From an optimization exercise on the open Yosys and OpenROAD flow, aimed at small area and a short achievable clock period; shortcuts taken in it are not production practice.
In this exercise RTL edits were held to simulation tests only and were not proved equivalent to the original.
Not every run is shown, and edits may drop behaviour that the tests do not exercise.
Power figures rest on the tool's default switching activity, not on a simulated workload.

Figure 1. The routed nets (run 1).
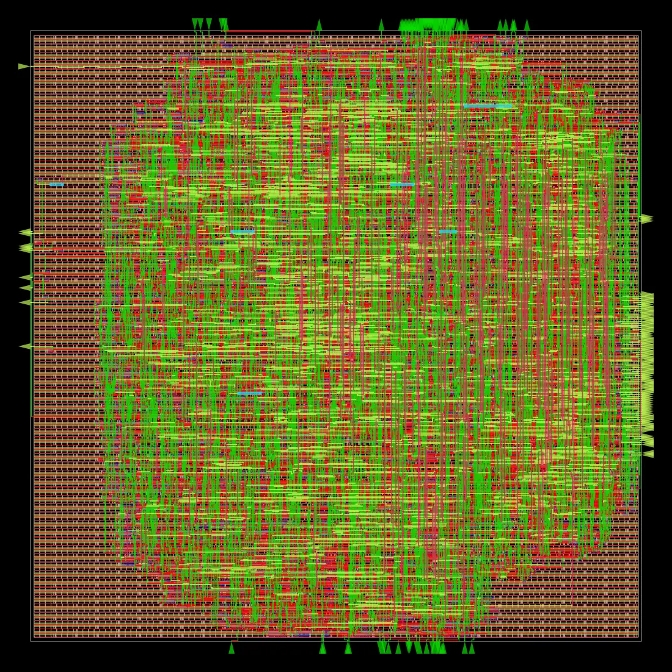
Figure 2. Signal wires on met3 (run 1).
Scale: 1.5 px per µm.
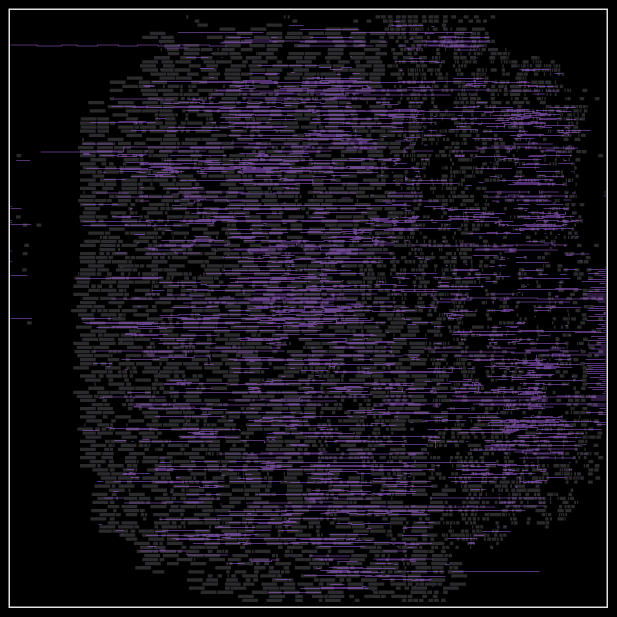
Figure 3. Metal layers overlaid (run 1).
Scale: 2 px per µm.
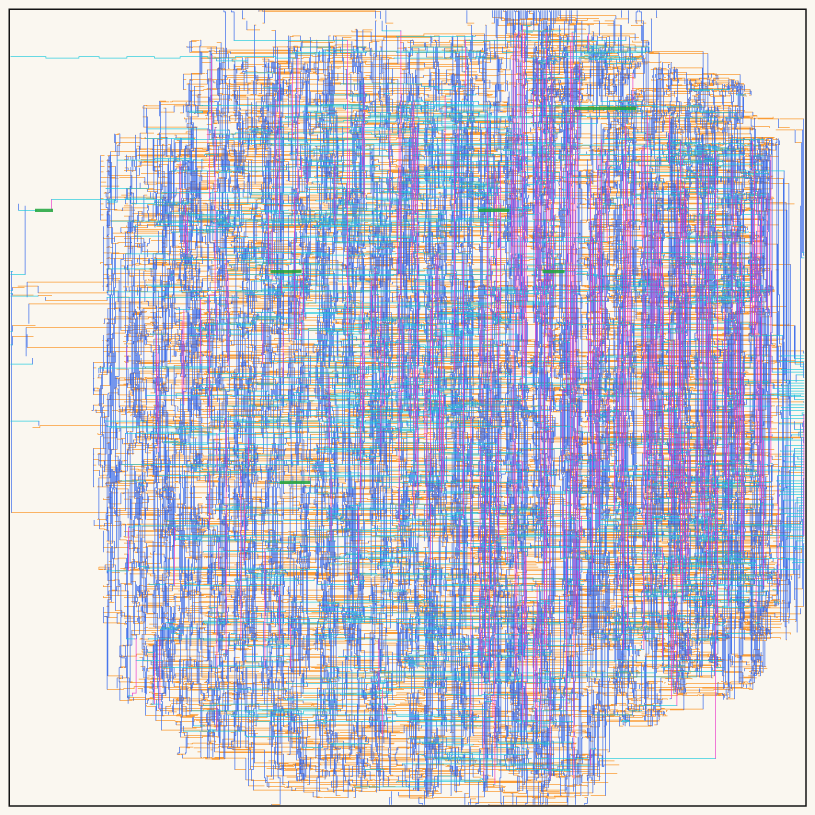
`flow/run.sh`:
```
#!/bin/bash
# synth_recipe.tcl (not shown) runs the flow's synth.tcl, then flattens the netlist and writes it again
# the make line also repeats each setting of config.mk as NAME=value (left out here)
make -C /OpenROAD-flow-scripts/flow DESIGN_CONFIG=/design/flow/config.mk WORK_HOME=/design/flow/orfs CLKGATE_MAP_FILE= SYNTH_SCRIPT=/design/flow/synth_recipe.tcl finish
```
`flow/config.mk`:
```
export PLATFORM = sky130hd
export DESIGN_NAME = mips
export DESIGN_NICKNAME = mips
export VERILOG_FILES = /design/flow/design.v
export SDC_FILE = /design/flow/constraint.sdc
export NUM_CORES = 4
export LEC_CHECK = 0
export CAP_MARGIN = 20
export CORE_MARGIN = 2
export CORE_UTILIZATION = 40
export SLEW_MARGIN = 20
```
`flow/constraint.sdc`:
```
create_clock -name core_clock -period 27.0 [get_ports {clk}]
set_input_delay 5.4000 -clock core_clock [delete_from_list [all_inputs] [get_ports {clk}]]
set_output_delay 5.4000 -clock core_clock [all_outputs]
set_load 0.01 [all_outputs]
```
`flow/design.v`:
```
`timescale 1ns / 1ps
module fulladder(
    input wire A,
    input wire B,
    input wire Cin,
    output wire Sum,
    output wire Cout
    );
    wire t1, t2, t3;
    xor x1(t1, A, B);
    xor x2(Sum, Cin, t1);
    and a1(t2, t1, Cin);
    and a2(t3, A, B);
    or o1(Cout, t2, t3);
endmodule
`timescale 1ns / 1ps
module adder #(parameter N=32) (
    input wire [N-1:0] A, B,
    input wire Cin,
    output wire [N-1:0] Sum,
    output wire FlagN, FlagC, FlagV
    );
    wire [N:0] carry;
    wire carry0;
    wire carry1;
    wire carry2;
    wire carry3;
    wire carry4;
    wire carry5;
    wire carry6;
    wire carry7;
    wire carry8;
    wire carry9;
    wire carry10;
    wire carry11;
    wire carry12;
    wire carry13;
    wire carry14;
    wire carry15;
    wire carry16;
    wire carry17;
    wire carry18;
    wire carry19;
    wire carry20;
    wire carry21;
    wire carry22;
    wire carry23;
    wire carry24;
    wire carry25;
    wire carry26;
    wire carry27;
    wire carry28;
    wire carry29;
    wire carry30;
    wire carry31;
    wire carry32;
    assign carry0 = Cin;
    assign FlagN = Sum[N-1];
    assign FlagC = carry[N];
    assign FlagV = carry[N] ^ carry[N-1];
    fulladder a0 (A[0], B[0], carry0, Sum[0], carry1);
    fulladder a1 (A[1], B[1], carry1, Sum[1], carry2);
    fulladder a2 (A[2], B[2], carry2, Sum[2], carry3);
    fulladder a3 (A[3], B[3], carry3, Sum[3], carry4);
    fulladder a4 (A[4], B[4], carry4, Sum[4], carry5);
    fulladder a5 (A[5], B[5], carry5, Sum[5], carry6);
    fulladder a6 (A[6], B[6], carry6, Sum[6], carry7);
    fulladder a7 (A[7], B[7], carry7, Sum[7], carry8);
    fulladder a8 (A[8], B[8], carry8, Sum[8], carry9);
    fulladder a9 (A[9], B[9], carry9, Sum[9], carry10);
    fulladder a10 (A[10], B[10], carry10, Sum[10], carry11);
    fulladder a11 (A[11], B[11], carry11, Sum[11], carry12);
    fulladder a12 (A[12], B[12], carry12, Sum[12], carry13);
    fulladder a13 (A[13], B[13], carry13, Sum[13], carry14);
    fulladder a14 (A[14], B[14], carry14, Sum[14], carry15);
    fulladder a15 (A[15], B[15], carry15, Sum[15], carry16);
    fulladder a16 (A[16], B[16], carry16, Sum[16], carry17);
    fulladder a17 (A[17], B[17], carry17, Sum[17], carry18);
    fulladder a18 (A[18], B[18], carry18, Sum[18], carry19);
    fulladder a19 (A[19], B[19], carry19, Sum[19], carry20);
    fulladder a20 (A[20], B[20], carry20, Sum[20], carry21);
    fulladder a21 (A[21], B[21], carry21, Sum[21], carry22);
    fulladder a22 (A[22], B[22], carry22, Sum[22], carry23);
    fulladder a23 (A[23], B[23], carry23, Sum[23], carry24);
    fulladder a24 (A[24], B[24], carry24, Sum[24], carry25);
    fulladder a25 (A[25], B[25], carry25, Sum[25], carry26);
    fulladder a26 (A[26], B[26], carry26, Sum[26], carry27);
    fulladder a27 (A[27], B[27], carry27, Sum[27], carry28);
    fulladder a28 (A[28], B[28], carry28, Sum[28], carry29);
    fulladder a29 (A[29], B[29], carry29, Sum[29], carry30);
    fulladder a30 (A[30], B[30], carry30, Sum[30], carry31);
    fulladder a31 (A[31], B[31], carry31, Sum[31], carry32);
    assign carry[32:0] = {carry32, carry31, carry30, carry29, carry28, carry27, carry26, carry25, carry24, carry23, carry22, carry21, carry20, carry19, carry18, carry17, carry16, carry15, carry14, carry13, carry12, carry11, carry10, carry9, carry8, carry7, carry6, carry5, carry4, carry3, carry2, carry1, carry0};
endmodule
`timescale 1ns / 1ps
module addsub #(parameter N=32) (
    input wire [N-1:0] A, B,
    input wire Subtract,
    output wire [N-1:0] Result,
    output wire FlagN, FlagC, FlagV
    );
    wire [N-1:0] ToBornottoB = {N{Subtract}} ^ B;
    adder #(N) add(A, ToBornottoB, Subtract, Result, FlagN, FlagC, FlagV);
endmodule
`timescale 1ns / 1ps
module logical #(parameter N=32) (
    input wire [N-1:0] A, B,
    input wire [1:0] op,
    output wire [N-1:0] R
    );
    assign R =      (op == 2'b00) ? (A & B) :
                    (op == 2'b01) ? (A | B) :
                    (op == 2'b10) ? (A ^ B) :
                    (op == 2'b11) ? ((A ~^ B) - (A & B)) : {N{1'b1}};
endmodule
`timescale 1ns / 1ps
module comparator(
    input wire FlagN, FlagV, FlagC, bool0,
    output wire comparison
    );
    assign comparison = (bool0 == 1) ? (~FlagC) : (FlagN ^ FlagV);
endmodule
`timescale 1ns / 1ps
module shifter #(parameter N=32) (
    input wire signed [N-1:0] IN,
    input wire [$clog2(N)-1:0] shamt,        
    input wire left, logical,
    output wire [N-1:0] OUT
    );
    assign OUT = left ? (IN << shamt) :
                    (logical ? IN >> shamt : IN >>> shamt);
endmodule
`timescale 1ns / 1ps
module ALU #(parameter N=32) (
    input wire [N-1:0] A, B,
    output wire [N-1:0] R,
    input wire [4:0] ALUfn,
    output wire FlagZ
    );
    wire FlagN, FlagC, FlagV;
    wire subtract, bool1, bool0, shft, math;
    assign {subtract, bool1, bool0, shft, math} = ALUfn[4:0];        
    wire [N-1:0] addsubResult, shiftResult, logicalResult;           
    wire comparatorResult;
    addsub #(N) AS(A, B, subtract, addsubResult, FlagN, FlagC, FlagV);
    shifter #(N) S(B, A[$clog2(N)-1:0], ~bool1, ~bool0, shiftResult);
    logical #(N) L(A, B, {bool1, bool0}, logicalResult);
    comparator C(FlagN, FlagV, FlagC, bool0, comparatorResult);
    assign R = (~shft & math) ? addsubResult :                       
               (shft & ~math) ? shiftResult :
               (~shft & ~math) ? logicalResult : {{(N-1){1'b0}}, comparatorResult};
    assign FlagZ = ~|R;                                                 
endmodule
`timescale 1ns / 1ps
`default_nettype none
module register_file #(
   parameter Nloc = 32,                       
   parameter Dbits = 32                       
)(
   input wire clock,
   input wire wr,                             
   input wire [$clog2(Nloc)-1 : 0] ReadAddr1, ReadAddr2, WriteAddr, 	
   input wire [Dbits-1 : 0] WriteData,        
   output wire [Dbits-1 : 0] ReadData1, ReadData2
   );
   logic [Dbits-1 : 0] rf [Nloc-1 : 0];       
   always_ff @(posedge clock)                 
      if(wr)
         rf[WriteAddr] <= WriteData;
   assign ReadData1 = (ReadAddr1 == 0) ? 0 : rf[ReadAddr1];      
   assign ReadData2 = (ReadAddr2 == 0) ? 0 : rf[ReadAddr2];      
endmodule
`timescale 1ns / 1ps
`default_nettype none
module controller(
   input  wire enable,
   input  wire [5:0] op, 
   input  wire [5:0] func,
   input  wire Z,
   output wire [1:0] pcsel,
   output wire [1:0] wasel, 
   output wire sext,
   output wire bsel,
   output wire [1:0] wdsel, 
   output logic [4:0] alufn,       
   output wire wr,
   output wire werf, 
   output wire [1:0] asel
   ); 
  assign pcsel = ((op == 6'b0) & (func == 6'b 001000)) ? 2'b11    
               : ((op == 6'b 000010) | (op == 6'b 000011)) ? 2'b10      
               : (((op == 6'b 000100) & Z) | ((op == 6'b 000101) & (~Z))) ? 2'b01                                      
               : 2'b00;
  logic [9:0] controls;                 
  wire _werf_, _wr_;                    
  assign werf = _werf_ & enable;        
  assign wr = _wr_ & enable;            
  assign {_werf_, wdsel[1:0], wasel[1:0], asel[1:0], bsel, sext, _wr_} = controls[9:0];
  always_comb
     case(op)                                      
        6'b 100011: controls = 10'b 1_10_01_00_1_1_0;      
        6'b 101011: controls = 10'b 0_00_00_00_1_1_1;      
        6'b 001000,                                         
        6'b 001001,                                         
        6'b 001010,
        6'b 001011: controls = 10'b 1_01_01_00_1_1_0;     
        6'b 001101: controls = 10'b 1_01_01_00_1_0_0;
        6'b 001111: controls = 10'b 1_01_01_10_1_0_0;
        6'b 001100,
        6'b 001110: controls = 10'b 1_01_01_00_1_0_0;
        6'b 000100,
        6'b 000101: controls = 10'b 0_00_00_00_0_1_0;
        6'b 000010: controls = 10'b 0_00_00_00_0_0_0;
        6'b 000011: controls = 10'b 1_00_10_00_0_0_0;
      6'b000000:                                    
         case(func)                               
            6'b 100000,
            6'b 100001,
            6'b 100010,
            6'b 100100,
            6'b 100101,
            6'b 100110,
            6'b 100111,
            6'b 101010,
            6'b 101011,
            6'b 000100: controls = 10'b 1_01_00_00_0_0_0;
            6'b 000000,
            6'b 000010,
            6'b 000011: controls = 10'b 1_01_00_01_0_0_0;
            6'b 001000: controls = 10'b 0_00_00_00_0_0_0;
            default:   controls = 10'b 0_00_00_00_0_0_0;  
         endcase
      default: controls = 10'b 0_00_00_00_0_0_0;          
    endcase
  always_comb
    case(op)                         
        6'b 100011,                           
        6'b 101011,                           
        6'b 001000,                           
        6'b 001001: alufn = 5'b 00001;       
        6'b 001010: alufn = 5'b 10011;       
        6'b 001011: alufn = 5'b 10111;
        6'b 000100,                           
        6'b 000101: alufn = 5'b 10001;              
        6'b 001101: alufn = 5'b 00100;
        6'b 001111: alufn = 5'b 00010;
        6'b 001100: alufn = 5'b 00000;
        6'b 001110: alufn = 5'b 01000;
      6'b000000:                      
         case(func)                  
            6'b 100000,
            6'b 100001: alufn = 5'b 00001;  
            6'b 100010: alufn = 5'b 10001;  
            6'b 100100: alufn = 5'b 00000;
            6'b 100101: alufn = 5'b 00100;
            6'b 100110: alufn = 5'b 01000;
            6'b 100111: alufn = 5'b 01100;
            6'b 101010: alufn = 5'b 10011;
            6'b 101011: alufn = 5'b 10111;
            6'b 000000,
            6'b 000100: alufn = 5'b 00010;
            6'b 000010: alufn = 5'b 01010;
            6'b 000011: alufn = 5'b 01110;
            default:   alufn = 5'b 00000;  
         endcase
      default: alufn = 5'b 00000;          
    endcase
endmodule
`timescale 1ns / 1ps
`default_nettype none
module datapath #(
    parameter Nreg = 32,
    parameter Dbits = 16
)(
    input wire clk,
    input wire reset,
    input wire enable,
    /*verilator lint_off UNUSED*/
    input wire [31:0] instr,
    input wire [1:0] pcsel,
    input wire [1:0] wasel,
    input wire sext,
    input wire bsel,
    input wire [1:0] wdsel,
    input wire [4:0] alufn,
    input wire werf,
    input wire [1:0] asel,
    input wire [31:0] mem_readdata,
    output logic [31:0] pc,
    output wire Z,
    output wire [31 : 0] mem_addr,
    output wire [31:0] mem_writedata
    );
    wire [31:0] JT;
    wire [25:0] J;
    wire [31:0] BT;
    wire [31:0] pcPlus4;
    wire [4:0] Rd, Rt, Rs;
    wire [$clog2(Nreg)-1 : 0] reg_writeaddr;
    wire [Dbits-1:0] reg_writedata;
    wire [Dbits-1:0] ReadData1, ReadData2, alu_result;
    wire [15:0] Imm;
    wire [31:0] signImm;
    wire [Dbits-1:0] aluA, aluB;
    wire [4:0] shamt;
    wire [31:0] newPC; 
    assign newPC = (pcsel == 2'b00) ? pcPlus4:
                   (pcsel == 2'b01) ? BT:
                   (pcsel == 2'b10) ? {pc[31:28], J[25:0], 2'b00}:
                    JT;  
    assign J = instr[25:0];
    assign pcPlus4 = pc + 4;
    assign Rd = instr[15:11];
    assign Rt = instr[20:16];
    assign Rs = instr[25:21];
    assign reg_writeaddr = (wasel == 2'b00) ? Rd:
                           (wasel == 2'b01) ? Rt:
                           (wasel == 2'b10) ? 5'b 11111 :  
                           5'b 00000;
    assign Imm = instr[15:0];
    assign signImm = sext ? {{16{Imm[15]}}, Imm} : {{16{1'b0}}, Imm};
    assign JT = ReadData1;
    assign BT = pcPlus4 + (signImm << 2);
    assign shamt[4:0] = instr[10:6];
    assign aluA = (asel == 2'b00) ? ReadData1:
                  (asel == 2'b01) ? {27'b0, shamt}:
                   32'b 0000_0001_0000;  
    assign aluB = bsel ? signImm : ReadData2;
    assign mem_addr = alu_result;
    assign reg_writedata = (wdsel == 2'b00) ? pcPlus4:
                           (wdsel == 2'b01) ? alu_result:
                           (wdsel == 2'b10) ? mem_readdata:
                            32'b0;
    assign mem_writedata = ReadData2;
    always_ff@(posedge clk)
        pc <= reset ? 32'h00400000:
                (~enable) ? pc:  
                    newPC;
    register_file #(.Nloc(Nreg), .Dbits(Dbits)) RF (
        .clock(clk), 
        .wr(werf), 
        .ReadAddr1(Rs), 
        .ReadAddr2(Rt),
        .WriteAddr(reg_writeaddr),
        .WriteData(reg_writedata),
        .ReadData1(ReadData1),
        .ReadData2(ReadData2)
    );
    ALU #(.N(Dbits)) ALU (
        .A(aluA),
        .B(aluB),
        .R(alu_result),
        .ALUfn(alufn),
        .FlagZ(Z)
    );
endmodule
`timescale 1ns / 1ps
`default_nettype none
module mips#(
    parameter Dbits=32,                         
    parameter Nreg=32                           
)(
    input wire clk, 
    input wire reset,
    input wire enable,
    output wire [31:0] pc, 
    input wire [31:0] instr, 
    output wire mem_wr, 
    output wire [31:0] mem_addr,
    output wire [31:0] mem_writedata, 
    input wire [31:0] mem_readdata,
    output wire werf
    );
   wire [1:0] pcsel;
   wire [1:0] wdsel, wasel;
   wire [4:0] alufn;
   wire Z, sext, bsel;  
   wire [1:0] asel; 
   controller c(.enable(enable), .op(instr[31:26]), .func(instr[5:0]), .Z(Z),
                  .pcsel(pcsel), .wasel(wasel[1:0]), .sext(sext), .bsel(bsel), 
                  .wdsel(wdsel), .alufn(alufn), .wr(mem_wr), .werf(werf), .asel(asel));
   datapath #(.Nreg(Nreg), .Dbits(Dbits)) dp(.clk(clk), .reset(reset), .enable(enable),
                  .pc(pc), .instr(instr),
                  .pcsel(pcsel), .wasel(wasel[1:0]), .sext(sext), .bsel(bsel), 
                  .wdsel(wdsel), .alufn(alufn), .werf(werf), .asel(asel),
                  .Z(Z), .mem_addr(mem_addr), .mem_writedata(mem_writedata), .mem_readdata(mem_readdata));
endmodule
```
==> impl_results.md, run 1 <==
* Standard-cell row count at 144
* H-tree levels at 3
* Number of I/O pins at 165
* Clk latency of the worst-skew pair at 0.75 ns
* Worst IR drop on VDD at roughly 0.045 mV
* Final worst path period need at 26.53 ns
* Leakage dissipation at 25.1 nW
* Syn-to-layout area delta at 14.9%
* F_max at 37.7 MHz
* Post-Route Skew at 0.0472 ns
* Via count of the first global-routing pass at 46002
* Hold-fix buffers at CTS at 0
* Placed cell area at approximately 68000 µm²
* Worst slew slack as a fraction of its limit at 17.7%
* Initial DRC count at 6500
* Number of filler cells placed in the layout at 13673
* Synth cell types at 103
* Clk sink count at about 1100
* Flip-flop and latch count after synthesis at 1056
* Multi-input gate area at 29100 µm²
* Top library cells by usage in the layout, fill and taps aside: sky130_fd_sc_hd__edfxtp_1, sky130_fd_sc_hd__mux2i_1, sky130_fd_sc_hd__mux4_2
* Final-stage net count at 5141
* Wire length reported by the detailed router at 260 mm
* GPL Wtd Cong at 1.06
* Overall die width at 398 µm
* Post-route cell area at between 70000 and 80000 µm²
* Top cell family by delay on the critical path: adder cells
* Worst path slowest cell: sky130_fd_sc_hd__mux4_2
* TritonCTS clock tree: done
* Cell mode on critical path: sky130_fd_sc_hd__fa_2
* TritonCTS Buffers at 106
* CP Buf/Inv Count at 5
* Largest stage delay on the critical path at 0.53 ns
* Number of nets produced by synthesis at ~4900
* Placed instance count at between 6000 and 7000
* Register clock-pin slew on the reported worst setup and hold paths at around 0.060 ns
* Height of the chip at 398 µm
* Slew Limit Fails at 0
* Initial antenna violation count at 14
* Endpoint of the lowest-slack register-to-register path: dp.pc[22]$_SDFFE_PP1P_
* Crit Path Category: input pin to output pin
* R2R depth at 57
* Number of port buffers at 164
* Count of unresolved DRC violations after routing at 0
* Capture point of the critical path: mem_addr[31]
* Post-synthesis instance area at 62000 µm²
* Clock root cell: sky130_fd_sc_hd__clkbuf_16
* Post-Route Hold Slack at 0.510 ns
* Post-synth EDFFs at 1024
* Final Instance Count excl. Fillers at 7051
* Number of cells produced by synthesis at 4668
* Critical Path AT at 21.13 ns
* Status: no timing/DRC/antenna violations
* Internal power consumption at 2.99 mW
* WL per Instance at 36.9 µm
* Final period utilization at 98.3%
* Net Sw Frac at ~30%
* Fraction of final layout cells with drive strength greater than 1 at 22.2%
* Maximum number of pins on one net before global-route repair at between 100 and 150
* Required time reported for the critical path endpoint at about 22 ns
* Remaining antenna violation count at 0
* Final HPWL DP at between 150 and 200 mm
* Number of endpoints failing setup at the final stage at 0
* Sequential share of power at a little over two fifths
* Maximum count of clock buffers along a single path at 3
* Starting Density at 40.2%
* Pwr Total at 4.25 mW
* Leading cell type in the layout, fill and taps excluded: sky130_fd_sc_hd__edfxtp_1
* Final Hold Vio Count at 0
* Critical path fanouts, max at 11
* Max_cap viols at 0
* Final global-route overflow total at 0
* Yosys synthesis warning count at 3
* Worst Tran Pin Value at 1.22 ns
* Avg Inst Size Synth at 13.3 µm²
* Total Die Area at 158000 µm²
* Power density over cell area at about 60 nW/µm²
* Net switching power figure at 1.27 mW
* Combinational share of power at a little over a fifth
* Wire length of the first global-routing pass at 358 mm
* Vias per cell at 6.70
* Reg-to-reg critical path startpoint: dp.RF.rf[7][0]$_DFFE_PP_
* Via count of the routed design at 47263
* Setup repair after global routing missed its margin: false
* Placeable core region at 154000 µm²
* Crit path depth at 47
* End-of-flow core utilization at between 40% and 50%
* Type of the tightest min-delay check: flip-flop to flip-flop
* First-pass DRT Iterations at 9
* Launch point of the worst path: instr[16]
* Fraction of synthesis flops using an asynchronous set or reset pin at 0%
* Sequential cell area in the final layout at 31400 µm²
* Ys flop type: sky130_fd_sc_hd__edfxtp_1
* Clock network fraction of total power at between 30 and 40%
* Worst Setup End Kind: output pin
* Worst setup slack for register-to-register paths at 7.69 ns
* Type of element launching the critical path: input pin
* Sequential fraction of the synthesis area at between 50% and 60%
## Picture notes: Figure 1
Routed met3 length: 28.7 mm
Top Metal Used: met5
aggregate global-route resource usage: 32.3%
Met2 Routed Length: 119 mm

## Picture notes: Figure 2
share of all routed wire: 11%
longest straight run: 219 µm
nets with wire on the layer: 732
wire length on this layer: 28.7 mm

## Picture notes: Figure 3
| layer | colour | wire length |
|---|---|---|
| met1 | orange | 94.0 mm |
| met3 | cyan | 28.7 mm |
| met2 | blue | 119 mm |
| met5 | green | 87.6 µm |
| met4 | magenta | 18200 µm |

-- run 1: power by group through the flow --
stage	logic (mW)	registers (mW)	clock network, mW
floorplan	0.517	1.84	0
global placement	0.896	1.85	0
detailed placement	0.895	1.85	0
CTS	0.900	1.81	1.53
global route	0.969	1.81	1.59
finish	0.931	1.81	1.51
-- run 1: metrics by stage --
| stage | setup TNS [ns] | setup slack [ns] |
|---|---|---|
| 6_report | 0 | 0.471 |
| 5_1_grt | 0 | 0.0418 |
| 4_1_cts | 0 | 0.0374 |
| 3_5_place_dp | -1.26 | -0.687 |
| 3_3_place_gp | -1.06 | -0.643 |
| 2_1_floorplan | 0 | 0.00197 |
-- run 1: Yosys cell counts (67+ instances only) --
| cell type | number | area, µm² |
|---|---|---|
| sky130_fd_sc_hd__inv_1 | 122 | 458 |
| sky130_fd_sc_hd__ha_1 | 126 | 1580 |
| sky130_fd_sc_hd__nand3_1 | 90 | 450 |
| sky130_fd_sc_hd__buf_2 | 67 | 335 |
| sky130_fd_sc_hd__edfxtp_1 | 1024 | 30700 |
| sky130_fd_sc_hd__xnor2_1 | 71 | 622 |
| sky130_fd_sc_hd__o21ai_0 | 108 | 541 |
| sky130_fd_sc_hd__a21oi_1 | 217 | 1090 |
| sky130_fd_sc_hd__nor2_1 | 229 | 860 |
| sky130_fd_sc_hd__mux2i_1 | 466 | 4660 |
| sky130_fd_sc_hd__nor3_1 | 71 | 355 |
| sky130_fd_sc_hd__a22oi_1 | 226 | 1700 |
| sky130_fd_sc_hd__mux4_2 | 340 | 7660 |
| sky130_fd_sc_hd__nand2_1 | 272 | 1020 |
| sky130_fd_sc_hd__clkbuf_1 | 180 | 676 |
-- run 1: worst reg2reg max path, delay by kind of cell (launching register included) --
kind | cells | cell delay (ns)
buffers and inverters | 6 | 0.97
adders and majority gates | 31 | 12.30
AOI/OAI and AO/OA | 10 | 1.78
and+or+nand+nor | 7 | 2.60
muxes | 3 | 1.14
DFF | 1 | 0.42
-- run 1: what timing repair did --
item	in CTS	in global routing
resized for setup	9	11
endpoints found under the hold margin	0	0
pin swaps	1	2
endpoints found under the setup margin	3	2
setup buffers	1	0
-- run 1: cell type report --
class | instances | share of cell area (%)
Antenna cell | 3 | 0.0105
Clock buffer | 126 | 3.90
Clock inverter | 71 | 1.08
Inverter | 127 | 0.669
Multi-Input combinational cell | 3139 | 40.9
Sequential cell | 1056 | 44.1
Tap cell | 2044 | 3.59
Timing Repair Buffer | 485 | 5.82
-- run 1: state kept, by name, summed over array words and instances (netlist names) --
register	flops
dp.RF.rf	1024
dp.pc	32
-- run 1: layer usage --
metal	GRT usage, %	wire (µm)	vias up
li1	-	-	19212
met5	0	87	-
met1	40.2	94000	24125
met3	8.20	28700	718
met2	50.6	119000	3196
met4	19.6	18200	12
-- run 1: worst min path at each step --
stage / startpoint / to / slack, ns / depth (start not counted)
after floorplan: dp.pc[31]$_SDFFE_PP0P_ / dp.pc[31]$_SDFFE_PP0P_ / 0.50 / 2
after global placement: dp.pc[31]$_SDFFE_PP0P_ / dp.pc[31]$_SDFFE_PP0P_ / 0.49 / 2
after detailed placement: dp.pc[31]$_SDFFE_PP0P_ / dp.pc[31]$_SDFFE_PP0P_ / 0.50 / 2
after CTS: dp.pc[31]$_SDFFE_PP0P_ / dp.pc[31]$_SDFFE_PP0P_ / 0.51 / 2
after global routing: dp.pc[31]$_SDFFE_PP0P_ / dp.pc[31]$_SDFFE_PP0P_ / 0.54 / 2
final: dp.pc[31]$_SDFFE_PP0P_ / dp.pc[31]$_SDFFE_PP0P_ / 0.51 / 2
-- run 1: cells by family after synthesis --
| kind of cell | share of synthesized area, % |
|---|---|
| AO/OA/AOI/OAI | 12.5 |
| XOR/XNOR | 1.48 |
| adder cells (fa/ha/maj) | 3.61 |
| buffers and inverters | 3.52 |
| flip-flops | 50.6 |
| multiplexers | 21.1 |
| AND/OR/NAND/NOR | 7.19 |
## Run 2: files that changed since run 1, shown whole
==> flow/design.v <==
`timescale 1ns / 1ps
`default_nettype none
module mips #(
    parameter Dbits = 32,
    parameter Nreg  = 32
)(
    input  wire        clk,
    input  wire        reset,
    input  wire        enable,
    output wire [31:0] pc,
    input  wire [31:0] instr,
    output wire        mem_wr,
    output wire [31:0] mem_addr,
    output wire [31:0] mem_writedata,
    input  wire [31:0] mem_readdata,
    output wire        werf
    );
    wire [5:0]  op  = instr[31:26];
    wire [5:0]  fn  = instr[5:0];
    wire [4:0]  rs  = instr[25:21];
    wire [4:0]  rt  = instr[20:16];
    wire [4:0]  rd  = instr[15:11];
    wire [4:0]  sh  = instr[10:6];
    wire [15:0] imm = instr[15:0];
    wire rtype  = (op == 6'b000000);
    wire r_add  = rtype & (fn[5:1] == 5'b10000);      
    wire r_sub  = rtype & (fn == 6'b100010);
    wire r_and  = rtype & (fn == 6'b100100);
    wire r_or   = rtype & (fn == 6'b100101);
    wire r_xor  = rtype & (fn == 6'b100110);
    wire r_nor  = rtype & (fn == 6'b100111);
    wire r_slt  = rtype & (fn == 6'b101010);
    wire r_sltu = rtype & (fn == 6'b101011);
    wire r_sll  = rtype & (fn == 6'b000000);
    wire r_srl  = rtype & (fn == 6'b000010);
    wire r_sra  = rtype & (fn == 6'b000011);
    wire r_sllv = rtype & (fn == 6'b000100);
    wire r_jr   = rtype & (fn == 6'b001000);
    wire i_addi  = (op[5:1] == 5'b00100);             
    wire i_slti  = (op == 6'b001010);
    wire i_sltiu = (op == 6'b001011);
    wire i_andi  = (op == 6'b001100);
    wire i_ori   = (op == 6'b001101);
    wire i_xori  = (op == 6'b001110);
    wire i_lui   = (op == 6'b001111);
    wire i_lw    = (op == 6'b100011);
    wire i_sw    = (op == 6'b101011);
    wire i_beq   = (op == 6'b000100);
    wire i_bne   = (op == 6'b000101);
    wire i_j     = (op == 6'b000010);
    wire i_jal   = (op == 6'b000011);
    wire r_alu   = r_add | r_sub | r_and | r_or | r_xor | r_nor | r_slt | r_sltu |
                   r_sll | r_srl | r_sra | r_sllv;
    wire i_alu   = i_addi | i_slti | i_sltiu | i_andi | i_ori | i_xori | i_lui;
    wire wr_en   = r_alu | i_alu | i_lw | i_jal;
    assign werf   = wr_en & enable;
    assign mem_wr = i_sw & enable;
    wire use_imm = ~rtype & ~i_beq & ~i_bne;          
    wire sub     = r_sub | r_slt | r_sltu | i_slti | i_sltiu | i_beq | i_bne;
    wire [31:0] simm = {{16{imm[15]}}, imm};
    wire [31:0] zimm = {16'b0, imm};
    wire [4:0] wa = i_jal ? 5'd31 : (rtype ? rd : rt);
    wire [31:0] wd;
    reg  [31:0] rf [1:31];
    wire [31:0] rdA, rdB;
    genvar k;
    generate
        for (k = 1; k < 32; k = k + 1) begin : g_rf
            always @(posedge clk)
                if (werf && wa == k) rf[k] <= wd;
        end
    endgenerate
    wire [31:0] selA, selB;
    wire [31:0] termA [0:31];
    wire [31:0] termB [0:31];
    assign termA[0] = 32'b0;
    assign termB[0] = 32'b0;
    generate
        for (k = 1; k < 32; k = k + 1) begin : g_rd
            assign selA[k] = (rs == k);
            assign selB[k] = (rt == k);
            assign termA[k] = termA[k-1] | ({32{selA[k]}} & rf[k]);
            assign termB[k] = termB[k-1] | ({32{selB[k]}} & rf[k]);
        end
    endgenerate
    assign selA[0] = 1'b0;
    assign selB[0] = 1'b0;
    assign rdA = termA[31];
    assign rdB = termB[31];
    assign mem_writedata = rdB;
    wire [31:0] bop = use_imm ? simm : rdB;
    wire [31:0] badd = bop ^ {32{sub}};
    wire [32:0] sum = {1'b0, rdA} + {1'b0, badd} + {32'b0, sub};
    wire [31:0] s = sum[31:0];
    wire cout = sum[32];
    wire ovf  = (rdA[31] == badd[31]) & (s[31] != rdA[31]);
    wire lt_s = s[31] ^ ovf;
    wire lt_u = ~cout;
    wire eq   = (s == 32'b0);
    assign mem_addr = s;
    wire [31:0] lb = rtype ? rdB : zimm;
    wire [31:0] l_and = rdA & lb;
    wire [31:0] l_or  = rdA | lb;
    wire [31:0] l_xor = rdA ^ lb;
    wire [4:0] samt = r_sllv ? rdA[4:0] : sh;
    wire shl  = r_sll | r_sllv;
    wire fill = r_sra & rdB[31];
    wire [31:0] x0;
    genvar j;
    generate
        for (j = 0; j < 32; j = j + 1) begin : g_rev
            assign x0[j] = shl ? rdB[31-j] : rdB[j];
        end
    endgenerate
    wire [31:0] x1 = samt[0] ? {fill,        x0[31:1]}  : x0;
    wire [31:0] x2 = samt[1] ? {{2{fill}},   x1[31:2]}  : x1;
    wire [31:0] x3 = samt[2] ? {{4{fill}},   x2[31:4]}  : x2;
    wire [31:0] x4 = samt[3] ? {{8{fill}},   x3[31:8]}  : x3;
    wire [31:0] x5 = samt[4] ? {{16{fill}},  x4[31:16]} : x4;
    wire [31:0] shr_res = x5;
    wire [31:0] shl_res;
    generate
        for (j = 0; j < 32; j = j + 1) begin : g_rev2
            assign shl_res[j] = x5[31-j];
        end
    endgenerate
    wire [31:0] pc4 = pc + 32'd4;
    wire is_lt   = r_slt | i_slti;
    wire is_ltu  = r_sltu | i_sltiu;
    wire is_add  = r_add | r_sub | i_addi;
    assign wd = ({32{is_add}}          & s)
              | ({32{r_and | i_andi}}  & l_and)
              | ({32{r_or  | i_ori}}   & l_or)
              | ({32{r_xor | i_xori}}  & l_xor)
              | ({32{r_nor}}           & ~l_or)
              | ({32{shl}}             & shl_res)
              | ({32{r_srl | r_sra}}   & shr_res)
              | ({32{i_lui}}           & {imm, 16'b0})
              | ({32{i_jal}}           & pc4)
              | ({32{i_lw}}            & mem_readdata)
              | {31'b0, (is_lt & lt_s) | (is_ltu & lt_u)};
    wire take = (i_beq & eq) | (i_bne & ~eq);
    wire [31:0] bt = pc4 + {simm[29:0], 2'b00};
    wire [31:0] npc = r_jr        ? rdA :
                      (i_j | i_jal) ? {pc[31:28], instr[25:0], 2'b00} :
                      take        ? bt : pc4;
    reg [31:0] pc_q;
    always @(posedge clk)
        if (reset)       pc_q <= 32'h00400000;
        else if (enable) pc_q <= npc;
    assign pc = pc_q;
endmodule
Figure 4. Signal wires on met3 (run 2).
Scale: 2 px per µm.
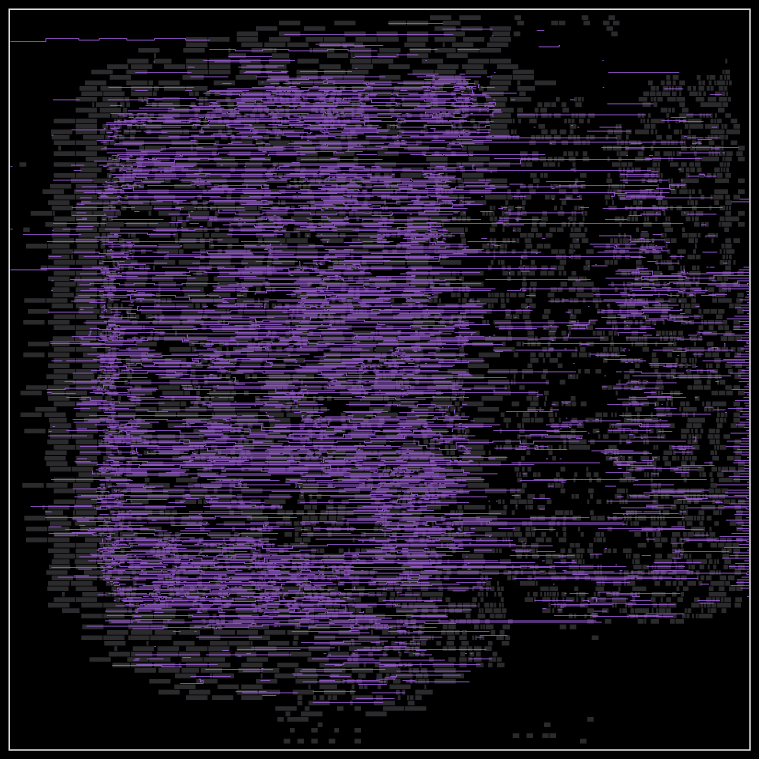
longest straight run: 265 µm
share of all routed wire: 17%
wire length on this layer: 49.0 mm
nets with wire on the layer: 1150
main direction: horizontal
via count of the routed design: 49784
met3 track utilization from global routing: 17.6%

Figure 5. Sequential cells grouped by signal name (run 2).
Scale: 1 px per µm. Other cells in grey.
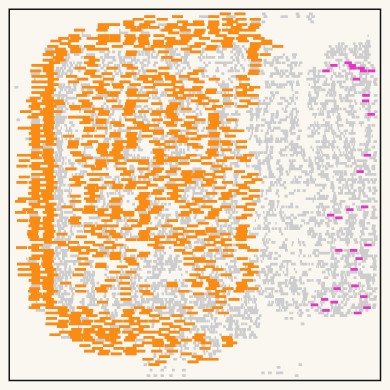
| name in the netlist | colour | sequential cells |
|---|---|---|
| rf | orange | 992 |
| pc_q | magenta | 32 |
share of the final layout cell area in sequential cells: 49.1%
sequential power: 1.76 mW
sequential cell area in the final layout: 30400 µm²
end-of-flow core utilization: 46.5%

Figure 6. Metal layers overlaid (run 2).
Scale: 2 px per µm.
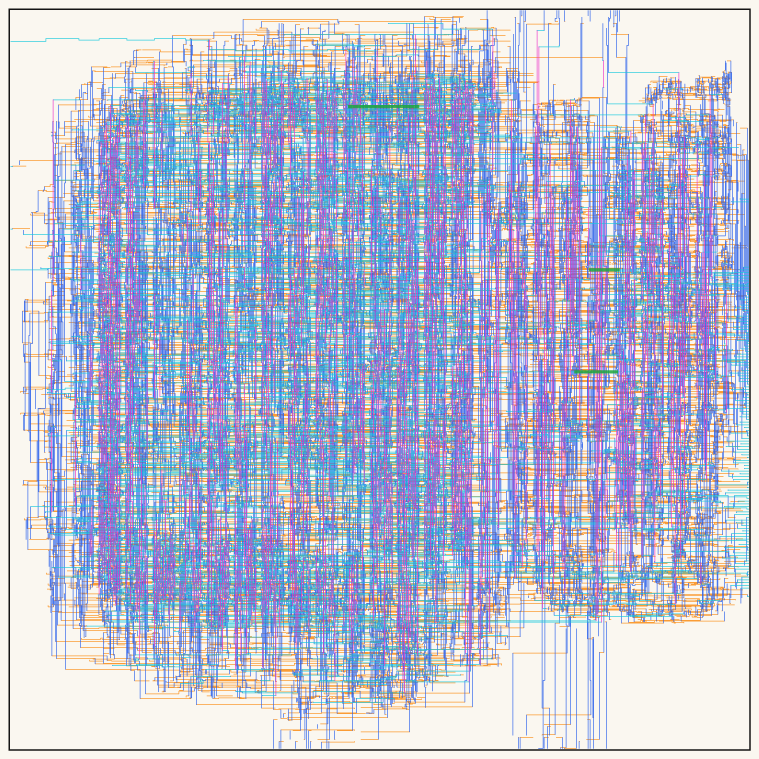
| layer | colour | wire length |
|---|---|---|
| met1 | orange | 92.8 mm |
| met5 | green | 68.1 µm |
| met3 | cyan | 49.0 mm |
| met4 | magenta | 28.0 mm |
| met2 | blue | 117 mm |
wire length reported by the detailed router: 287 mm
aggregate global-route resource usage: 40.6%
WL per Instance: 44.1 µm

==> impl_results.md, run 2 <==
* Status: no timing/DRC/antenna violations
* Number of filler cells placed in the layout at 12066 (-12%)
* Height of the chip at 370 µm (-7.1%)
* Maximum count of clock buffers along a single path at 3 (unchanged)
* Top cells by instance count after synthesis: sky130_fd_sc_hd__edfxtp_1, sky130_fd_sc_hd__a22oi_1, sky130_fd_sc_hd__nand2_1, sky130_fd_sc_hd__clkbuf_1, sky130_fd_sc_hd__nor2_1
* First-pass DRT Iterations at 12 (+3)
* Overall die width at 370 µm (-7.1%)
* Post-synth EDFFs at 992 (-3.1%)
* Total Die Area at 137000 µm² (-14%)
* Worst Setup End Kind: output pin
* Remaining antenna violation count at 0 (unchanged)
* Worst setup slack for register-to-register paths at 18.59 ns (+10.90 ns)
* Standard-cell row count at 134 (-6.9%)
* Worst path setup slack after routing at 7.87 ns (+7.39 ns)
* F_max at 52.3 MHz (+39%)
* Top cell family by delay on the critical path: simple AND/OR/NAND/NOR gates
* Initial antenna violation count at 7 (-7)
* Sequential fraction of the synthesis area at 56.9% (+6.3 points)
* Required time reported for the critical path endpoint at 21.60 ns (about the same)
* Multi-input gate area at 22100 µm² (-24%)
* Worst setup slack before clock tree synthesis at 8.29 ns (+8.98 ns)
* Placeable core region at 133000 µm² (-14%)
* Most flops, register: rf
* Count of unresolved DRC violations after routing at 0 (unchanged)
* Register clock-pin slew on the reported worst setup and hold paths at 0.06 ns (about the same)
* Power density over cell area at 64.7 nW/µm² (+8.4%)
* Type of the tightest min-delay check: flip-flop to flip-flop
* Number of nets produced by synthesis at 4725 (-3.5%)
* Yosys synthesis warning count at 2 (-1)
* Hold-fix buffers at CTS at 0 (unchanged)
* Flip-flop count of the largest register after layout at 992 (-3.1%)
* Synth cell types at 94 (-8.7%)
* Largest stage delay on the critical path at 0.83 ns (+0.30 ns)
* Reg-to-reg critical path startpoint: rf[15][10]$_DFFE_PP_
* Top post-synthesis cells by area: sky130_fd_sc_hd__edfxtp_1, sky130_fd_sc_hd__a22oi_1, sky130_fd_sc_hd__ha_1
* Crit Path Category: input pin to output pin
* Number of port buffers at 164 (unchanged)
* # resized after CTS at 0 (-9)
* Critical path fanouts, max at 18 (+7)
* Final Instance Count excl. Fillers at 6525 (-7.5%)
* Worst path slowest cell: sky130_fd_sc_hd__clkdlybuf4s50_1
* Vias per cell at 7.63 (+14%)
* Start point of the worst hold path: pc_q[0]$_SDFFE_PP0P_
* Placed instance count at 6319 (-7.7%)
* Flip-flop and latch count after synthesis at 1024 (-3.0%)
* Fraction of final layout cells with drive strength greater than 1 at 11.3% (-11 points)
* Post-route cell area at 61900 µm² (-13%)
* Clk sink count at 1024 (-3.0%)
* Ys flop type: sky130_fd_sc_hd__edfxtp_1
* Registers with the highest flip-flop counts: rf: 992 flops, pc_q: 32 flops
* Final period utilization at 70.9% (-27 points)
* Maximum number of pins on one net before global-route repair at 67 (-44%)
* Top-count cell post-synth: sky130_fd_sc_hd__edfxtp_1
* CP Buf/Inv Count at 3 (-2)
* Clock root cell: sky130_fd_sc_hd__clkbuf_16
* Fraction of synthesis flops using an asynchronous set or reset pin at 0% (unchanged)
* Final HPWL DP at 173 mm (about the same)
* Leakage dissipation at 21.3 nW (-15%)
* Clk latency of the worst-skew pair at 0.78 ns (+0.03 ns)
* Final-stage net count at 4856 (-5.5%)
* Launch point of the worst path: instr[16]
* Pwr Total at 4.01 mW (-5.8%)
* Starting Density at 40.2% (-0.071 points)
* Top library cells by usage in the layout, fill and taps aside: sky130_fd_sc_hd__edfxtp_1, sky130_fd_sc_hd__a22oi_1, sky130_fd_sc_hd__nand2_1
* Max_cap viols at 0 (unchanged)
* Final Hold Vio Count at 0 (unchanged)
* Worst slew slack as a fraction of its limit at 15.7% (-2.0 points)
* Post-Route Hold Slack at 0.527 ns (+0.0171 ns)
* Syn-to-layout area delta at 15.8%
* Worst IR drop on VDD at 0.0576 mV (+28%)
* Number of cells produced by synthesis at 4531 (-2.9%)
* Number of I/O pins at 165 (unchanged)
* Slew Limit Fails at 0 (unchanged)
* Synth top area share at 55.7% (+6.1 points)
* Setup TNS at 0 ns (unchanged)
* Placed cell area at 58300 µm² (-14%)
* Final worst path period need at 19.13 ns (-7.39 ns)
* H-tree levels at 3 (unchanged)
* TritonCTS Buffers at 109 (+2.8%)
[run 2: changes by cell type after synthesis, moves of 80 or more]
cell,delta
sky130_fd_sc_hd__mux4_2,-339
sky130_fd_sc_hd__a21oi_1,-103
sky130_fd_sc_hd__a221oi_1,+99
sky130_fd_sc_hd__a22o_1,+104
sky130_fd_sc_hd__mux2i_1,-365
sky130_fd_sc_hd__clkbuf_1,+85
sky130_fd_sc_hd__a22oi_1,+388
sky130_fd_sc_hd__nand4_1,+93
sky130_fd_sc_hd__a222oi_1,+85
sky130_fd_sc_hd__nand3_1,+80
[run 2: worst reg2reg max path, cell delays in order, from the launching register on]
cell                        delay [ns]
sky130_fd_sc_hd__edfxtp_1         0.45
sky130_fd_sc_hd__and3_1           0.17
sky130_fd_sc_hd__a2111oi_0        0.61
sky130_fd_sc_hd__nand3_1          0.12
sky130_fd_sc_hd__or4_1            0.92
sky130_fd_sc_hd__mux2_2           0.49
sky130_fd_sc_hd__xor2_1           0.15
sky130_fd_sc_hd__ha_1             0.42
sky130_fd_sc_hd__and3_1           0.21
sky130_fd_sc_hd__and3_1           0.20
sky130_fd_sc_hd__nand3_1          0.22
sky130_fd_sc_hd__nor3b_1          0.10
sky130_fd_sc_hd__a221oi_1         0.48
sky130_fd_sc_hd__a21boi_1         0.66
sky130_fd_sc_hd__mux2i_1          0.25
sky130_fd_sc_hd__nor4_1           0.78
sky130_fd_sc_hd__and4b_1          0.41
sky130_fd_sc_hd__o2111a_1         0.27
sky130_fd_sc_hd__a41oi_2          0.22
sky130_fd_sc_hd__o21ai_2          0.19
sky130_fd_sc_hd__buf_4            0.40
sky130_fd_sc_hd__nor4_1           0.14
sky130_fd_sc_hd__or3_1            0.35
[run 2: layer usage]
layer / global-route usage, % / routed length [µm]
met4: 28.8 / 28000
met2: 59.0 / 117000
met5: 0 / 68
met1: 48.1 / 92800
met3: 17.6 / 49000
[run 2: final timing paths]
kind / to / depth (start not counted)
worst max register to register: pc_q[5]$_SDFFE_PP0P_ / 22
worst min-delay path: pc_q[0]$_SDFFE_PP0P_ / 2
worst min register to register: pc_q[0]$_SDFFE_PP0P_ / 2
worst max-delay path: mem_addr[31] / 21
[run 2: cell type report]
class,count,area share (%)
well taps,1768,3.57
diodes,8,0.0323
clock inverters,65,1.26
flip-flops and latches,1024,49.1
multi-input cells,3058,35.7
inverters,107,0.649
clock buffers,133,4.55
repair buffers,362,5.06
[run 2: logic make-up after synthesis]
family                     share of synthesized area (%)
AOI/OAI and AO/OA                                   21.4
xor gates and xnor gates                            1.74
adders and majority gates                           3.00
buffers and inverters                               3.25
DFF                                                 56.9
muxes                                               2.49
and+or+nand+nor                                     11.2
[run 2: power by group]
group	leakage (nW)	total, mW	internal [mW]	switching [mW]
combinational	10.1	0.711	0.233	0.478
sequential	9.43	1.76	1.75	0.00739
clock	1.74	1.54	0.877	0.665
total	21.3	4.01	2.86	1.15
==> inputs of run 3 (changes only) <==
--- a/flow/design.v
+++ b/flow/design.v
@@ -99,9 +99,20 @@
     wire eq   = (s == 32'b0);
     assign mem_addr = s;
     wire [31:0] lb = rtype ? rdB : zimm;
-    wire [31:0] l_and = rdA & lb;
-    wire [31:0] l_or  = rdA | lb;
-    wire [31:0] l_xor = rdA ^ lb;
+    wire op_and = r_and | i_andi;
+    wire op_or  = r_or  | i_ori;
+    wire op_xor = r_xor | i_xori;
+    wire [3:0] tt = {op_and | op_or,             
+                     op_or | op_xor,             
+                     op_or | op_xor,             
+                     r_nor};                     
+    wire [31:0] l_res;
+    genvar m;
+    generate
+        for (m = 0; m < 32; m = m + 1) begin : g_log
+            assign l_res[m] = tt[{rdA[m], lb[m]}];
+        end
+    endgenerate
     wire [4:0] samt = r_sllv ? rdA[4:0] : sh;
     wire shl  = r_sll | r_sllv;
     wire fill = r_sra & rdB[31];
@@ -129,10 +140,7 @@
     wire is_ltu  = r_sltu | i_sltiu;
     wire is_add  = r_add | r_sub | i_addi;
     assign wd = ({32{is_add}}          & s)
-              | ({32{r_and | i_andi}}  & l_and)
-              | ({32{r_or  | i_ori}}   & l_or)
-              | ({32{r_xor | i_xori}}  & l_xor)
-              | ({32{r_nor}}           & ~l_or)
+              | l_res
               | ({32{shl}}             & shl_res)
               | ({32{r_srl | r_sra}}   & shr_res)
               | ({32{i_lui}}           & {imm, 16'b0})
==> flow/flow/run.sh (new file) <==
#!/bin/bash
# Standard synthesis and layout, with faster port buffers and a setup margin
# that makes the resizer work on the critical paths.
set -euo pipefail
export BUFFER_PORTS_ARGS="-buffer_cell sky130_fd_sc_hd__buf_4"
MARGIN=$(cat flow/margin.txt)
bash standard.sh SETUP_SLACK_MARGIN=$MARGIN finish > flow_make.log 2>&1
==> flow/flow/margin.txt (new file) <==
12.5
==> flow/standard.sh (new file) <==
#!/bin/bash
# synth_recipe.tcl (not shown) runs the flow's synth.tcl, then flattens the netlist and writes it again
# the make line also repeats each setting of config.mk as NAME=value (left out here)
make -C /OpenROAD-flow-scripts/flow DESIGN_CONFIG=/design/flow/config.mk WORK_HOME=/design/flow/orfs CLKGATE_MAP_FILE= SYNTH_SCRIPT=/design/flow/synth_recipe.tcl "${@:-finish}"
--- a/flow/config.mk
+++ b/flow/config.mk
@@ -5,7 +5,11 @@
 export SDC_FILE = /design/flow/constraint.sdc
 export NUM_CORES = 4
 export LEC_CHECK = 0
+export ABC_AREA = 1
 export CAP_MARGIN = 20
 export CORE_MARGIN = 2
-export CORE_UTILIZATION = 40
+export CORE_UTILIZATION = 70
+export CTS_CLUSTER_DIAMETER = 80
+export CTS_CLUSTER_SIZE = 24
+export PLACE_DENSITY = 0.78
 export SLEW_MARGIN = 20
removed: flow/run.sh
==> impl_results.md, run 3 <==
* Number of cells produced by synthesis at 6081 (+34%)
* Wire length of the first global-routing pass at roughly 530 mm
* Number of nets produced by synthesis at 6211 (+31%)
* Maximum count of clock buffers along a single path at 3 (unchanged)
* Aggregate global-route resource usage at 90.4%
* Flip-flop and latch count after synthesis at 1024 (unchanged)
* Number of port buffers at 164 (unchanged)
* H-tree levels at 2 (-1)
* Top post-synthesis cells by area: sky130_fd_sc_hd__edfxtp_1, sky130_fd_sc_hd__nand2_1, sky130_fd_sc_hd__inv_1
* Synth cell types at 60 (-36%)
* Final global-route overflow total at 666
* Number of I/O pins at 165 (unchanged)
* Biggest area consumer among synthesized cells: sky130_fd_sc_hd__edfxtp_1
* Maximum number of pins on one net before global-route repair at 63
* Stage at which the flow ended: 5_1_grt
* Synth top area share at 54.0% (-1.7 points)
* Final HPWL DP at 187 mm (+7.8%)
* Yosys synthesis warning count at 2 (unchanged)
* Post-synth EDFFs at 992 (unchanged)
* Hold-fix buffers at CTS at 0 (unchanged)
* Height of the chip at 285 µm (-23%)
* GPL Wtd Cong at 1.23
* Post-synthesis instance area at 55200 µm²
* Worst setup slack before clock tree synthesis at 10.39 ns (+2.11 ns)
* Via count of the first global-routing pass at 65843
* Clk sink count at 1024 (unchanged)
* Standard-cell row count at 102 (-24%)
* Avg Inst Size Synth at 9.07 µm²
* TritonCTS Buffers at 51 (-53%)
* Status: stopped before the end
* Ys flop type: sky130_fd_sc_hd__edfxtp_1
* Sequential fraction of the synthesis area at 55.2% (-1.7 points)
* Starting Density at 71.0% (+31 points)
* Err: [ERROR GRT-0116] Global routing finished with congestion. Check the congestion regions in the DRC Viewer.
* Fraction of synthesis flops using an asynchronous set or reset pin at 0% (unchanged)
* Top-count cell post-synth: sky130_fd_sc_hd__nand2_1
* Clock root cell: sky130_fd_sc_hd__clkbuf_16
* Overall die width at 285 µm (-23%)
* Top cells by instance count after synthesis: sky130_fd_sc_hd__nand2_1, sky130_fd_sc_hd__edfxtp_1, sky130_fd_sc_hd__inv_1, sky130_fd_sc_hd__nor2_1, sky130_fd_sc_hd__o21ai_0
-- run 3: metal layers --
layer	overflow	track usage, %
met5	25	64.3
met4	250	89.3
met3	85	85.9
met2	248	96.8
met1	58	90.6
-- run 3: cell families after synthesis --
kind of cell	Yosys count	synth area share, %
AOI/OAI and AO/OA	1348	15.5
xor gates and xnor gates	97	1.54
adders and majority gates	63	1.46
buffers and inverters	1129	7.82
DFF	1024	55.2
muxes	8	0.145
and+or+nand+nor	2412	18.3
-- run 3: power by group through the flow --
| stage | clock [mW] | sequential [mW] | combinational, mW |
|---|---|---|---|
| floorplan | 0 | 1.81 | 0.324 |
| global placement | 0 | 1.81 | 0.609 |
| detailed placement | 0 | 1.81 | 0.617 |
| CTS | 0.863 | 1.77 | 0.744 |
-- run 3: repair_timing --
action,4_1_cts
resized for setup,595
endpoints found under the setup margin,33
cloned,7
buffers inserted,215
pin swaps,86
-- run 3: worst max-delay path by stage --
stage | startpoint | to | slack [ns]
2_1_floorplan | instr[20] | mem_addr[30] | 12.68
3_3_place_gp | instr[20] | mem_addr[30] | 10.57
3_5_place_dp | instr[20] | mem_addr[30] | 10.39
4_1_cts | instr[18] | mem_addr[30] | 12.47
-- run 3: metrics by stage --
| stage | cells | hold slack, ns | instance area, µm² |
|---|---|---|---|
| 2_1_floorplan | 6081 | 0.495 | 55200 |
| 3_3_place_gp | 7255 | 0.567 | 58700 |
| 3_5_place_dp | 7257 | 0.583 | 58700 |
| 4_1_cts | 7541 | 0.596 | 64600 |
==> inputs of run 4 (changes only) <==
--- a/flow/design.v
+++ b/flow/design.v
@@ -71,22 +71,22 @@
         end
     endgenerate
     wire [31:0] selA, selB;
-    wire [31:0] termA [0:31];
-    wire [31:0] termB [0:31];
-    assign termA[0] = 32'b0;
-    assign termB[0] = 32'b0;
-    generate
-        for (k = 1; k < 32; k = k + 1) begin : g_rd
-            assign selA[k] = (rs == k);
-            assign selB[k] = (rt == k);
-            assign termA[k] = termA[k-1] | ({32{selA[k]}} & rf[k]);
-            assign termB[k] = termB[k-1] | ({32{selB[k]}} & rf[k]);
-        end
-    endgenerate
-    assign selA[0] = 1'b0;
-    assign selB[0] = 1'b0;
-    assign rdA = termA[31];
-    assign rdB = termB[31];
+    genvar b;
+    generate
+        for (k = 0; k < 32; k = k + 1) begin : g_sel
+            assign selA[k] = (k != 0) && (rs == k);
+            assign selB[k] = (k != 0) && (rt == k);
+        end
+        for (b = 0; b < 32; b = b + 1) begin : g_col
+            wire [31:0] col;
+            assign col[0] = 1'b0;
+            for (k = 1; k < 32; k = k + 1) begin : g_c
+                assign col[k] = rf[k][b];
+            end
+            rd_bit RA (.sel(selA[31:1]), .d(col[31:1]), .q(rdA[b]));
+            rd_bit RB (.sel(selB[31:1]), .d(col[31:1]), .q(rdB[b]));
+        end
+    endgenerate
     assign mem_writedata = rdB;
     wire [31:0] bop = use_imm ? simm : rdB;
     wire [31:0] badd = bop ^ {32{sub}};
@@ -97,7 +97,7 @@
     wire lt_s = s[31] ^ ovf;
     wire lt_u = ~cout;
     wire eq   = (s == 32'b0);
-    assign mem_addr = s;
+    ks_add32 AG (.a(rdA), .b(simm), .s(mem_addr));
     wire [31:0] lb = rtype ? rdB : zimm;
     wire op_and = r_and | i_andi;
     wire op_or  = r_or  | i_ori;
@@ -138,8 +138,9 @@
     wire [31:0] pc4 = pc + 32'd4;
     wire is_lt   = r_slt | i_slti;
     wire is_ltu  = r_sltu | i_sltiu;
-    wire is_add  = r_add | r_sub | i_addi;
+    wire is_add  = r_add | r_sub;
     assign wd = ({32{is_add}}          & s)
+              | ({32{i_addi}}          & mem_addr)
               | l_res
               | ({32{shl}}             & shl_res)
               | ({32{r_srl | r_sra}}   & shr_res)
@@ -158,3 +159,103 @@
         else if (enable) pc_q <= npc;
     assign pc = pc_q;
 endmodule
+module rd_bit (
+    input  wire [30:0] sel,
+    input  wire [30:0] d,
+    output wire        q
+    );
+    wire [10:0] n;                                   
+    genvar j;
+    generate
+        for (j = 0; j < 10; j = j + 1) begin : g3
+            g_aoi222 u (.a1(sel[3*j]), .a2(d[3*j]), .b1(sel[3*j+1]), .b2(d[3*j+1]),
+                        .c1(sel[3*j+2]), .c2(d[3*j+2]), .y(n[j]));
+        end
+    endgenerate
+    g_nand2 u10 (.a(sel[30]), .b(d[30]), .y(n[10]));
+    wire [2:0] p;                                    
+    g_nand4 v0 (.a(n[0]), .b(n[1]), .c(n[2]), .d(n[3]), .y(p[0]));
+    g_nand4 v1 (.a(n[4]), .b(n[5]), .c(n[6]), .d(n[7]), .y(p[1]));
+    g_nand3 v2 (.a(n[8]), .b(n[9]), .c(n[10]), .y(p[2]));
+    g_or3   w  (.a(p[0]), .b(p[1]), .c(p[2]), .y(q));
+endmodule
+module g_aoi222 (input wire a1, a2, b1, b2, c1, c2, output wire y);
+    assign y = ~((a1 & a2) | (b1 & b2) | (c1 & c2));
+endmodule
+module g_nand4 (input wire a, b, c, d, output wire y);
+    assign y = ~(a & b & c & d);
+endmodule
+module g_nand3 (input wire a, b, c, output wire y);
+    assign y = ~(a & b & c);
+endmodule
+module g_or3 (input wire a, b, c, output wire y);
+    assign y = a | b | c;
+endmodule
+module ks_add32 (
+    input  wire [31:0] a,
+    input  wire [31:0] b,
+    output wire [31:0] s
+    );
+    wire [31:0] g0, p0, g2, p2, g4, p4;               
+    wire [31:0] g1, p1, g3, p3, g5;                   
+    genvar i;
+    generate
+        for (i = 0; i < 32; i = i + 1) begin : l0
+            g_nand2 ug (.a(a[i]), .b(b[i]), .y(g0[i]));
+            g_xnor2 up (.a(a[i]), .b(b[i]), .y(p0[i]));
+        end
+        for (i = 0; i < 32; i = i + 1) begin : l1
+            if (i >= 1) begin : c
+                g_o21ai ug (.a1(p0[i]), .a2(g0[i-1]), .b1(g0[i]), .y(g1[i]));
+                g_nor2  up (.a(p0[i]), .b(p0[i-1]), .y(p1[i]));
+            end else begin : t
+                g_inv ug (.a(g0[i]), .y(g1[i]));
+                g_inv up (.a(p0[i]), .y(p1[i]));
+            end
+        end
+        for (i = 0; i < 32; i = i + 1) begin : l2
+            if (i >= 2) begin : c
+                g_a21oi ug (.a1(p1[i]), .a2(g1[i-2]), .b1(g1[i]), .y(g2[i]));
+                g_nand2 up (.a(p1[i]), .b(p1[i-2]), .y(p2[i]));
+            end else begin : t
+                g_inv ug (.a(g1[i]), .y(g2[i]));
+                g_inv up (.a(p1[i]), .y(p2[i]));
+            end
+        end
+        for (i = 0; i < 32; i = i + 1) begin : l3
+            if (i >= 4) begin : c
+                g_o21ai ug (.a1(p2[i]), .a2(g2[i-4]), .b1(g2[i]), .y(g3[i]));
+                g_nor2  up (.a(p2[i]), .b(p2[i-4]), .y(p3[i]));
+            end else begin : t
+                g_inv ug (.a(g2[i]), .y(g3[i]));
+                g_inv up (.a(p2[i]), .y(p3[i]));
+            end
+        end
+        for (i = 0; i < 32; i = i + 1) begin : l4
+            if (i >= 8) begin : c
+                g_a21oi ug (.a1(p3[i]), .a2(g3[i-8]), .b1(g3[i]), .y(g4[i]));
+                g_nand2 up (.a(p3[i]), .b(p3[i-8]), .y(p4[i]));
+            end else begin : t
+                g_inv ug (.a(g3[i]), .y(g4[i]));
+                g_inv up (.a(p3[i]), .y(p4[i]));
+            end
+        end
+        for (i = 0; i < 31; i = i + 1) begin : l5
+            if (i >= 16) begin : c
+                g_o21ai ug (.a1(p4[i]), .a2(g4[i-16]), .b1(g4[i]), .y(g5[i]));
+            end else begin : t
+                g_inv ug (.a(g4[i]), .y(g5[i]));
+            end
+        end
+        g_inv us0 (.a(p0[0]), .y(s[0]));
+        for (i = 1; i < 32; i = i + 1) begin : sm
+            g_xnor2 ux (.a(p0[i]), .b(g5[i-1]), .y(s[i]));
+        end
+    endgenerate
+endmodule
+module g_xnor2 (input wire a, b, output wire y);  assign y = ~(a ^ b);        endmodule
+module g_nand2 (input wire a, b, output wire y);  assign y = ~(a & b);        endmodule
+module g_nor2  (input wire a, b, output wire y);  assign y = ~(a | b);        endmodule
+module g_inv   (input wire a, output wire y);     assign y = ~a;              endmodule
+module g_a21oi (input wire a1, a2, b1, output wire y); assign y = ~((a1 & a2) | b1); endmodule
+module g_o21ai (input wire a1, a2, b1, output wire y); assign y = ~((a1 | a2) & b1); endmodule
==> flow/flow/margin.txt (replaced) <==
12.8
==> flow/config.mk (replaced) <==
export PLATFORM = sky130hd
export DESIGN_NAME = mips
export DESIGN_NICKNAME = mips
export VERILOG_FILES = /design/flow/design.v
export SDC_FILE = /design/flow/constraint.sdc
export NUM_CORES = 4
export LEC_CHECK = 0
export CAP_MARGIN = 20
export CORE_MARGIN = 2
export CORE_UTILIZATION = 50
export CTS_CLUSTER_DIAMETER = 80
export CTS_CLUSTER_SIZE = 24
export SLEW_MARGIN = 20
export SYNTH_HIERARCHICAL = 1
Figure 7. Sequential cells grouped by signal name (run 4).
Scale: 1 px per µm. Other cells in grey.
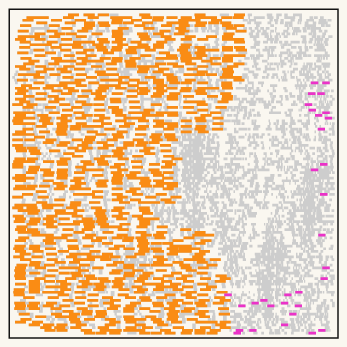
| name in the netlist | colour | sequential cells |
|---|---|---|
| pc_q | magenta | 32 |
| rf | orange | 992 |
end-of-flow core utilization: 60.3%
sequential power: 1.80 mW

Figure 8. Metal layers overlaid (run 4).
Scale: 2 px per µm.
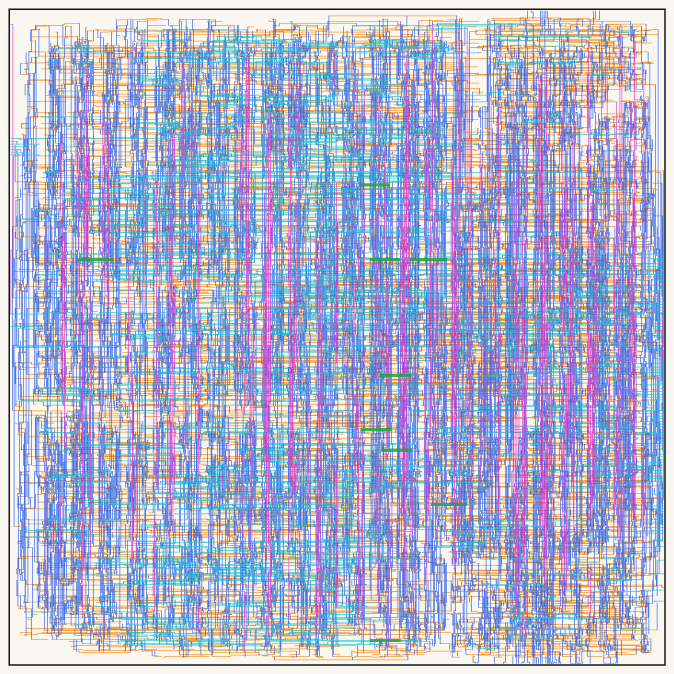
| layer | colour | wire length |
|---|---|---|
| met3 | cyan | 35.5 mm |
| met2 | blue | 107 mm |
| met4 | magenta | 23.5 mm |
| met5 | green | 133 µm |
| met1 | orange | 80.1 mm |

Figure 9. The routed nets (run 4).
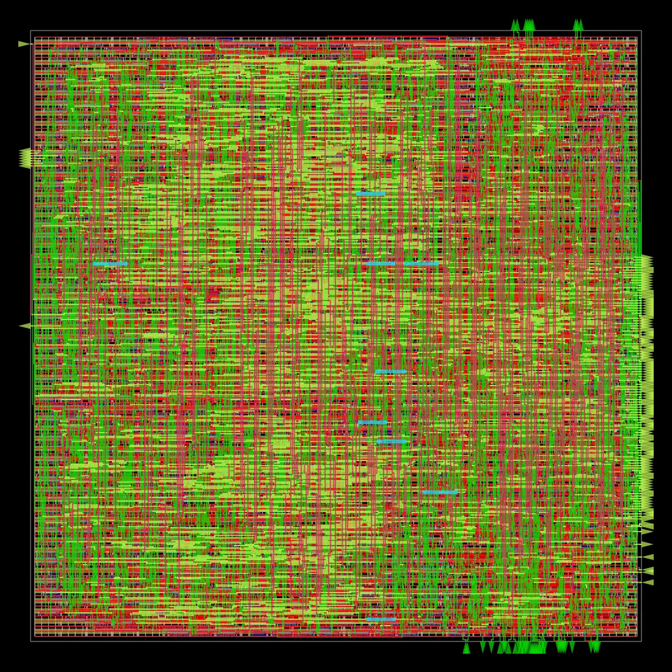
Routed met3 length: 35.5 mm
WL per Instance: 40.8 µm
wire length reported by the detailed router: 246 mm
via count of the routed design: 46686
Met2 Routed Length: 107 mm

==> impl_results.md, run 4 <==
* Status: no timing/DRC/antenna violations
* Top-count cell post-synth: sky130_fd_sc_hd__edfxtp_1
* Ys flop type: sky130_fd_sc_hd__edfxtp_1
* Overall die width at 327 µm (+15%)
* Initial DRC count at 10275
* Most flops, register: rf
* Height of the chip at 327 µm (+15%)
* Number of port buffers at 164 (unchanged)
* Start point of the worst hold path: pc_q[29]$_SDFFE_PP0P_
* Registers with the highest flip-flop counts: rf: 992 flops, pc_q: 32 flops
* Hold-critical path endpoint: pc_q[29]$_SDFFE_PP0P_
* TritonCTS clock tree: done
* Top post-synthesis cells by area: sky130_fd_sc_hd__edfxtp_1, sky130_fd_sc_hd__a222oi_1, sky130_fd_sc_hd__mux2i_1
* Worst setup slack for register-to-register paths at 18.46 ns
* Setup repair after global routing missed its margin: true
* Maximum number of pins on one net before global-route repair at 84
* Final period utilization at a little over half
* Aggregate global-route resource usage at 43.8%
* Setup TNS at 0 ns
* GPL Wtd Cong at 1.08 (-12%)
* F_max at 68.0 MHz
* Initial antenna violation count at 11
* Remaining antenna violation count at 0
* Synth cell types at 81 (+35%)
* Number of nets produced by synthesis at 4332 (-30%)
* Yosys synthesis warning count at 8 (+6)
* Worst Tran Pin Value at 1.23 ns
* Slew Limit Fails at 0
* Number of I/O pins at 165 (unchanged)
* Avg Inst Size Synth at 12.4 µm² (+37%)
* Post-Route Hold Slack at 0.545 ns
* Critical Path AT at 9.31 ns
* R2R depth at 22
* Placeable core region at around 100000 µm²
* Leading cell type in the layout, fill and taps excluded: sky130_fd_sc_hd__edfxtp_1
* Type of the tightest min-delay check: flip-flop to flip-flop
* Total Die Area at 107000 µm²
* Synth top area share at 57.1% (+3.1 points)
* Clock root cell: sky130_fd_sc_hd__clkbuf_16
* Via count of the first global-routing pass at between 40000 and 50000
* Starting Density at 50.4% (-21 points)
* Biggest area consumer among synthesized cells: sky130_fd_sc_hd__edfxtp_1
* Reg-to-reg critical path startpoint: rf[13][0]$_DFFE_PP_
* TritonCTS Buffers at 52 (+2.0%)
* Final global-route overflow total at 0
* Fraction of synthesis flops using an asynchronous set or reset pin at 0% (unchanged)
* H-tree levels at 2 (unchanged)
* Required time reported for the critical path endpoint at 21.60 ns
* Standard-cell row count at 118 (+16%)
* Top cells by instance count after synthesis: sky130_fd_sc_hd__edfxtp_1, sky130_fd_sc_hd__a222oi_1, sky130_fd_sc_hd__nand2_1, sky130_fd_sc_hd__nor2_1, sky130_fd_sc_hd__a21oi_1
* Type of element launching the critical path: input pin
* Syn-to-layout area delta at 19.5%
* Maximum count of clock buffers along a single path at 3 (unchanged)
* Flip-flop and latch count after synthesis at 1024 (unchanged)
* Crit Path Category: input pin to output pin
* Number of cells produced by synthesis at 4194 (-31%)
* Final HPWL DP at 149 mm (-20%)
* Endpoint of the lowest-slack register-to-register path: pc_q[19]$_SDFFE_PP0P_
* Post-Route Skew at 0.0420 ns
* Post-synth EDFFs at 992 (unchanged)
* First-pass DRT Iterations at 13
* Clk sink count at 1024 (unchanged)
* Worst setup slack before clock tree synthesis at 11.41 ns (+1.02 ns)
* Post-synthesis instance area at 52200 µm² (-5.3%)
* Power density over cell area at 59.5 nW/µm²
* Clk latency of the worst-skew pair at ~0.72 ns
* Sequential fraction of the synthesis area at 58.3% (+3.1 points)
* Wire length of the first global-routing pass at ~330 mm
* Worst Setup End Kind: output pin
==> run 4: cell count changes after synthesis, moves of 131 or more <==
cell / previous run / this run
sky130_fd_sc_hd__a222oi_1: 0 / 671
sky130_fd_sc_hd__inv_1: 835 / 58
sky130_fd_sc_hd__mux2i_1: 8 / 156
sky130_fd_sc_hd__nand2_1: 1421 / 384
sky130_fd_sc_hd__nand3_1: 265 / 134
sky130_fd_sc_hd__o21ai_0: 401 / 141
sky130_fd_sc_hd__o22ai_1: 299 / 2
==> run 4: stage by stage <==
step	power (mW)	cells	cell area (µm²)
after floorplan	2.27	4194	52300
after global placement	2.64	5772	56800
after detailed placement	2.64	5772	56800
after CTS	3.62	5940	60900
after global routing	3.79	6029	62400
final	3.71	6034	62400
==> run 4: worst max-delay path by stage <==
stage                         to  slack, ns  cells after the start
global route        mem_addr[30]      12.30                     17
CTS                 mem_addr[30]      12.75                     16
floorplan           mem_addr[25]      12.79                     12
detailed placement  mem_addr[23]      11.41                     15
finish              mem_addr[30]      12.29                     16
global placement    mem_addr[23]      11.32                     15
==> run 4: area by class of cell <==
type / count / area [µm²] / area share (%)
repair buffers: 519 / 4800 / 7.69
multi-input cells: 2980 / 23700 / 37.9
inverters: 58 / 220 / 0.353
clock buffers: 57 / 1350 / 2.17
flip-flops and latches: 1024 / 30400 / 48.8
clock inverters: 11 / 179 / 0.287
well taps: 1380 / 1730 / 2.77
diodes: 5 / 12.5 / 0.0201
==> run 4: report_power, final <==
part | total [mW] | leakage, nW | switching [mW] | internal (mW)
sequential | 1.80 | 9.33 | 0.00648 | 1.79
combinational | 1.02 | 11.1 | 0.672 | 0.348
clock | 0.897 | 0.746 | 0.528 | 0.369
==> run 4: layer usage <==
layer / up-vias / GRT usage, %
li1: 18897 / -
met1: 22749 / 52.2
met2: 4086 / 66.5
met3: 936 / 13.4
met4: 18 / 34.0
met5: - / 0
==> run 4: timing repair <==
action                     CTS  global route
cloned                      11            12
setup buffers               89            77
hold buffers                 0             0
resized for setup          334           126
pin swaps                  160           110
setup endpoints to repair   32            36
hold endpoints to repair     0             0
==> run 4: cell families after synthesis <==
kind of cell             after synthesis  share of synthesized area (%)
flip-flops                          1024                           58.3
adder cells (fa/ha/maj)               71                           1.73
AO/OA/AOI/OAI                       1330                           20.9
XOR/XNOR                             175                           2.94
buffers and inverters                193                           1.42
AND/OR/NAND/NOR                     1204                           10.8
multiplexers                         197                           3.93
==> run 4: critical path: stages <==
cell,delay (ns)
sky130_fd_sc_hd__buf_12,0.14
sky130_fd_sc_hd__or3_4,0.20
sky130_fd_sc_hd__nor2_4,0.05
sky130_fd_sc_hd__buf_8,0.18
sky130_fd_sc_hd__a222oi_1,0.41
sky130_fd_sc_hd__nand4_1,0.72
sky130_fd_sc_hd__or3_4,0.71
sky130_fd_sc_hd__xnor2_4,0.29
sky130_fd_sc_hd__o21ai_4,0.12
sky130_fd_sc_hd__a21oi_2,0.16
sky130_fd_sc_hd__o21ai_2,0.09
sky130_fd_sc_hd__a21oi_2,0.16
sky130_fd_sc_hd__buf_4,0.18
sky130_fd_sc_hd__o21ai_4,0.07
sky130_fd_sc_hd__xnor2_2,0.20
sky130_fd_sc_hd__buf_4,0.16
==> run 4: per-module statistics from Yosys (local to each module, per instance), excerpt <==
module    flip-flops and latches  copies in the design  cells inside
g_or3                          0                    64             1
g_xnor2                        0                    63             1
mips                        1024                     1          2890
g_nand4                        0                   128             1
g_nand2                        0                   137             1
g_o21ai                        0                    72             1
g_a21oi                        0                    52             1
g_inv                          0                    32             1
g_nand3                        0                    64             1
g_aoi222                       0                   640             1
g_nor2                         0                    52             1
--- run 5 (changed files replaced; the others as in run 4) ---
==> flow/design.v <==
`timescale 1ns / 1ps
`default_nettype none
module mips #(
    parameter Dbits = 32,
    parameter Nreg  = 32
)(
    input  wire        clk,
    input  wire        reset,
    input  wire        enable,
    output wire [31:0] pc,
    input  wire [31:0] instr,
    output wire        mem_wr,
    output wire [31:0] mem_addr,
    output wire [31:0] mem_writedata,
    input  wire [31:0] mem_readdata,
    output wire        werf
    );
    wire [5:0]  op  = instr[31:26];
    wire [5:0]  fn  = instr[5:0];
    wire [4:0]  rs  = instr[25:21];
    wire [4:0]  rt  = instr[20:16];
    wire [4:0]  rd  = instr[15:11];
    wire [4:0]  sh  = instr[10:6];
    wire [15:0] imm = instr[15:0];
    wire rtype  = (op == 6'b000000);
    wire r_add  = rtype & (fn[5:1] == 5'b10000);      
    wire r_sub  = rtype & (fn == 6'b100010);
    wire r_and  = rtype & (fn == 6'b100100);
    wire r_or   = rtype & (fn == 6'b100101);
    wire r_xor  = rtype & (fn == 6'b100110);
    wire r_nor  = rtype & (fn == 6'b100111);
    wire r_slt  = rtype & (fn == 6'b101010);
    wire r_sltu = rtype & (fn == 6'b101011);
    wire r_sll  = rtype & (fn == 6'b000000);
    wire r_srl  = rtype & (fn == 6'b000010);
    wire r_sra  = rtype & (fn == 6'b000011);
    wire r_sllv = rtype & (fn == 6'b000100);
    wire r_jr   = rtype & (fn == 6'b001000);
    wire i_addi  = (op[5:1] == 5'b00100);             
    wire i_slti  = (op == 6'b001010);
    wire i_sltiu = (op == 6'b001011);
    wire i_andi  = (op == 6'b001100);
    wire i_ori   = (op == 6'b001101);
    wire i_xori  = (op == 6'b001110);
    wire i_lui   = (op == 6'b001111);
    wire i_lw    = (op == 6'b100011);
    wire i_sw    = (op == 6'b101011);
    wire i_beq   = (op == 6'b000100);
    wire i_bne   = (op == 6'b000101);
    wire i_j     = (op == 6'b000010);
    wire i_jal   = (op == 6'b000011);
    wire r_alu   = r_add | r_sub | r_and | r_or | r_xor | r_nor | r_slt | r_sltu |
                   r_sll | r_srl | r_sra | r_sllv;
    wire i_alu   = i_addi | i_slti | i_sltiu | i_andi | i_ori | i_xori | i_lui;
    wire wr_en   = r_alu | i_alu | i_lw | i_jal;
    assign werf   = wr_en & enable;
    assign mem_wr = i_sw & enable;
    wire use_imm = ~rtype & ~i_beq & ~i_bne;          
    wire sub     = r_sub | r_slt | r_sltu | i_slti | i_sltiu | i_beq | i_bne;
    wire [31:0] simm = {{16{imm[15]}}, imm};
    wire [31:0] zimm = {16'b0, imm};
    wire [4:0] wa = i_jal ? 5'd31 : (rtype ? rd : rt);
    wire [31:0] wd;
    reg  [31:0] rf [1:31];
    wire [31:0] rdA, rdB;
    genvar k;
    generate
        for (k = 1; k < 32; k = k + 1) begin : g_rf
            always @(posedge clk)
                if (werf && wa == k) rf[k] <= wd;
        end
    endgenerate
    wire [31:0] selA, selB;
    wire [31:0] rdAn;                                
    genvar b;
    generate
    endgenerate
    dec5 DA (.a(rs), .sel(selA));
    dec5 DB (.a(rt), .sel(selB));
    generate
        for (b = 0; b < 32; b = b + 1) begin : g_col
            wire [31:0] col;
            assign col[0] = 1'b0;
            for (k = 1; k < 32; k = k + 1) begin : g_c
                assign col[k] = rf[k][b];
            end
            rd_bit RA (.sel(selA[31:1]), .d(col[31:1]), .q(rdA[b]), .qn(rdAn[b]));
            rd_bit RB (.sel(selB[31:1]), .d(col[31:1]), .q(rdB[b]), .qn());
        end
    endgenerate
    assign mem_writedata = rdB;
    wire [31:0] bop = use_imm ? simm : rdB;
    wire [31:0] badd = bop ^ {32{sub}};
    wire [32:0] sum = {1'b0, rdA} + {1'b0, badd} + {32'b0, sub};
    wire [31:0] s = sum[31:0];
    wire cout = sum[32];
    wire ovf  = (rdA[31] == badd[31]) & (s[31] != rdA[31]);
    wire lt_s = s[31] ^ ovf;
    wire lt_u = ~cout;
    wire eq   = (s == 32'b0);
    ks_add32 AG (.an(rdAn), .b(simm), .s(mem_addr));
    wire [31:0] lb = rtype ? rdB : zimm;
    wire op_and = r_and | i_andi;
    wire op_or  = r_or  | i_ori;
    wire op_xor = r_xor | i_xori;
    wire [3:0] tt = {op_and | op_or,             
                     op_or | op_xor,             
                     op_or | op_xor,             
                     r_nor};                     
    wire [31:0] l_res;
    genvar m;
    generate
        for (m = 0; m < 32; m = m + 1) begin : g_log
            g_mux4 u (.s1(rdA[m]), .s0(lb[m]), .d(tt), .y(l_res[m]));
        end
    endgenerate
    wire [4:0] samt = r_sllv ? rdA[4:0] : sh;
    wire shl  = r_sll | r_sllv;
    wire fill = r_sra & rdB[31];
    wire fill_n = ~fill;
    wire [31:0] x5;
    shift_r32 SH (.d(rdB), .rev(shl), .amt(samt), .fill(fill), .fill_n(fill_n), .q(x5));
    wire [31:0] shl_res;
    genvar j;
    generate
        for (j = 0; j < 32; j = j + 1) begin : g_rev2
            assign shl_res[j] = x5[31-j];
        end
    endgenerate
    wire [31:0] shr_res = x5;
    wire [31:0] pc4 = pc + 32'd4;
    wire is_lt   = r_slt | i_slti;
    wire is_ltu  = r_sltu | i_sltiu;
    wire is_add  = r_add | r_sub;
    assign wd = ({32{is_add}}          & s)
              | ({32{i_addi}}          & mem_addr)
              | l_res
              | ({32{shl}}             & shl_res)
              | ({32{r_srl | r_sra}}   & shr_res)
              | ({32{i_lui}}           & {imm, 16'b0})
              | ({32{i_jal}}           & pc4)
              | ({32{i_lw}}            & mem_readdata)
              | {31'b0, (is_lt & lt_s) | (is_ltu & lt_u)};
    wire take = (i_beq & eq) | (i_bne & ~eq);
    wire [31:0] bt = pc4 + {simm[29:0], 2'b00};
    wire [31:0] npc = r_jr        ? rdA :
                      (i_j | i_jal) ? {pc[31:28], instr[25:0], 2'b00} :
                      take        ? bt : pc4;
    reg [31:0] pc_q;
    always @(posedge clk)
        if (reset)       pc_q <= 32'h00400000;
        else if (enable) pc_q <= npc;
    assign pc = pc_q;
endmodule
module shift_r32 (
    input  wire [31:0] d,
    input  wire        rev,
    input  wire [4:0]  amt,
    input  wire        fill,
    input  wire        fill_n,
    output wire [31:0] q
    );
    wire [31:0] x0n, x1, x2n, x3, x4n;
    genvar j;
    generate
        for (j = 0; j < 32; j = j + 1) begin : g
            g_mux2i u0 (.s(rev), .a1(d[31-j]), .a0(d[j]), .y(x0n[j]));
            g_mux2i u1 (.s(amt[0]), .a1(j + 1  < 32 ? x0n[(j + 1)  % 32] : fill_n), .a0(x0n[j]), .y(x1[j]));
            g_mux2i u2 (.s(amt[1]), .a1(j + 2  < 32 ? x1[(j + 2)  % 32]  : fill),   .a0(x1[j]),  .y(x2n[j]));
            g_mux2i u3 (.s(amt[2]), .a1(j + 4  < 32 ? x2n[(j + 4) % 32]  : fill_n), .a0(x2n[j]), .y(x3[j]));
            g_mux2i u4 (.s(amt[3]), .a1(j + 8  < 32 ? x3[(j + 8)  % 32]  : fill),   .a0(x3[j]),  .y(x4n[j]));
            g_mux2i u5 (.s(amt[4]), .a1(j + 16 < 32 ? x4n[(j + 16) % 32] : fill_n), .a0(x4n[j]), .y(q[j]));
        end
    endgenerate
endmodule
module dec5 (
    input  wire [4:0]  a,
    output wire [31:0] sel
    );
    wire [4:0] an;
    wire [3:0] lo;                                   
    wire [7:0] hi;                                   
    genvar k;
    generate
        for (k = 0; k < 5; k = k + 1) begin : g_inv
            g_inv u (.a(a[k]), .y(an[k]));
        end
        for (k = 0; k < 4; k = k + 1) begin : g_lo
            g_nor2 u (.a(k & 1 ? an[0] : a[0]), .b(k & 2 ? an[1] : a[1]), .y(lo[k]));
        end
        for (k = 0; k < 8; k = k + 1) begin : g_hi
            g_nor3 u (.a(k & 1 ? an[2] : a[2]), .b(k & 2 ? an[3] : a[3]),
                      .c(k & 4 ? an[4] : a[4]), .y(hi[k]));
        end
        assign sel[0] = 1'b0;
        for (k = 1; k < 32; k = k + 1) begin : g_sel
            g_and2 u (.a(lo[k & 3]), .b(hi[k >> 2]), .y(sel[k]));
        end
    endgenerate
endmodule
module rd_bit (
    input  wire [30:0] sel,
    input  wire [30:0] d,
    output wire        q,
    output wire        qn                            
    );
    wire [10:0] n;                                   
    genvar j;
    generate
        for (j = 0; j < 10; j = j + 1) begin : g3
            g_aoi222 u (.a1(sel[3*j]), .a2(d[3*j]), .b1(sel[3*j+1]), .b2(d[3*j+1]),
                        .c1(sel[3*j+2]), .c2(d[3*j+2]), .y(n[j]));
        end
    endgenerate
    g_nand2 u10 (.a(sel[30]), .b(d[30]), .y(n[10]));
    wire [2:0] p;                                    
    g_nand4 v0 (.a(n[0]), .b(n[1]), .c(n[2]), .d(n[3]), .y(p[0]));
    g_nand4 v1 (.a(n[4]), .b(n[5]), .c(n[6]), .d(n[7]), .y(p[1]));
    g_nand3 v2 (.a(n[8]), .b(n[9]), .c(n[10]), .y(p[2]));
    g_or3   w  (.a(p[0]), .b(p[1]), .c(p[2]), .y(q));
    g_nor3  wn (.a(p[0]), .b(p[1]), .c(p[2]), .y(qn));
endmodule
module g_aoi222 (input wire a1, a2, b1, b2, c1, c2, output wire y);
    assign y = ~((a1 & a2) | (b1 & b2) | (c1 & c2));
endmodule
module g_nand4 (input wire a, b, c, d, output wire y);
    assign y = ~(a & b & c & d);
endmodule
module g_nand3 (input wire a, b, c, output wire y);
    assign y = ~(a & b & c);
endmodule
module g_or3 (input wire a, b, c, output wire y);
    assign y = a | b | c;
endmodule
module ks_add32 (
    input  wire [31:0] an,
    input  wire [31:0] b,
    output wire [31:0] s
    );
    wire [31:0] bn;
    wire [31:0] g0, p0, g2, p2, g4, p4;               
    wire [31:0] g1, p1, g3, p3, g5;                   
    genvar i;
    generate
        for (i = 0; i < 32; i = i + 1) begin : l0
            g_inv   ub (.a(b[i]), .y(bn[i]));
            g_nor2  ug (.a(an[i]), .b(bn[i]), .y(g0[i]));
            g_xnor2 up (.a(an[i]), .b(b[i]), .y(p0[i]));
        end
        for (i = 0; i < 32; i = i + 1) begin : l1
            if (i >= 1) begin : c
                g_a21oi ug (.a1(p0[i]), .a2(g0[i-1]), .b1(g0[i]), .y(g1[i]));
                g_nand2 up (.a(p0[i]), .b(p0[i-1]), .y(p1[i]));
            end else begin : t
                g_inv ug (.a(g0[i]), .y(g1[i]));
                g_inv up (.a(p0[i]), .y(p1[i]));
            end
        end
        for (i = 0; i < 32; i = i + 1) begin : l2
            if (i >= 2) begin : c
                g_o21ai ug (.a1(p1[i]), .a2(g1[i-2]), .b1(g1[i]), .y(g2[i]));
                g_nor2  up (.a(p1[i]), .b(p1[i-2]), .y(p2[i]));
            end else begin : t
                g_inv ug (.a(g1[i]), .y(g2[i]));
                g_inv up (.a(p1[i]), .y(p2[i]));
            end
        end
        for (i = 0; i < 32; i = i + 1) begin : l3
            if (i >= 4) begin : c
                g_a21oi ug (.a1(p2[i]), .a2(g2[i-4]), .b1(g2[i]), .y(g3[i]));
                g_nand2 up (.a(p2[i]), .b(p2[i-4]), .y(p3[i]));
            end else begin : t
                g_inv ug (.a(g2[i]), .y(g3[i]));
                g_inv up (.a(p2[i]), .y(p3[i]));
            end
        end
        for (i = 0; i < 32; i = i + 1) begin : l4
            if (i >= 8) begin : c
                g_o21ai ug (.a1(p3[i]), .a2(g3[i-8]), .b1(g3[i]), .y(g4[i]));
                g_nor2  up (.a(p3[i]), .b(p3[i-8]), .y(p4[i]));
            end else begin : t
                g_inv ug (.a(g3[i]), .y(g4[i]));
                g_inv up (.a(p3[i]), .y(p4[i]));
            end
        end
        for (i = 0; i < 31; i = i + 1) begin : l5
            if (i >= 16) begin : c
                g_a21oi ug (.a1(p4[i]), .a2(g4[i-16]), .b1(g4[i]), .y(g5[i]));
            end else begin : t
                g_inv ug (.a(g4[i]), .y(g5[i]));
            end
        end
        g_buf us0 (.a(p0[0]), .y(s[0]));
        for (i = 1; i < 32; i = i + 1) begin : sm
            g_xnor2 ux (.a(p0[i]), .b(g5[i-1]), .y(s[i]));
        end
    endgenerate
endmodule
module g_xnor2 (input wire a, b, output wire y);  assign y = ~(a ^ b);        endmodule
module g_and2  (input wire a, b, output wire y);  assign y = a & b;           endmodule
module g_nor3  (input wire a, b, c, output wire y); assign y = ~(a | b | c);  endmodule
module g_nand2 (input wire a, b, output wire y);  assign y = ~(a & b);        endmodule
module g_nor2  (input wire a, b, output wire y);  assign y = ~(a | b);        endmodule
module g_mux4  (input wire s1, s0, input wire [3:0] d, output wire y); assign y = d[{s1, s0}]; endmodule
module g_mux2i (input wire s, a1, a0, output wire y); assign y = ~(s ? a1 : a0); endmodule
module g_buf   (input wire a, output wire y);     assign y = a;               endmodule
module g_inv   (input wire a, output wire y);     assign y = ~a;              endmodule
module g_a21oi (input wire a1, a2, b1, output wire y); assign y = ~((a1 & a2) | b1); endmodule
module g_o21ai (input wire a1, a2, b1, output wire y); assign y = ~((a1 | a2) & b1); endmodule
==> flow/flow/run.sh <==
#!/bin/bash
# Standard synthesis and layout, with faster port buffers, a lighter load
# assumed when mapping gates, and a setup margin that makes the resizer work
# on the critical paths.
set -euo pipefail
export BUFFER_PORTS_ARGS="-buffer_cell sky130_fd_sc_hd__buf_4"
MARGIN=$(cat flow/margin.txt)
bash standard.sh ABC_LOAD_IN_FF=1 SETUP_SLACK_MARGIN=$MARGIN finish > flow_make.log 2>&1
==> flow/flow/margin.txt <==
12.6
Figure 10. Signal wires on met3 (run 5).
Scale: 2 px per µm.
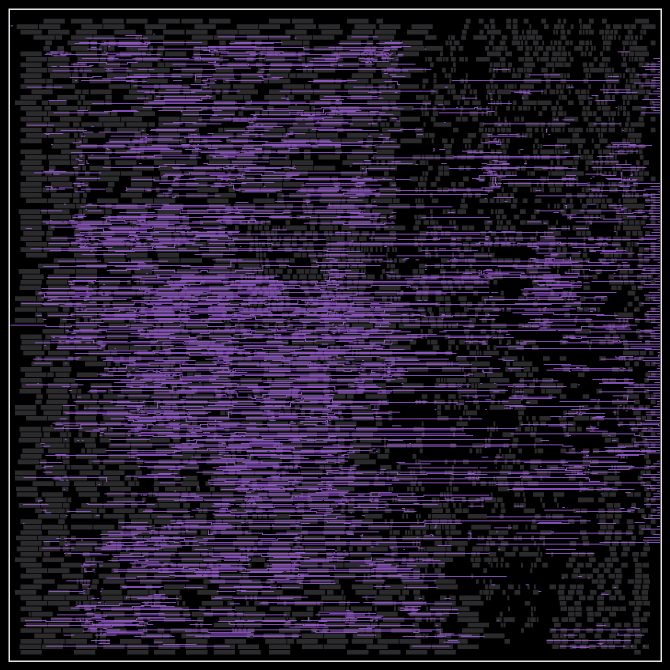
longest straight run: 219 µm
main direction: horizontal
share of all routed wire: 16%
nets with wire on the layer: 950
wire length reported by the detailed router: 244 mm
via count of the routed design: 45031
met3 track utilization from global routing: 15.2%

Figure 11. Metal layers overlaid (run 5).
Scale: 2 px per µm.
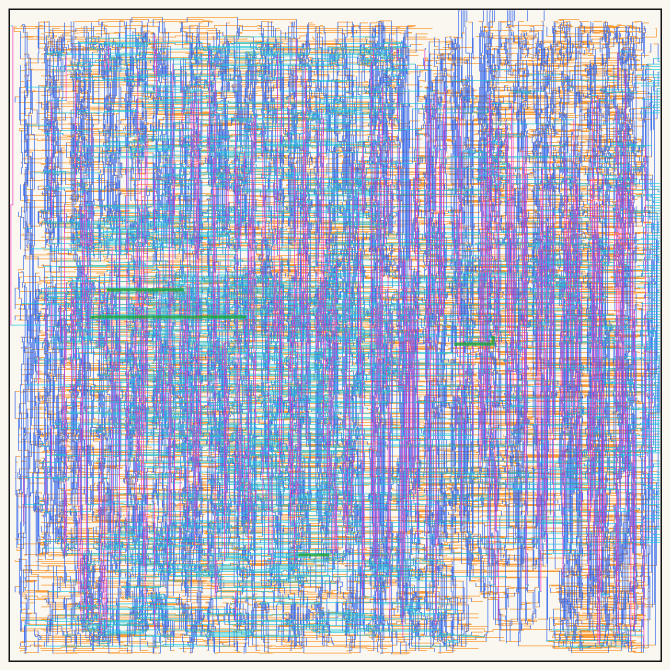
| layer | colour | wire length |
|---|---|---|
| met4 | magenta | 22.1 mm |
| met5 | green | 149 µm |
| met2 | blue | 104 mm |
| met3 | cyan | 38.5 mm |
| met1 | orange | 79.8 mm |
WL per Instance: 42.7 µm
aggregate global-route resource usage: 44.4%

Figure 12. Sequential cells grouped by signal name (run 5).
Scale: 1 px per µm. Other cells in grey.
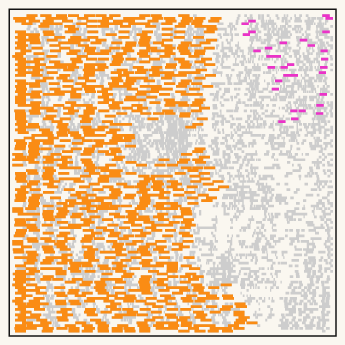
| name in the netlist | colour | sequential cells |
|---|---|---|
| rf | orange | 992 |
| pc_q | magenta | 32 |
share of the final layout cell area in sequential cells: 50.4%
end-of-flow core utilization: 59.2%
sequential power: 1.75 mW

==> impl_results.md, run 5 <==
* Status: no timing/DRC/antenna violations
* Placeable core region at 102000 µm² (-1.4%)
* Power density over cell area at 59.1 nW/µm² (-0.81%)
* Critical path fanouts, max at 16
* Clk latency of the worst-skew pair at 0.72 ns (about the same)
* Most flops, register: rf
* Overall die width at 325 µm (-0.60%)
* Sequential cell area in the final layout at 30400 µm² (unchanged)
* Leakage dissipation at 20.7 nW
* Yosys synthesis warning count at 8 (unchanged)
* Worst setup slack for register-to-register paths at 19.13 ns (+0.67 ns)
* Wire length of the first global-routing pass at 329 mm (-0.48%)
* Final worst path period need at around 15 ns
* Type of element launching the critical path: input pin
* Worst Tran Pin Value at 1.29 ns (+0.0617 ns)
* Setup TNS at 0 ns (unchanged)
* Largest stage delay on the critical path at 0.43 ns (-0.29 ns)
* F_max at 68.9 MHz (+1.3%)
* Height of the chip at 325 µm (-0.60%)
* Worst slew slack as a fraction of its limit at 13.2%
* GPL Wtd Cong at 1.02 (-5.3%)
* Top library cells by usage in the layout, fill and taps aside: sky130_fd_sc_hd__edfxtp_1, sky130_fd_sc_hd__a222oi_1, sky130_fd_sc_hd__buf_4
* TritonCTS Buffers at 52 (unchanged)
* Post-route cell area at 60400 µm² (-3.2%)
* Fraction of final layout cells with drive strength greater than 1 at 20.2%
* Initial DRC count at 10770 (+4.8%)
* CP Buf/Inv Count at 5 (+1)
* Leading cell type in the layout, fill and taps excluded: sky130_fd_sc_hd__edfxtp_1
* Remaining antenna violation count at 0 (unchanged)
* Register clock-pin slew on the reported worst setup and hold paths at 0.08 ns
* Number of nets produced by synthesis at 4062 (-6.2%)
* Number of port buffers at 164 (unchanged)
* Maximum count of clock buffers along a single path at 3 (unchanged)
* TritonCTS clock tree: done
* Final Instance Count excl. Fillers at 5726 (-5.1%)
* Max_cap viols at 0
* Worst path cell trace: buf_4 -> clkinvlp_4 -> nor3_4 -> buf_4 -> and2_4 -> a222oi_1 -> nand4_1 -> nor3_4 -> buf_12 -> xnor2_4 -> nand2_2 -> nor2_2 -> nand2_1 -> nor2_1 -> a21oi_2 -> xnor2_2 -> buf_4
* Placed cell area at 55900 µm² (-1.6%)
* Avg Inst Size Synth at 13.1 µm² (+5.6%)
* Worst path setup slack after routing at 12.48 ns
* Final period utilization at 53.8% (-0.71 points)
* Placed instance count at 5544 (-4.0%)
* Multi-input gate area at 22700 µm² (-3.9%)
* Final-stage net count at between 4000 and 5000
* Post-synthesis instance area at 51600 µm² (-1.2%)
* First-pass DRT Iterations at 13 (unchanged)
* Registers with the highest flip-flop counts: rf: 992 flops, pc_q: 32 flops
* Syn-to-layout area delta at 17.1%
* Slew Limit Fails at 0 (unchanged)
* Number of endpoints failing setup at the final stage at 0
* Number of I/O pins at 165 (unchanged)
* Maximum number of pins on one net before global-route repair at 65 (-23%)
* Cell mode on critical path: sky130_fd_sc_hd__buf_4
* Setup repair after global routing missed its margin: true
* Crit Path Category: input pin to output pin
* Worst path slowest cell: sky130_fd_sc_hd__and2_4
* Pwr Total at 3.57 mW (-3.9%)
* Hold-fix buffers at CTS at 0 (unchanged)
* Flip-flop count of the largest register after layout at 992
* Top cell family by delay on the critical path: simple AND/OR/NAND/NOR gates
* Clk sink count at 1024 (unchanged)
* Clock root cell: sky130_fd_sc_hd__clkbuf_16
* Final Hold Vio Count at 0
* Critical Path AT at 9.12 ns (-0.19 ns)
* Worst Setup End Kind: output pin
* Total Die Area at 106000 µm² (-1.2%)
* Type of the tightest min-delay check: flip-flop to flip-flop
* Via count of the first global-routing pass at 41128 (-4.1%)
* Final global-route overflow total at 0 (unchanged)
* Worst setup slack before clock tree synthesis at 11.50 ns (+0.0863 ns)
* Starting Density at 50.6% (+0.11 points)
* Final HPWL DP at 156 mm (+4.7%)
* Required time reported for the critical path endpoint at 21.60 ns (about the same)
* Vias per cell at 7.86
* Number of cells produced by synthesis at 3924 (-6.4%)
* H-tree levels at 2 (unchanged)
* Post-Route Skew at 0.0695 ns (+0.0275 ns)
* Standard-cell row count at 117 (-0.85%)
* Post-Route Hold Slack at 0.534 ns (-0.0114 ns)
* Initial antenna violation count at 11 (unchanged)
* Number of filler cells placed in the layout at 8198
* Count of unresolved DRC violations after routing at 0
* Worst IR drop on VDD at 0.0656 mV
## run 5: cell count changes in the layout (fill, tap and decap cells not counted), sizes merged, moves of 31 or more
cell | previous run | this run
and2 | 9 | 99
nand3 | 134 | 103
a21oi | 227 | 177
inv | 63 | 101
nor3 | 34 | 71
o21ai | 215 | 129
nand2 | 384 | 302
mux2 | 39 | 5
mux2i | 156 | 221
buf | 505 | 419
nor2 | 309 | 187
a222oi | 671 | 640
a221o | 7 | 53
## run 5: worst paths after layout
path	end	cells past startpoint	start
min reg2reg	pc_q[17]$_SDFFE_PP0P_	2	pc_q[17]$_SDFFE_PP0P_
max reg2reg	pc_q[22]$_SDFFE_PP1P_	21	rf[10][0]$_DFFE_PP_
min	pc_q[17]$_SDFFE_PP0P_	2	pc_q[17]$_SDFFE_PP0P_
max	mem_addr[30]	17	instr[25]
## run 5: worst min-delay path, delay by kind of cell (launching register included)
family,cells,cell delay [ns]
AOI/OAI and AO/OA,1,0.05
DFF,1,0.35
and+or+nand+nor,1,0.09
## run 5: layout make-up
cell class                 instances  area share, %
antenna                           13         0.0539
tap                             1368           2.83
multi-input combinational       2735           37.6
inverter                         101          0.646
clock buffer                      54           2.20
timing repair buffer             419           5.91
clock inverter                    12          0.317
sequential                      1024           50.4
## run 5: what timing repair did
action / in CTS / in global routing
setup buffers: 55 / 38
endpoints found under the setup margin: 31 / 30
pin swaps: 81 / 83
gates cloned: 7 / 3
gates resized for setup: 213 / 202
## run 5: where the power goes
| group | switching [mW] | leakage (nW) | internal [mW] |
|---|---|---|---|
| registers | 0.00784 | 9.43 | 1.74 |
| logic | 0.625 | 10.6 | 0.304 |
| clock network | 0.521 | 0.733 | 0.364 |
| total | 1.15 | 20.7 | 2.41 |
## run 5: metal layers
layer	share of wire [%]	vias up	track usage (%)
met5	0.061	-	0.543
met4	9.1	8	31.5
met1	33	21948	54.7
li1	-	17958	-
met3	16	928	15.2
met2	42	4189	65.4
==> inputs of run 6 (changes only) <==
==> flow/flow/run.sh (replaced) <==
#!/bin/bash
# Standard synthesis and layout, with faster port buffers, a lighter load
# assumed when mapping gates, and a setup margin that makes the resizer work
# on the critical paths.
set -euo pipefail
export BUFFER_PORTS_ARGS="-buffer_cell sky130_fd_sc_hd__buf_2"
MARGIN=$(cat flow/margin.txt)
bash standard.sh ABC_LOAD_IN_FF=1 SETUP_SLACK_MARGIN=$MARGIN finish > flow_make.log 2>&1
--- a/flow/config.mk
+++ b/flow/config.mk
@@ -5,10 +5,10 @@
 export SDC_FILE = /design/flow/constraint.sdc
 export NUM_CORES = 4
 export LEC_CHECK = 0
-export CAP_MARGIN = 20
+export CAP_MARGIN = 10
 export CORE_MARGIN = 2
 export CORE_UTILIZATION = 50
 export CTS_CLUSTER_DIAMETER = 80
 export CTS_CLUSTER_SIZE = 24
-export SLEW_MARGIN = 20
+export SLEW_MARGIN = 10
 export SYNTH_HIERARCHICAL = 1
Figure 13. Metal layers overlaid (run 6).
Scale: 2 px per µm.
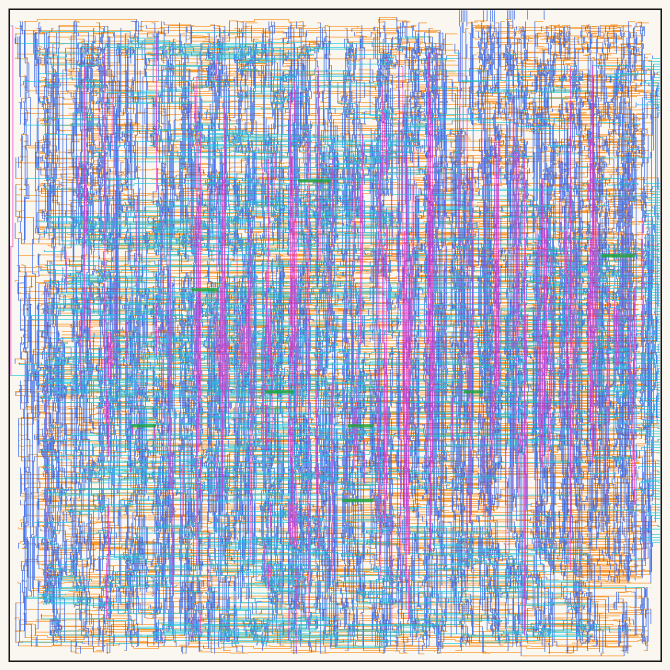
| layer | colour | wire length |
|---|---|---|
| met4 | magenta | 18800 µm |
| met5 | green | 98.4 µm |
| met3 | cyan | 37.2 mm |
| met2 | blue | 101 mm |
| met1 | orange | 82.6 mm |

Figure 14. Sequential cells grouped by signal name (run 6).
Scale: 1 px per µm. Other cells in grey.
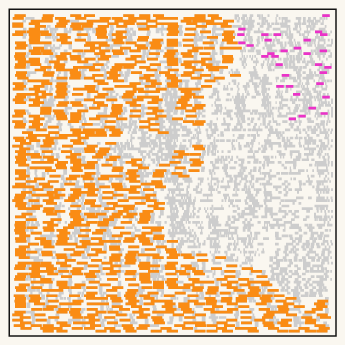
| name in the netlist | colour | sequential cells |
|---|---|---|
| pc_q | magenta | 32 |
| rf | orange | 992 |

Figure 15. The routed nets (run 6).
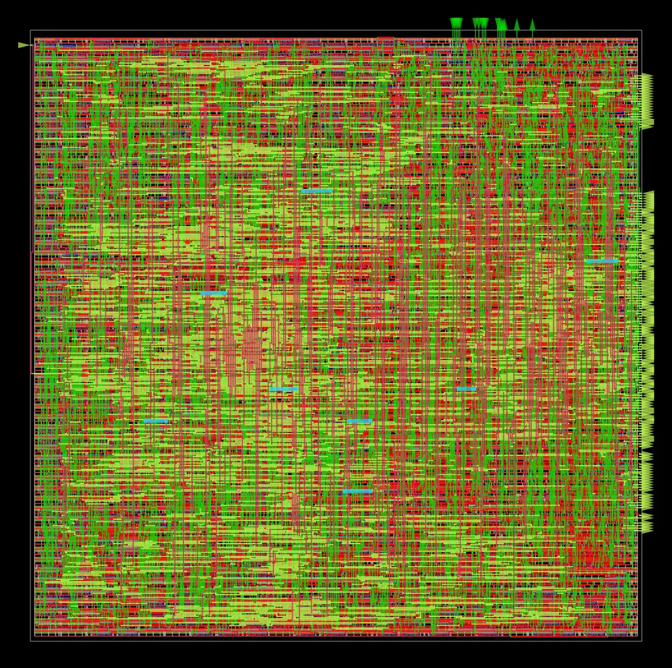
Routed met3 length: 37.2 mm
wire length reported by the detailed router: 240 mm
via count of the routed design: 44694

==> impl_results.md, run 6 <==
* Status: no timing/DRC/antenna violations
* Final global-route overflow total at 0 (unchanged)
* Register clock-pin slew on the reported worst setup and hold paths at 0.08 ns (about the same)
* Avg Inst Size Synth at 13.1 µm² (unchanged)
* Clock root cell: sky130_fd_sc_hd__clkbuf_16
* Number of filler cells placed in the layout at 8289 (+1.1%)
* Met2 Routed Length at 101 mm (-2.6%)
* Number of I/O pins at 165 (unchanged)
* Leading cell type in the layout, fill and taps excluded: sky130_fd_sc_hd__edfxtp_1
* Clk sink count at 1024 (unchanged)
* Remaining antenna violation count at 0 (unchanged)
* Number of port buffers at 164 (unchanged)
* Post-Route Skew at 0.0424 ns (-0.0271 ns)
* Type of the tightest min-delay check: flip-flop to flip-flop
* GPL Wtd Cong at 1.10 (+7.8%)
* Number of endpoints failing setup at the final stage at 0 (unchanged)
* Max_cap viols at 0 (unchanged)
* Power density over cell area at 58.8 nW/µm² (-0.53%)
* Leakage dissipation at 20.4 nW (-1.6%)
* Net switching power figure at 1.12 mW (-3.3%)
* Slew Limit Fails at 0 (unchanged)
* Final-stage net count at 4445 (-0.58%)
* Top Metal Used: met5
* Net Sw Frac at 32.0% (-0.31 points)
* Worst path cell trace: clkbuf_4 -> inv_4 -> nor3_4 -> buf_4 -> and2_4 -> buf_4 -> a222oi_1 -> nand4_1 -> nor3_4 -> nor2_1 -> a21oi_2 -> inv_1 -> a21oi_1 -> o21ai_1 -> a21oi_2 -> xnor2_4 -> buf_2
* Worst Tran Pin Value at 1.45 ns (+0.162 ns)
* Internal power consumption at 2.37 mW (-1.9%)
* Flip-flop count of the largest register after layout at 992 (unchanged)
* Crit Path Category: input pin to output pin
* Final Instance Count excl. Fillers at 5693 (-0.58%)
* Top library cells by usage in the layout, fill and taps aside: sky130_fd_sc_hd__edfxtp_1, sky130_fd_sc_hd__a222oi_1, sky130_fd_sc_hd__nand2_1
* Pwr Total at 3.48 mW (-2.3%)
* Initial antenna violation count at 18 (+7)
* Placeable core region at 102000 µm² (unchanged)
* Maximum number of pins on one net before global-route repair at 65 (unchanged)
* TritonCTS Buffers at 51 (-1.9%)
* Maximum count of clock buffers along a single path at 3 (unchanged)
* Worst path setup slack after routing at 12.48 ns (-0.000700 ns)
* H-tree levels at 2 (unchanged)
* TritonCTS clock tree: done
* Clk latency of the worst-skew pair at 0.71 ns (about the same)
* Final worst path period need at 14.52 ns (+0.000700 ns)
* Metal1 wirelength at 82.6 mm (+3.4%)
* Wire length of the first global-routing pass at 322 mm (-2.2%)
* Most flops, register: rf
* Standard-cell row count at 117 (unchanged)
* Number of cells produced by synthesis at 3924 (unchanged)
* Clock network fraction of total power at 24.9% (about the same)
* Combinational share of power at 24.8% (-1.3 points)
* Yosys synthesis warning count at 8 (unchanged)
* Hold-fix buffers at CTS at 0 (unchanged)
* Aggregate global-route resource usage at 43.4% (-0.96 points)
* Worst setup slack for register-to-register paths at 19.37 ns (+0.24 ns)
* Required time reported for the critical path endpoint at 21.60 ns (about the same)
* Worst IR drop on VDD at 0.0557 mV (-15%)
* Worst path slowest cell: sky130_fd_sc_hd__nor3_4
* Type of element launching the critical path: input pin
* Starting Density at 50.6% (unchanged)
* Setup repair after global routing missed its margin: true
* Sequential share of power at 50.3% (+1.2 points)
* Largest stage delay on the critical path at 0.37 ns (-0.06 ns)
* WL per Instance at 42.1 µm (-1.3%)
* Placed instance count at 5531 (-0.23%)
* Initial DRC count at 10860 (+0.84%)
* Number of nets produced by synthesis at 4062 (unchanged)
* Post-synthesis instance area at 51600 µm² (unchanged)
* Vias per cell at 7.85 (-0.17%)
* Fraction of final layout cells with drive strength greater than 1 at 19.0% (-1.1 points)
* Critical path fanouts, max at 14 (-2)
* Worst setup slack before clock tree synthesis at 11.44 ns (-0.0589 ns)
* Syn-to-layout area delta at 15.0%
* First-pass DRT Iterations at 13 (unchanged)
* Via count of the first global-routing pass at 40309 (-2.0%)
* Registers with the highest flip-flop counts: rf: 992 flops, pc_q: 32 flops
* Final Hold Vio Count at 0 (unchanged)
* Total Die Area at 106000 µm² (unchanged)
* Setup TNS at 0 ns (unchanged)
* Height of the chip at 325 µm (unchanged)
* Worst slew slack as a fraction of its limit at 3.18% (-10 points)
* Critical Path AT at 9.12 ns (about the same)
* Final period utilization at 53.8% (about the same)
* Final HPWL DP at 154 mm (-1.7%)
* Overall die width at 325 µm (unchanged)
* F_max at 68.9 MHz (about the same)
* Count of unresolved DRC violations after routing at 0 (unchanged)
* Worst Setup End Kind: output pin
## run 6: final timing paths
kind,start,to,depth (start not counted)
worst min register to register,pc_q[17]$_SDFFE_PP0P_,pc_q[17]$_SDFFE_PP0P_,2
worst min-delay path,pc_q[17]$_SDFFE_PP0P_,pc_q[17]$_SDFFE_PP0P_,2
worst max register to register,rf[7][0]$_DFFE_PP_,pc_q[22]$_SDFFE_PP1P_,21
worst max-delay path,instr[23],mem_addr[30],17
## run 6: what timing repair did
| action | CTS | global route |
|---|---|---|
| buffers inserted | 56 | 31 |
| gates resized for setup | 183 | 179 |
| pin swaps | 75 | 82 |
| endpoints found under the setup margin | 31 | 30 |
| cloned | 2 | 2 |
## run 6: area by class of cell
cell class                      instances  area (µm²)  area share [%]
Antenna cell                            8        20.0          0.0338
Sequential cell                      1024       30400            51.3
Clock buffer                           52        1300            2.19
Clock inverter                         11         143           0.241
Inverter                              101         393           0.663
Tap cell                             1368        1710            2.89
Multi-Input combinational cell       2727       22300            37.7
Timing Repair Buffer                  402        2960            4.99
## run 6: layer usage
layer	GRT usage, %	vias up
met5	0	-
met3	13.1	759
met4	26.7	16
met2	63.7	4137
met1	56.7	21878
li1	-	17904
## run 6: worst max-delay path: cells and delay by family
kind,cells,cell delay [ns]
and+or+nand+nor,5,1.19
AOI/OAI and AO/OA,5,1.28
xor gates and xnor gates,1,0.22
buffers and inverters,6,1.01
## run 6: per-stage QoR
stage               hold slack, ns  instance area [µm²]  util [%]
floorplan                    0.535                51600         -
global placement             0.521                55400      54.3
detailed placement           0.527                55400      54.3
CTS                          0.539                58200      57.0
global route                 0.584                59300      58.1
finish                       0.541                59300      58.1
## run 6: power by group through the flow
stage               clock [mW]  sequential, mW  combinational [mW]
CTS                      0.869            1.75               0.773
global route             0.920            1.75               0.877
floorplan                    0            1.79               0.387
finish                   0.867            1.75               0.865
global placement             0            1.79               0.727
detailed placement           0            1.79               0.725
==> inputs of run 7 (changes only) <==
--- a/flow/config.mk
+++ b/flow/config.mk
@@ -7,7 +7,7 @@
 export LEC_CHECK = 0
 export CAP_MARGIN = 10
 export CORE_MARGIN = 2
-export CORE_UTILIZATION = 50
+export CORE_UTILIZATION = 55
 export CTS_CLUSTER_DIAMETER = 80
 export CTS_CLUSTER_SIZE = 24
 export SLEW_MARGIN = 10
Figure 16. Sequential cells grouped by signal name (run 7).
Scale: 1 px per µm. Other cells in grey.
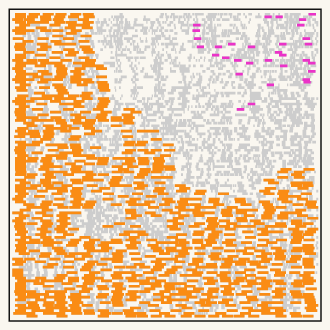
| name in the netlist | colour | sequential cells | where |
|---|---|---|---|
| rf | orange | 992 | spread over the die |
| pc_q | magenta | 32 | upper right |

Figure 17. Signal wires on met3 (run 7).
Scale: 2 px per µm.
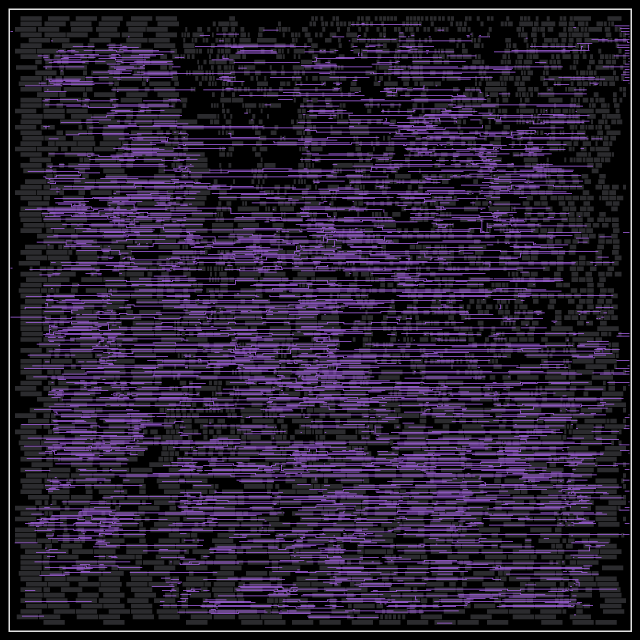
share of all routed wire: 17%
wire length on this layer: 37.8 mm
via count of the routed design: 44914
wire length reported by the detailed router: 229 mm
met3 track utilization from global routing: 14.7%

Figure 18. The routed nets (run 7).
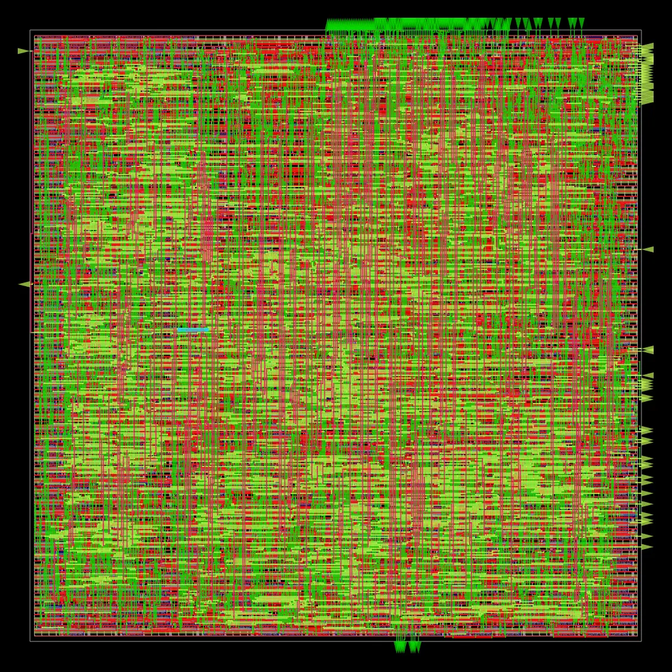
metal1 wirelength: 75.1 mm
Routed met3 length: 37.8 mm
WL per Instance: 41.0 µm

==> impl_results.md, run 7 <==
* Status: no timing/DRC/antenna violations
* Final global-route overflow total at 0 (unchanged)
* Clk latency of the worst-skew pair at 0.72 ns (about the same)
* Net Sw Frac at 31.5% (-0.51 points)
* Initial antenna violation count at 17 (-1)
* Clock network fraction of total power at 26.0% (+1.1 points)
* Overall die width at 310 µm (-4.6%)
* Post-synthesis instance area at 51600 µm² (unchanged)
* Critical path fanouts, max at 23 (+9)
* Vias per cell at 8.04 (+2.4%)
* Total Die Area at 96300 µm² (-9.0%)
* Leakage dissipation at 20.4 nW (-0.24%)
* Standard-cell row count at 112 (-4.3%)
* Max_cap viols at 0 (unchanged)
* Most flops, register: rf
* Reg-to-reg critical path startpoint: rf[4][0]$_DFFE_PP_
* Post-Route Skew at 0.0601 ns (+0.0177 ns)
* Worst setup slack for register-to-register paths at 18.78 ns (-0.59 ns)
* Number of I/O pins at 165 (unchanged)
* Endpoint of the lowest-slack register-to-register path: pc_q[22]$_SDFFE_PP1P_
* Setup repair after global routing missed its margin: true
* Leading cell type in the layout, fill and taps excluded: sky130_fd_sc_hd__edfxtp_1
* Worst Tran Pin Value at 1.22 ns (-0.233 ns)
* Number of cells produced by synthesis at 3924 (unchanged)
* Crit Path Category: input pin to output pin
* Avg Inst Size Synth at 13.1 µm² (unchanged)
* End-of-flow core utilization at 63.3% (+5.2 points)
* Final Instance Count excl. Fillers at 5589 (-1.8%)
* Maximum number of pins on one net before global-route repair at 67 (+3.1%)
* Worst Setup End Kind: output pin
* Combinational share of power at 23.6% (-1.2 points)
* Placeable core region at 93200 µm² (-8.7%)
* Aggregate global-route resource usage at 46.5% (+3.1 points)
* Post-Route Hold Slack at 0.536 ns (-0.00508 ns)
* Net switching power figure at 1.10 mW (-1.7%)
* Number of port buffers at 164 (unchanged)
* Number of endpoints failing setup at the final stage at 0 (unchanged)
* Largest stage delay on the critical path at 0.89 ns (+0.52 ns)
* Placed instance count at 5421 (-2.0%)
* Hold-fix buffers at CTS at 0 (unchanged)
* Registers with the highest flip-flop counts: rf: 992 flops, pc_q: 32 flops
* Height of the chip at 310 µm (-4.6%)
* Type of element launching the critical path: input pin
* Hold-critical path endpoint: pc_q[17]$_SDFFE_PP0P_
* Count of unresolved DRC violations after routing at 0 (unchanged)
* Yosys synthesis warning count at 8 (unchanged)
* Internal power consumption at 2.38 mW (+0.60%)
* Clk sink count at 1024 (unchanged)
* Setup TNS at 0 ns (unchanged)
* Register clock-pin slew on the reported worst setup and hold paths at 0.09 ns (about the same)
* Flip-flop count of the largest register after layout at 992 (unchanged)
* Final-stage net count at 4450 (+0.11%)
* Final worst path period need at 14.53 ns (+0.00760 ns)
* Placed cell area at 55300 µm² (-0.19%)
* Remaining antenna violation count at 0 (unchanged)
* Sequential share of power at 50.4% (about the same)
* Via count of the first global-routing pass at 40654 (+0.86%)
* Number of nets produced by synthesis at 4062 (unchanged)
* R2R depth at 21 (unchanged)
* Starting Density at 55.4% (+4.8 points)
* Worst path cell trace: buf_2 -> nor2_1 -> and2_1 -> buf_4 -> a222oi_1 -> nand4_1 -> or3_1 -> buf_2
* Final HPWL DP at 153 mm (-0.58%)
* Worst hold path depth at 2 (unchanged)
* GPL Wtd Cong at 1.06 (-3.8%)
* Worst slew slack as a fraction of its limit at 18.4% (+15 points)
* Worst path slowest cell: sky130_fd_sc_hd__or3_1
* Worst path setup slack after routing at 12.47 ns (-0.00760 ns)
* Post-route cell area at 59000 µm² (-0.48%)
* H-tree levels at 2 (unchanged)
* First-pass DRT Iterations at 15 (+2)
* TritonCTS Buffers at 54 (+5.9%)
* F_max at 68.8 MHz (about the same)
* Type of the tightest min-delay check: flip-flop to flip-flop
* Required time reported for the critical path endpoint at 21.60 ns (about the same)
* Power density over cell area at 59.0 nW/µm² (+0.33%)
* Final Hold Vio Count at 0 (unchanged)
* Critical Path AT at 9.13 ns (about the same)
* TritonCTS clock tree: done
-- run 7: area by class of cell --
class / instances / area [µm²]
Fill cell: 7183 / 34200
Sequential cell: 1024 / 30400
Multi-Input combinational cell: 2727 / 22100
Timing Repair Buffer: 404 / 2910
Tap cell: 1254 / 1570
Clock buffer: 54 / 1350
Inverter: 101 / 382
Clock inverter: 14 / 233
Antenna cell: 11 / 27.5
-- run 7: worst max path at each step --
stage,to,cells past startpoint,startpoint
2_1_floorplan,mem_addr[29],13,instr[24]
5_1_grt,mem_addr[14],17,instr[24]
3_5_place_dp,mem_addr[20],15,instr[21]
4_1_cts,mem_addr[31],16,instr[22]
3_3_place_gp,mem_addr[31],15,instr[21]
6_report,mem_writedata[23],8,instr[16]
-- run 7: repair_timing --
action                     4_1_cts  5_1_grt
setup endpoints to repair       32       30
pin swaps                       70       57
resized for setup              159      135
setup buffers                   62       25
gates cloned                     2        0
hold endpoints to repair         0        0
-- run 7: critical path: cells and delay by family --
family                 cells  cell delay [ns]
AO/OA/AOI/OAI              1             0.39
AND/OR/NAND/NOR            4             2.33
buffers and inverters      3             0.95
-- run 7: routing by layer --
metal	wire length [µm]	track usage (%)	vias up	part of all wire, %
met5	13	0	-	0.0057
met4	20100	28.9	2	8.8
met3	37800	14.7	954	17
met2	95900	68.7	4332	42
met1	75100	59.9	21718	33
li1	-	-	17908	-
-- run 7: power by group through the flow --
stage	Combinational, mW	Clock [mW]	Sequential, mW
after floorplan	0.387	0	1.79
after global placement	0.701	0	1.79
after detailed placement	0.699	0	1.79
after CTS	0.741	0.903	1.75
after global routing	0.843	0.955	1.75
final	0.822	0.905	1.75

static timing again, ports no longer ideal:
The results above use ideal ports. As a check the final layouts listed here were re-extracted and re-timed, cells and wires unchanged. Step 1 sets driving cells, clkbuf_16 on the clock port and buf_2 on the other inputs (assumed; they add their load-dependent delay and slew). Step 2, shift: input delay + t, output delay - t, t = (earliest + latest rising clock arrival at the registers) / 2. This alone moves slack from input paths to output paths. a / b / c = ideal ports / drivers / drivers and shift; a / b = the first two.
| run | t, ns | slack for setup (ns) | hold slack, ns | worst setup path at the end |
|---|---|---|---|---|
| run 1 | 0.810 | 0.471 / 0.263 / 0.263 | 0.510 / 0.510 / 0.510 | input to output |
| run 2 | 0.824 | 7.865 / 7.844 / 7.844 | 0.527 / 0.527 / 0.527 | input to output |
| run 4 | 0.775 | 12.290 / 12.157 / 12.157 | 0.545 / 0.545 / 0.545 | input to output |
| run 5 | 0.762 | 12.483 / 12.456 / 12.456 | 0.534 / 0.534 / 0.534 | input to output |
| run 6 | 0.763 | 12.482 / 12.461 / 12.461 | 0.541 / 0.541 / 0.541 | input to output |
| run 7 | 0.758 | 12.474 / 12.447 / 12.447 | 0.536 / 0.536 / 0.536 | input to output |
After both steps setup and hold are still met in every run listed. For run 1, which loses most, drivers alone change the setup slack by -0.208 ns; drivers and shift together by -0.208 ns.
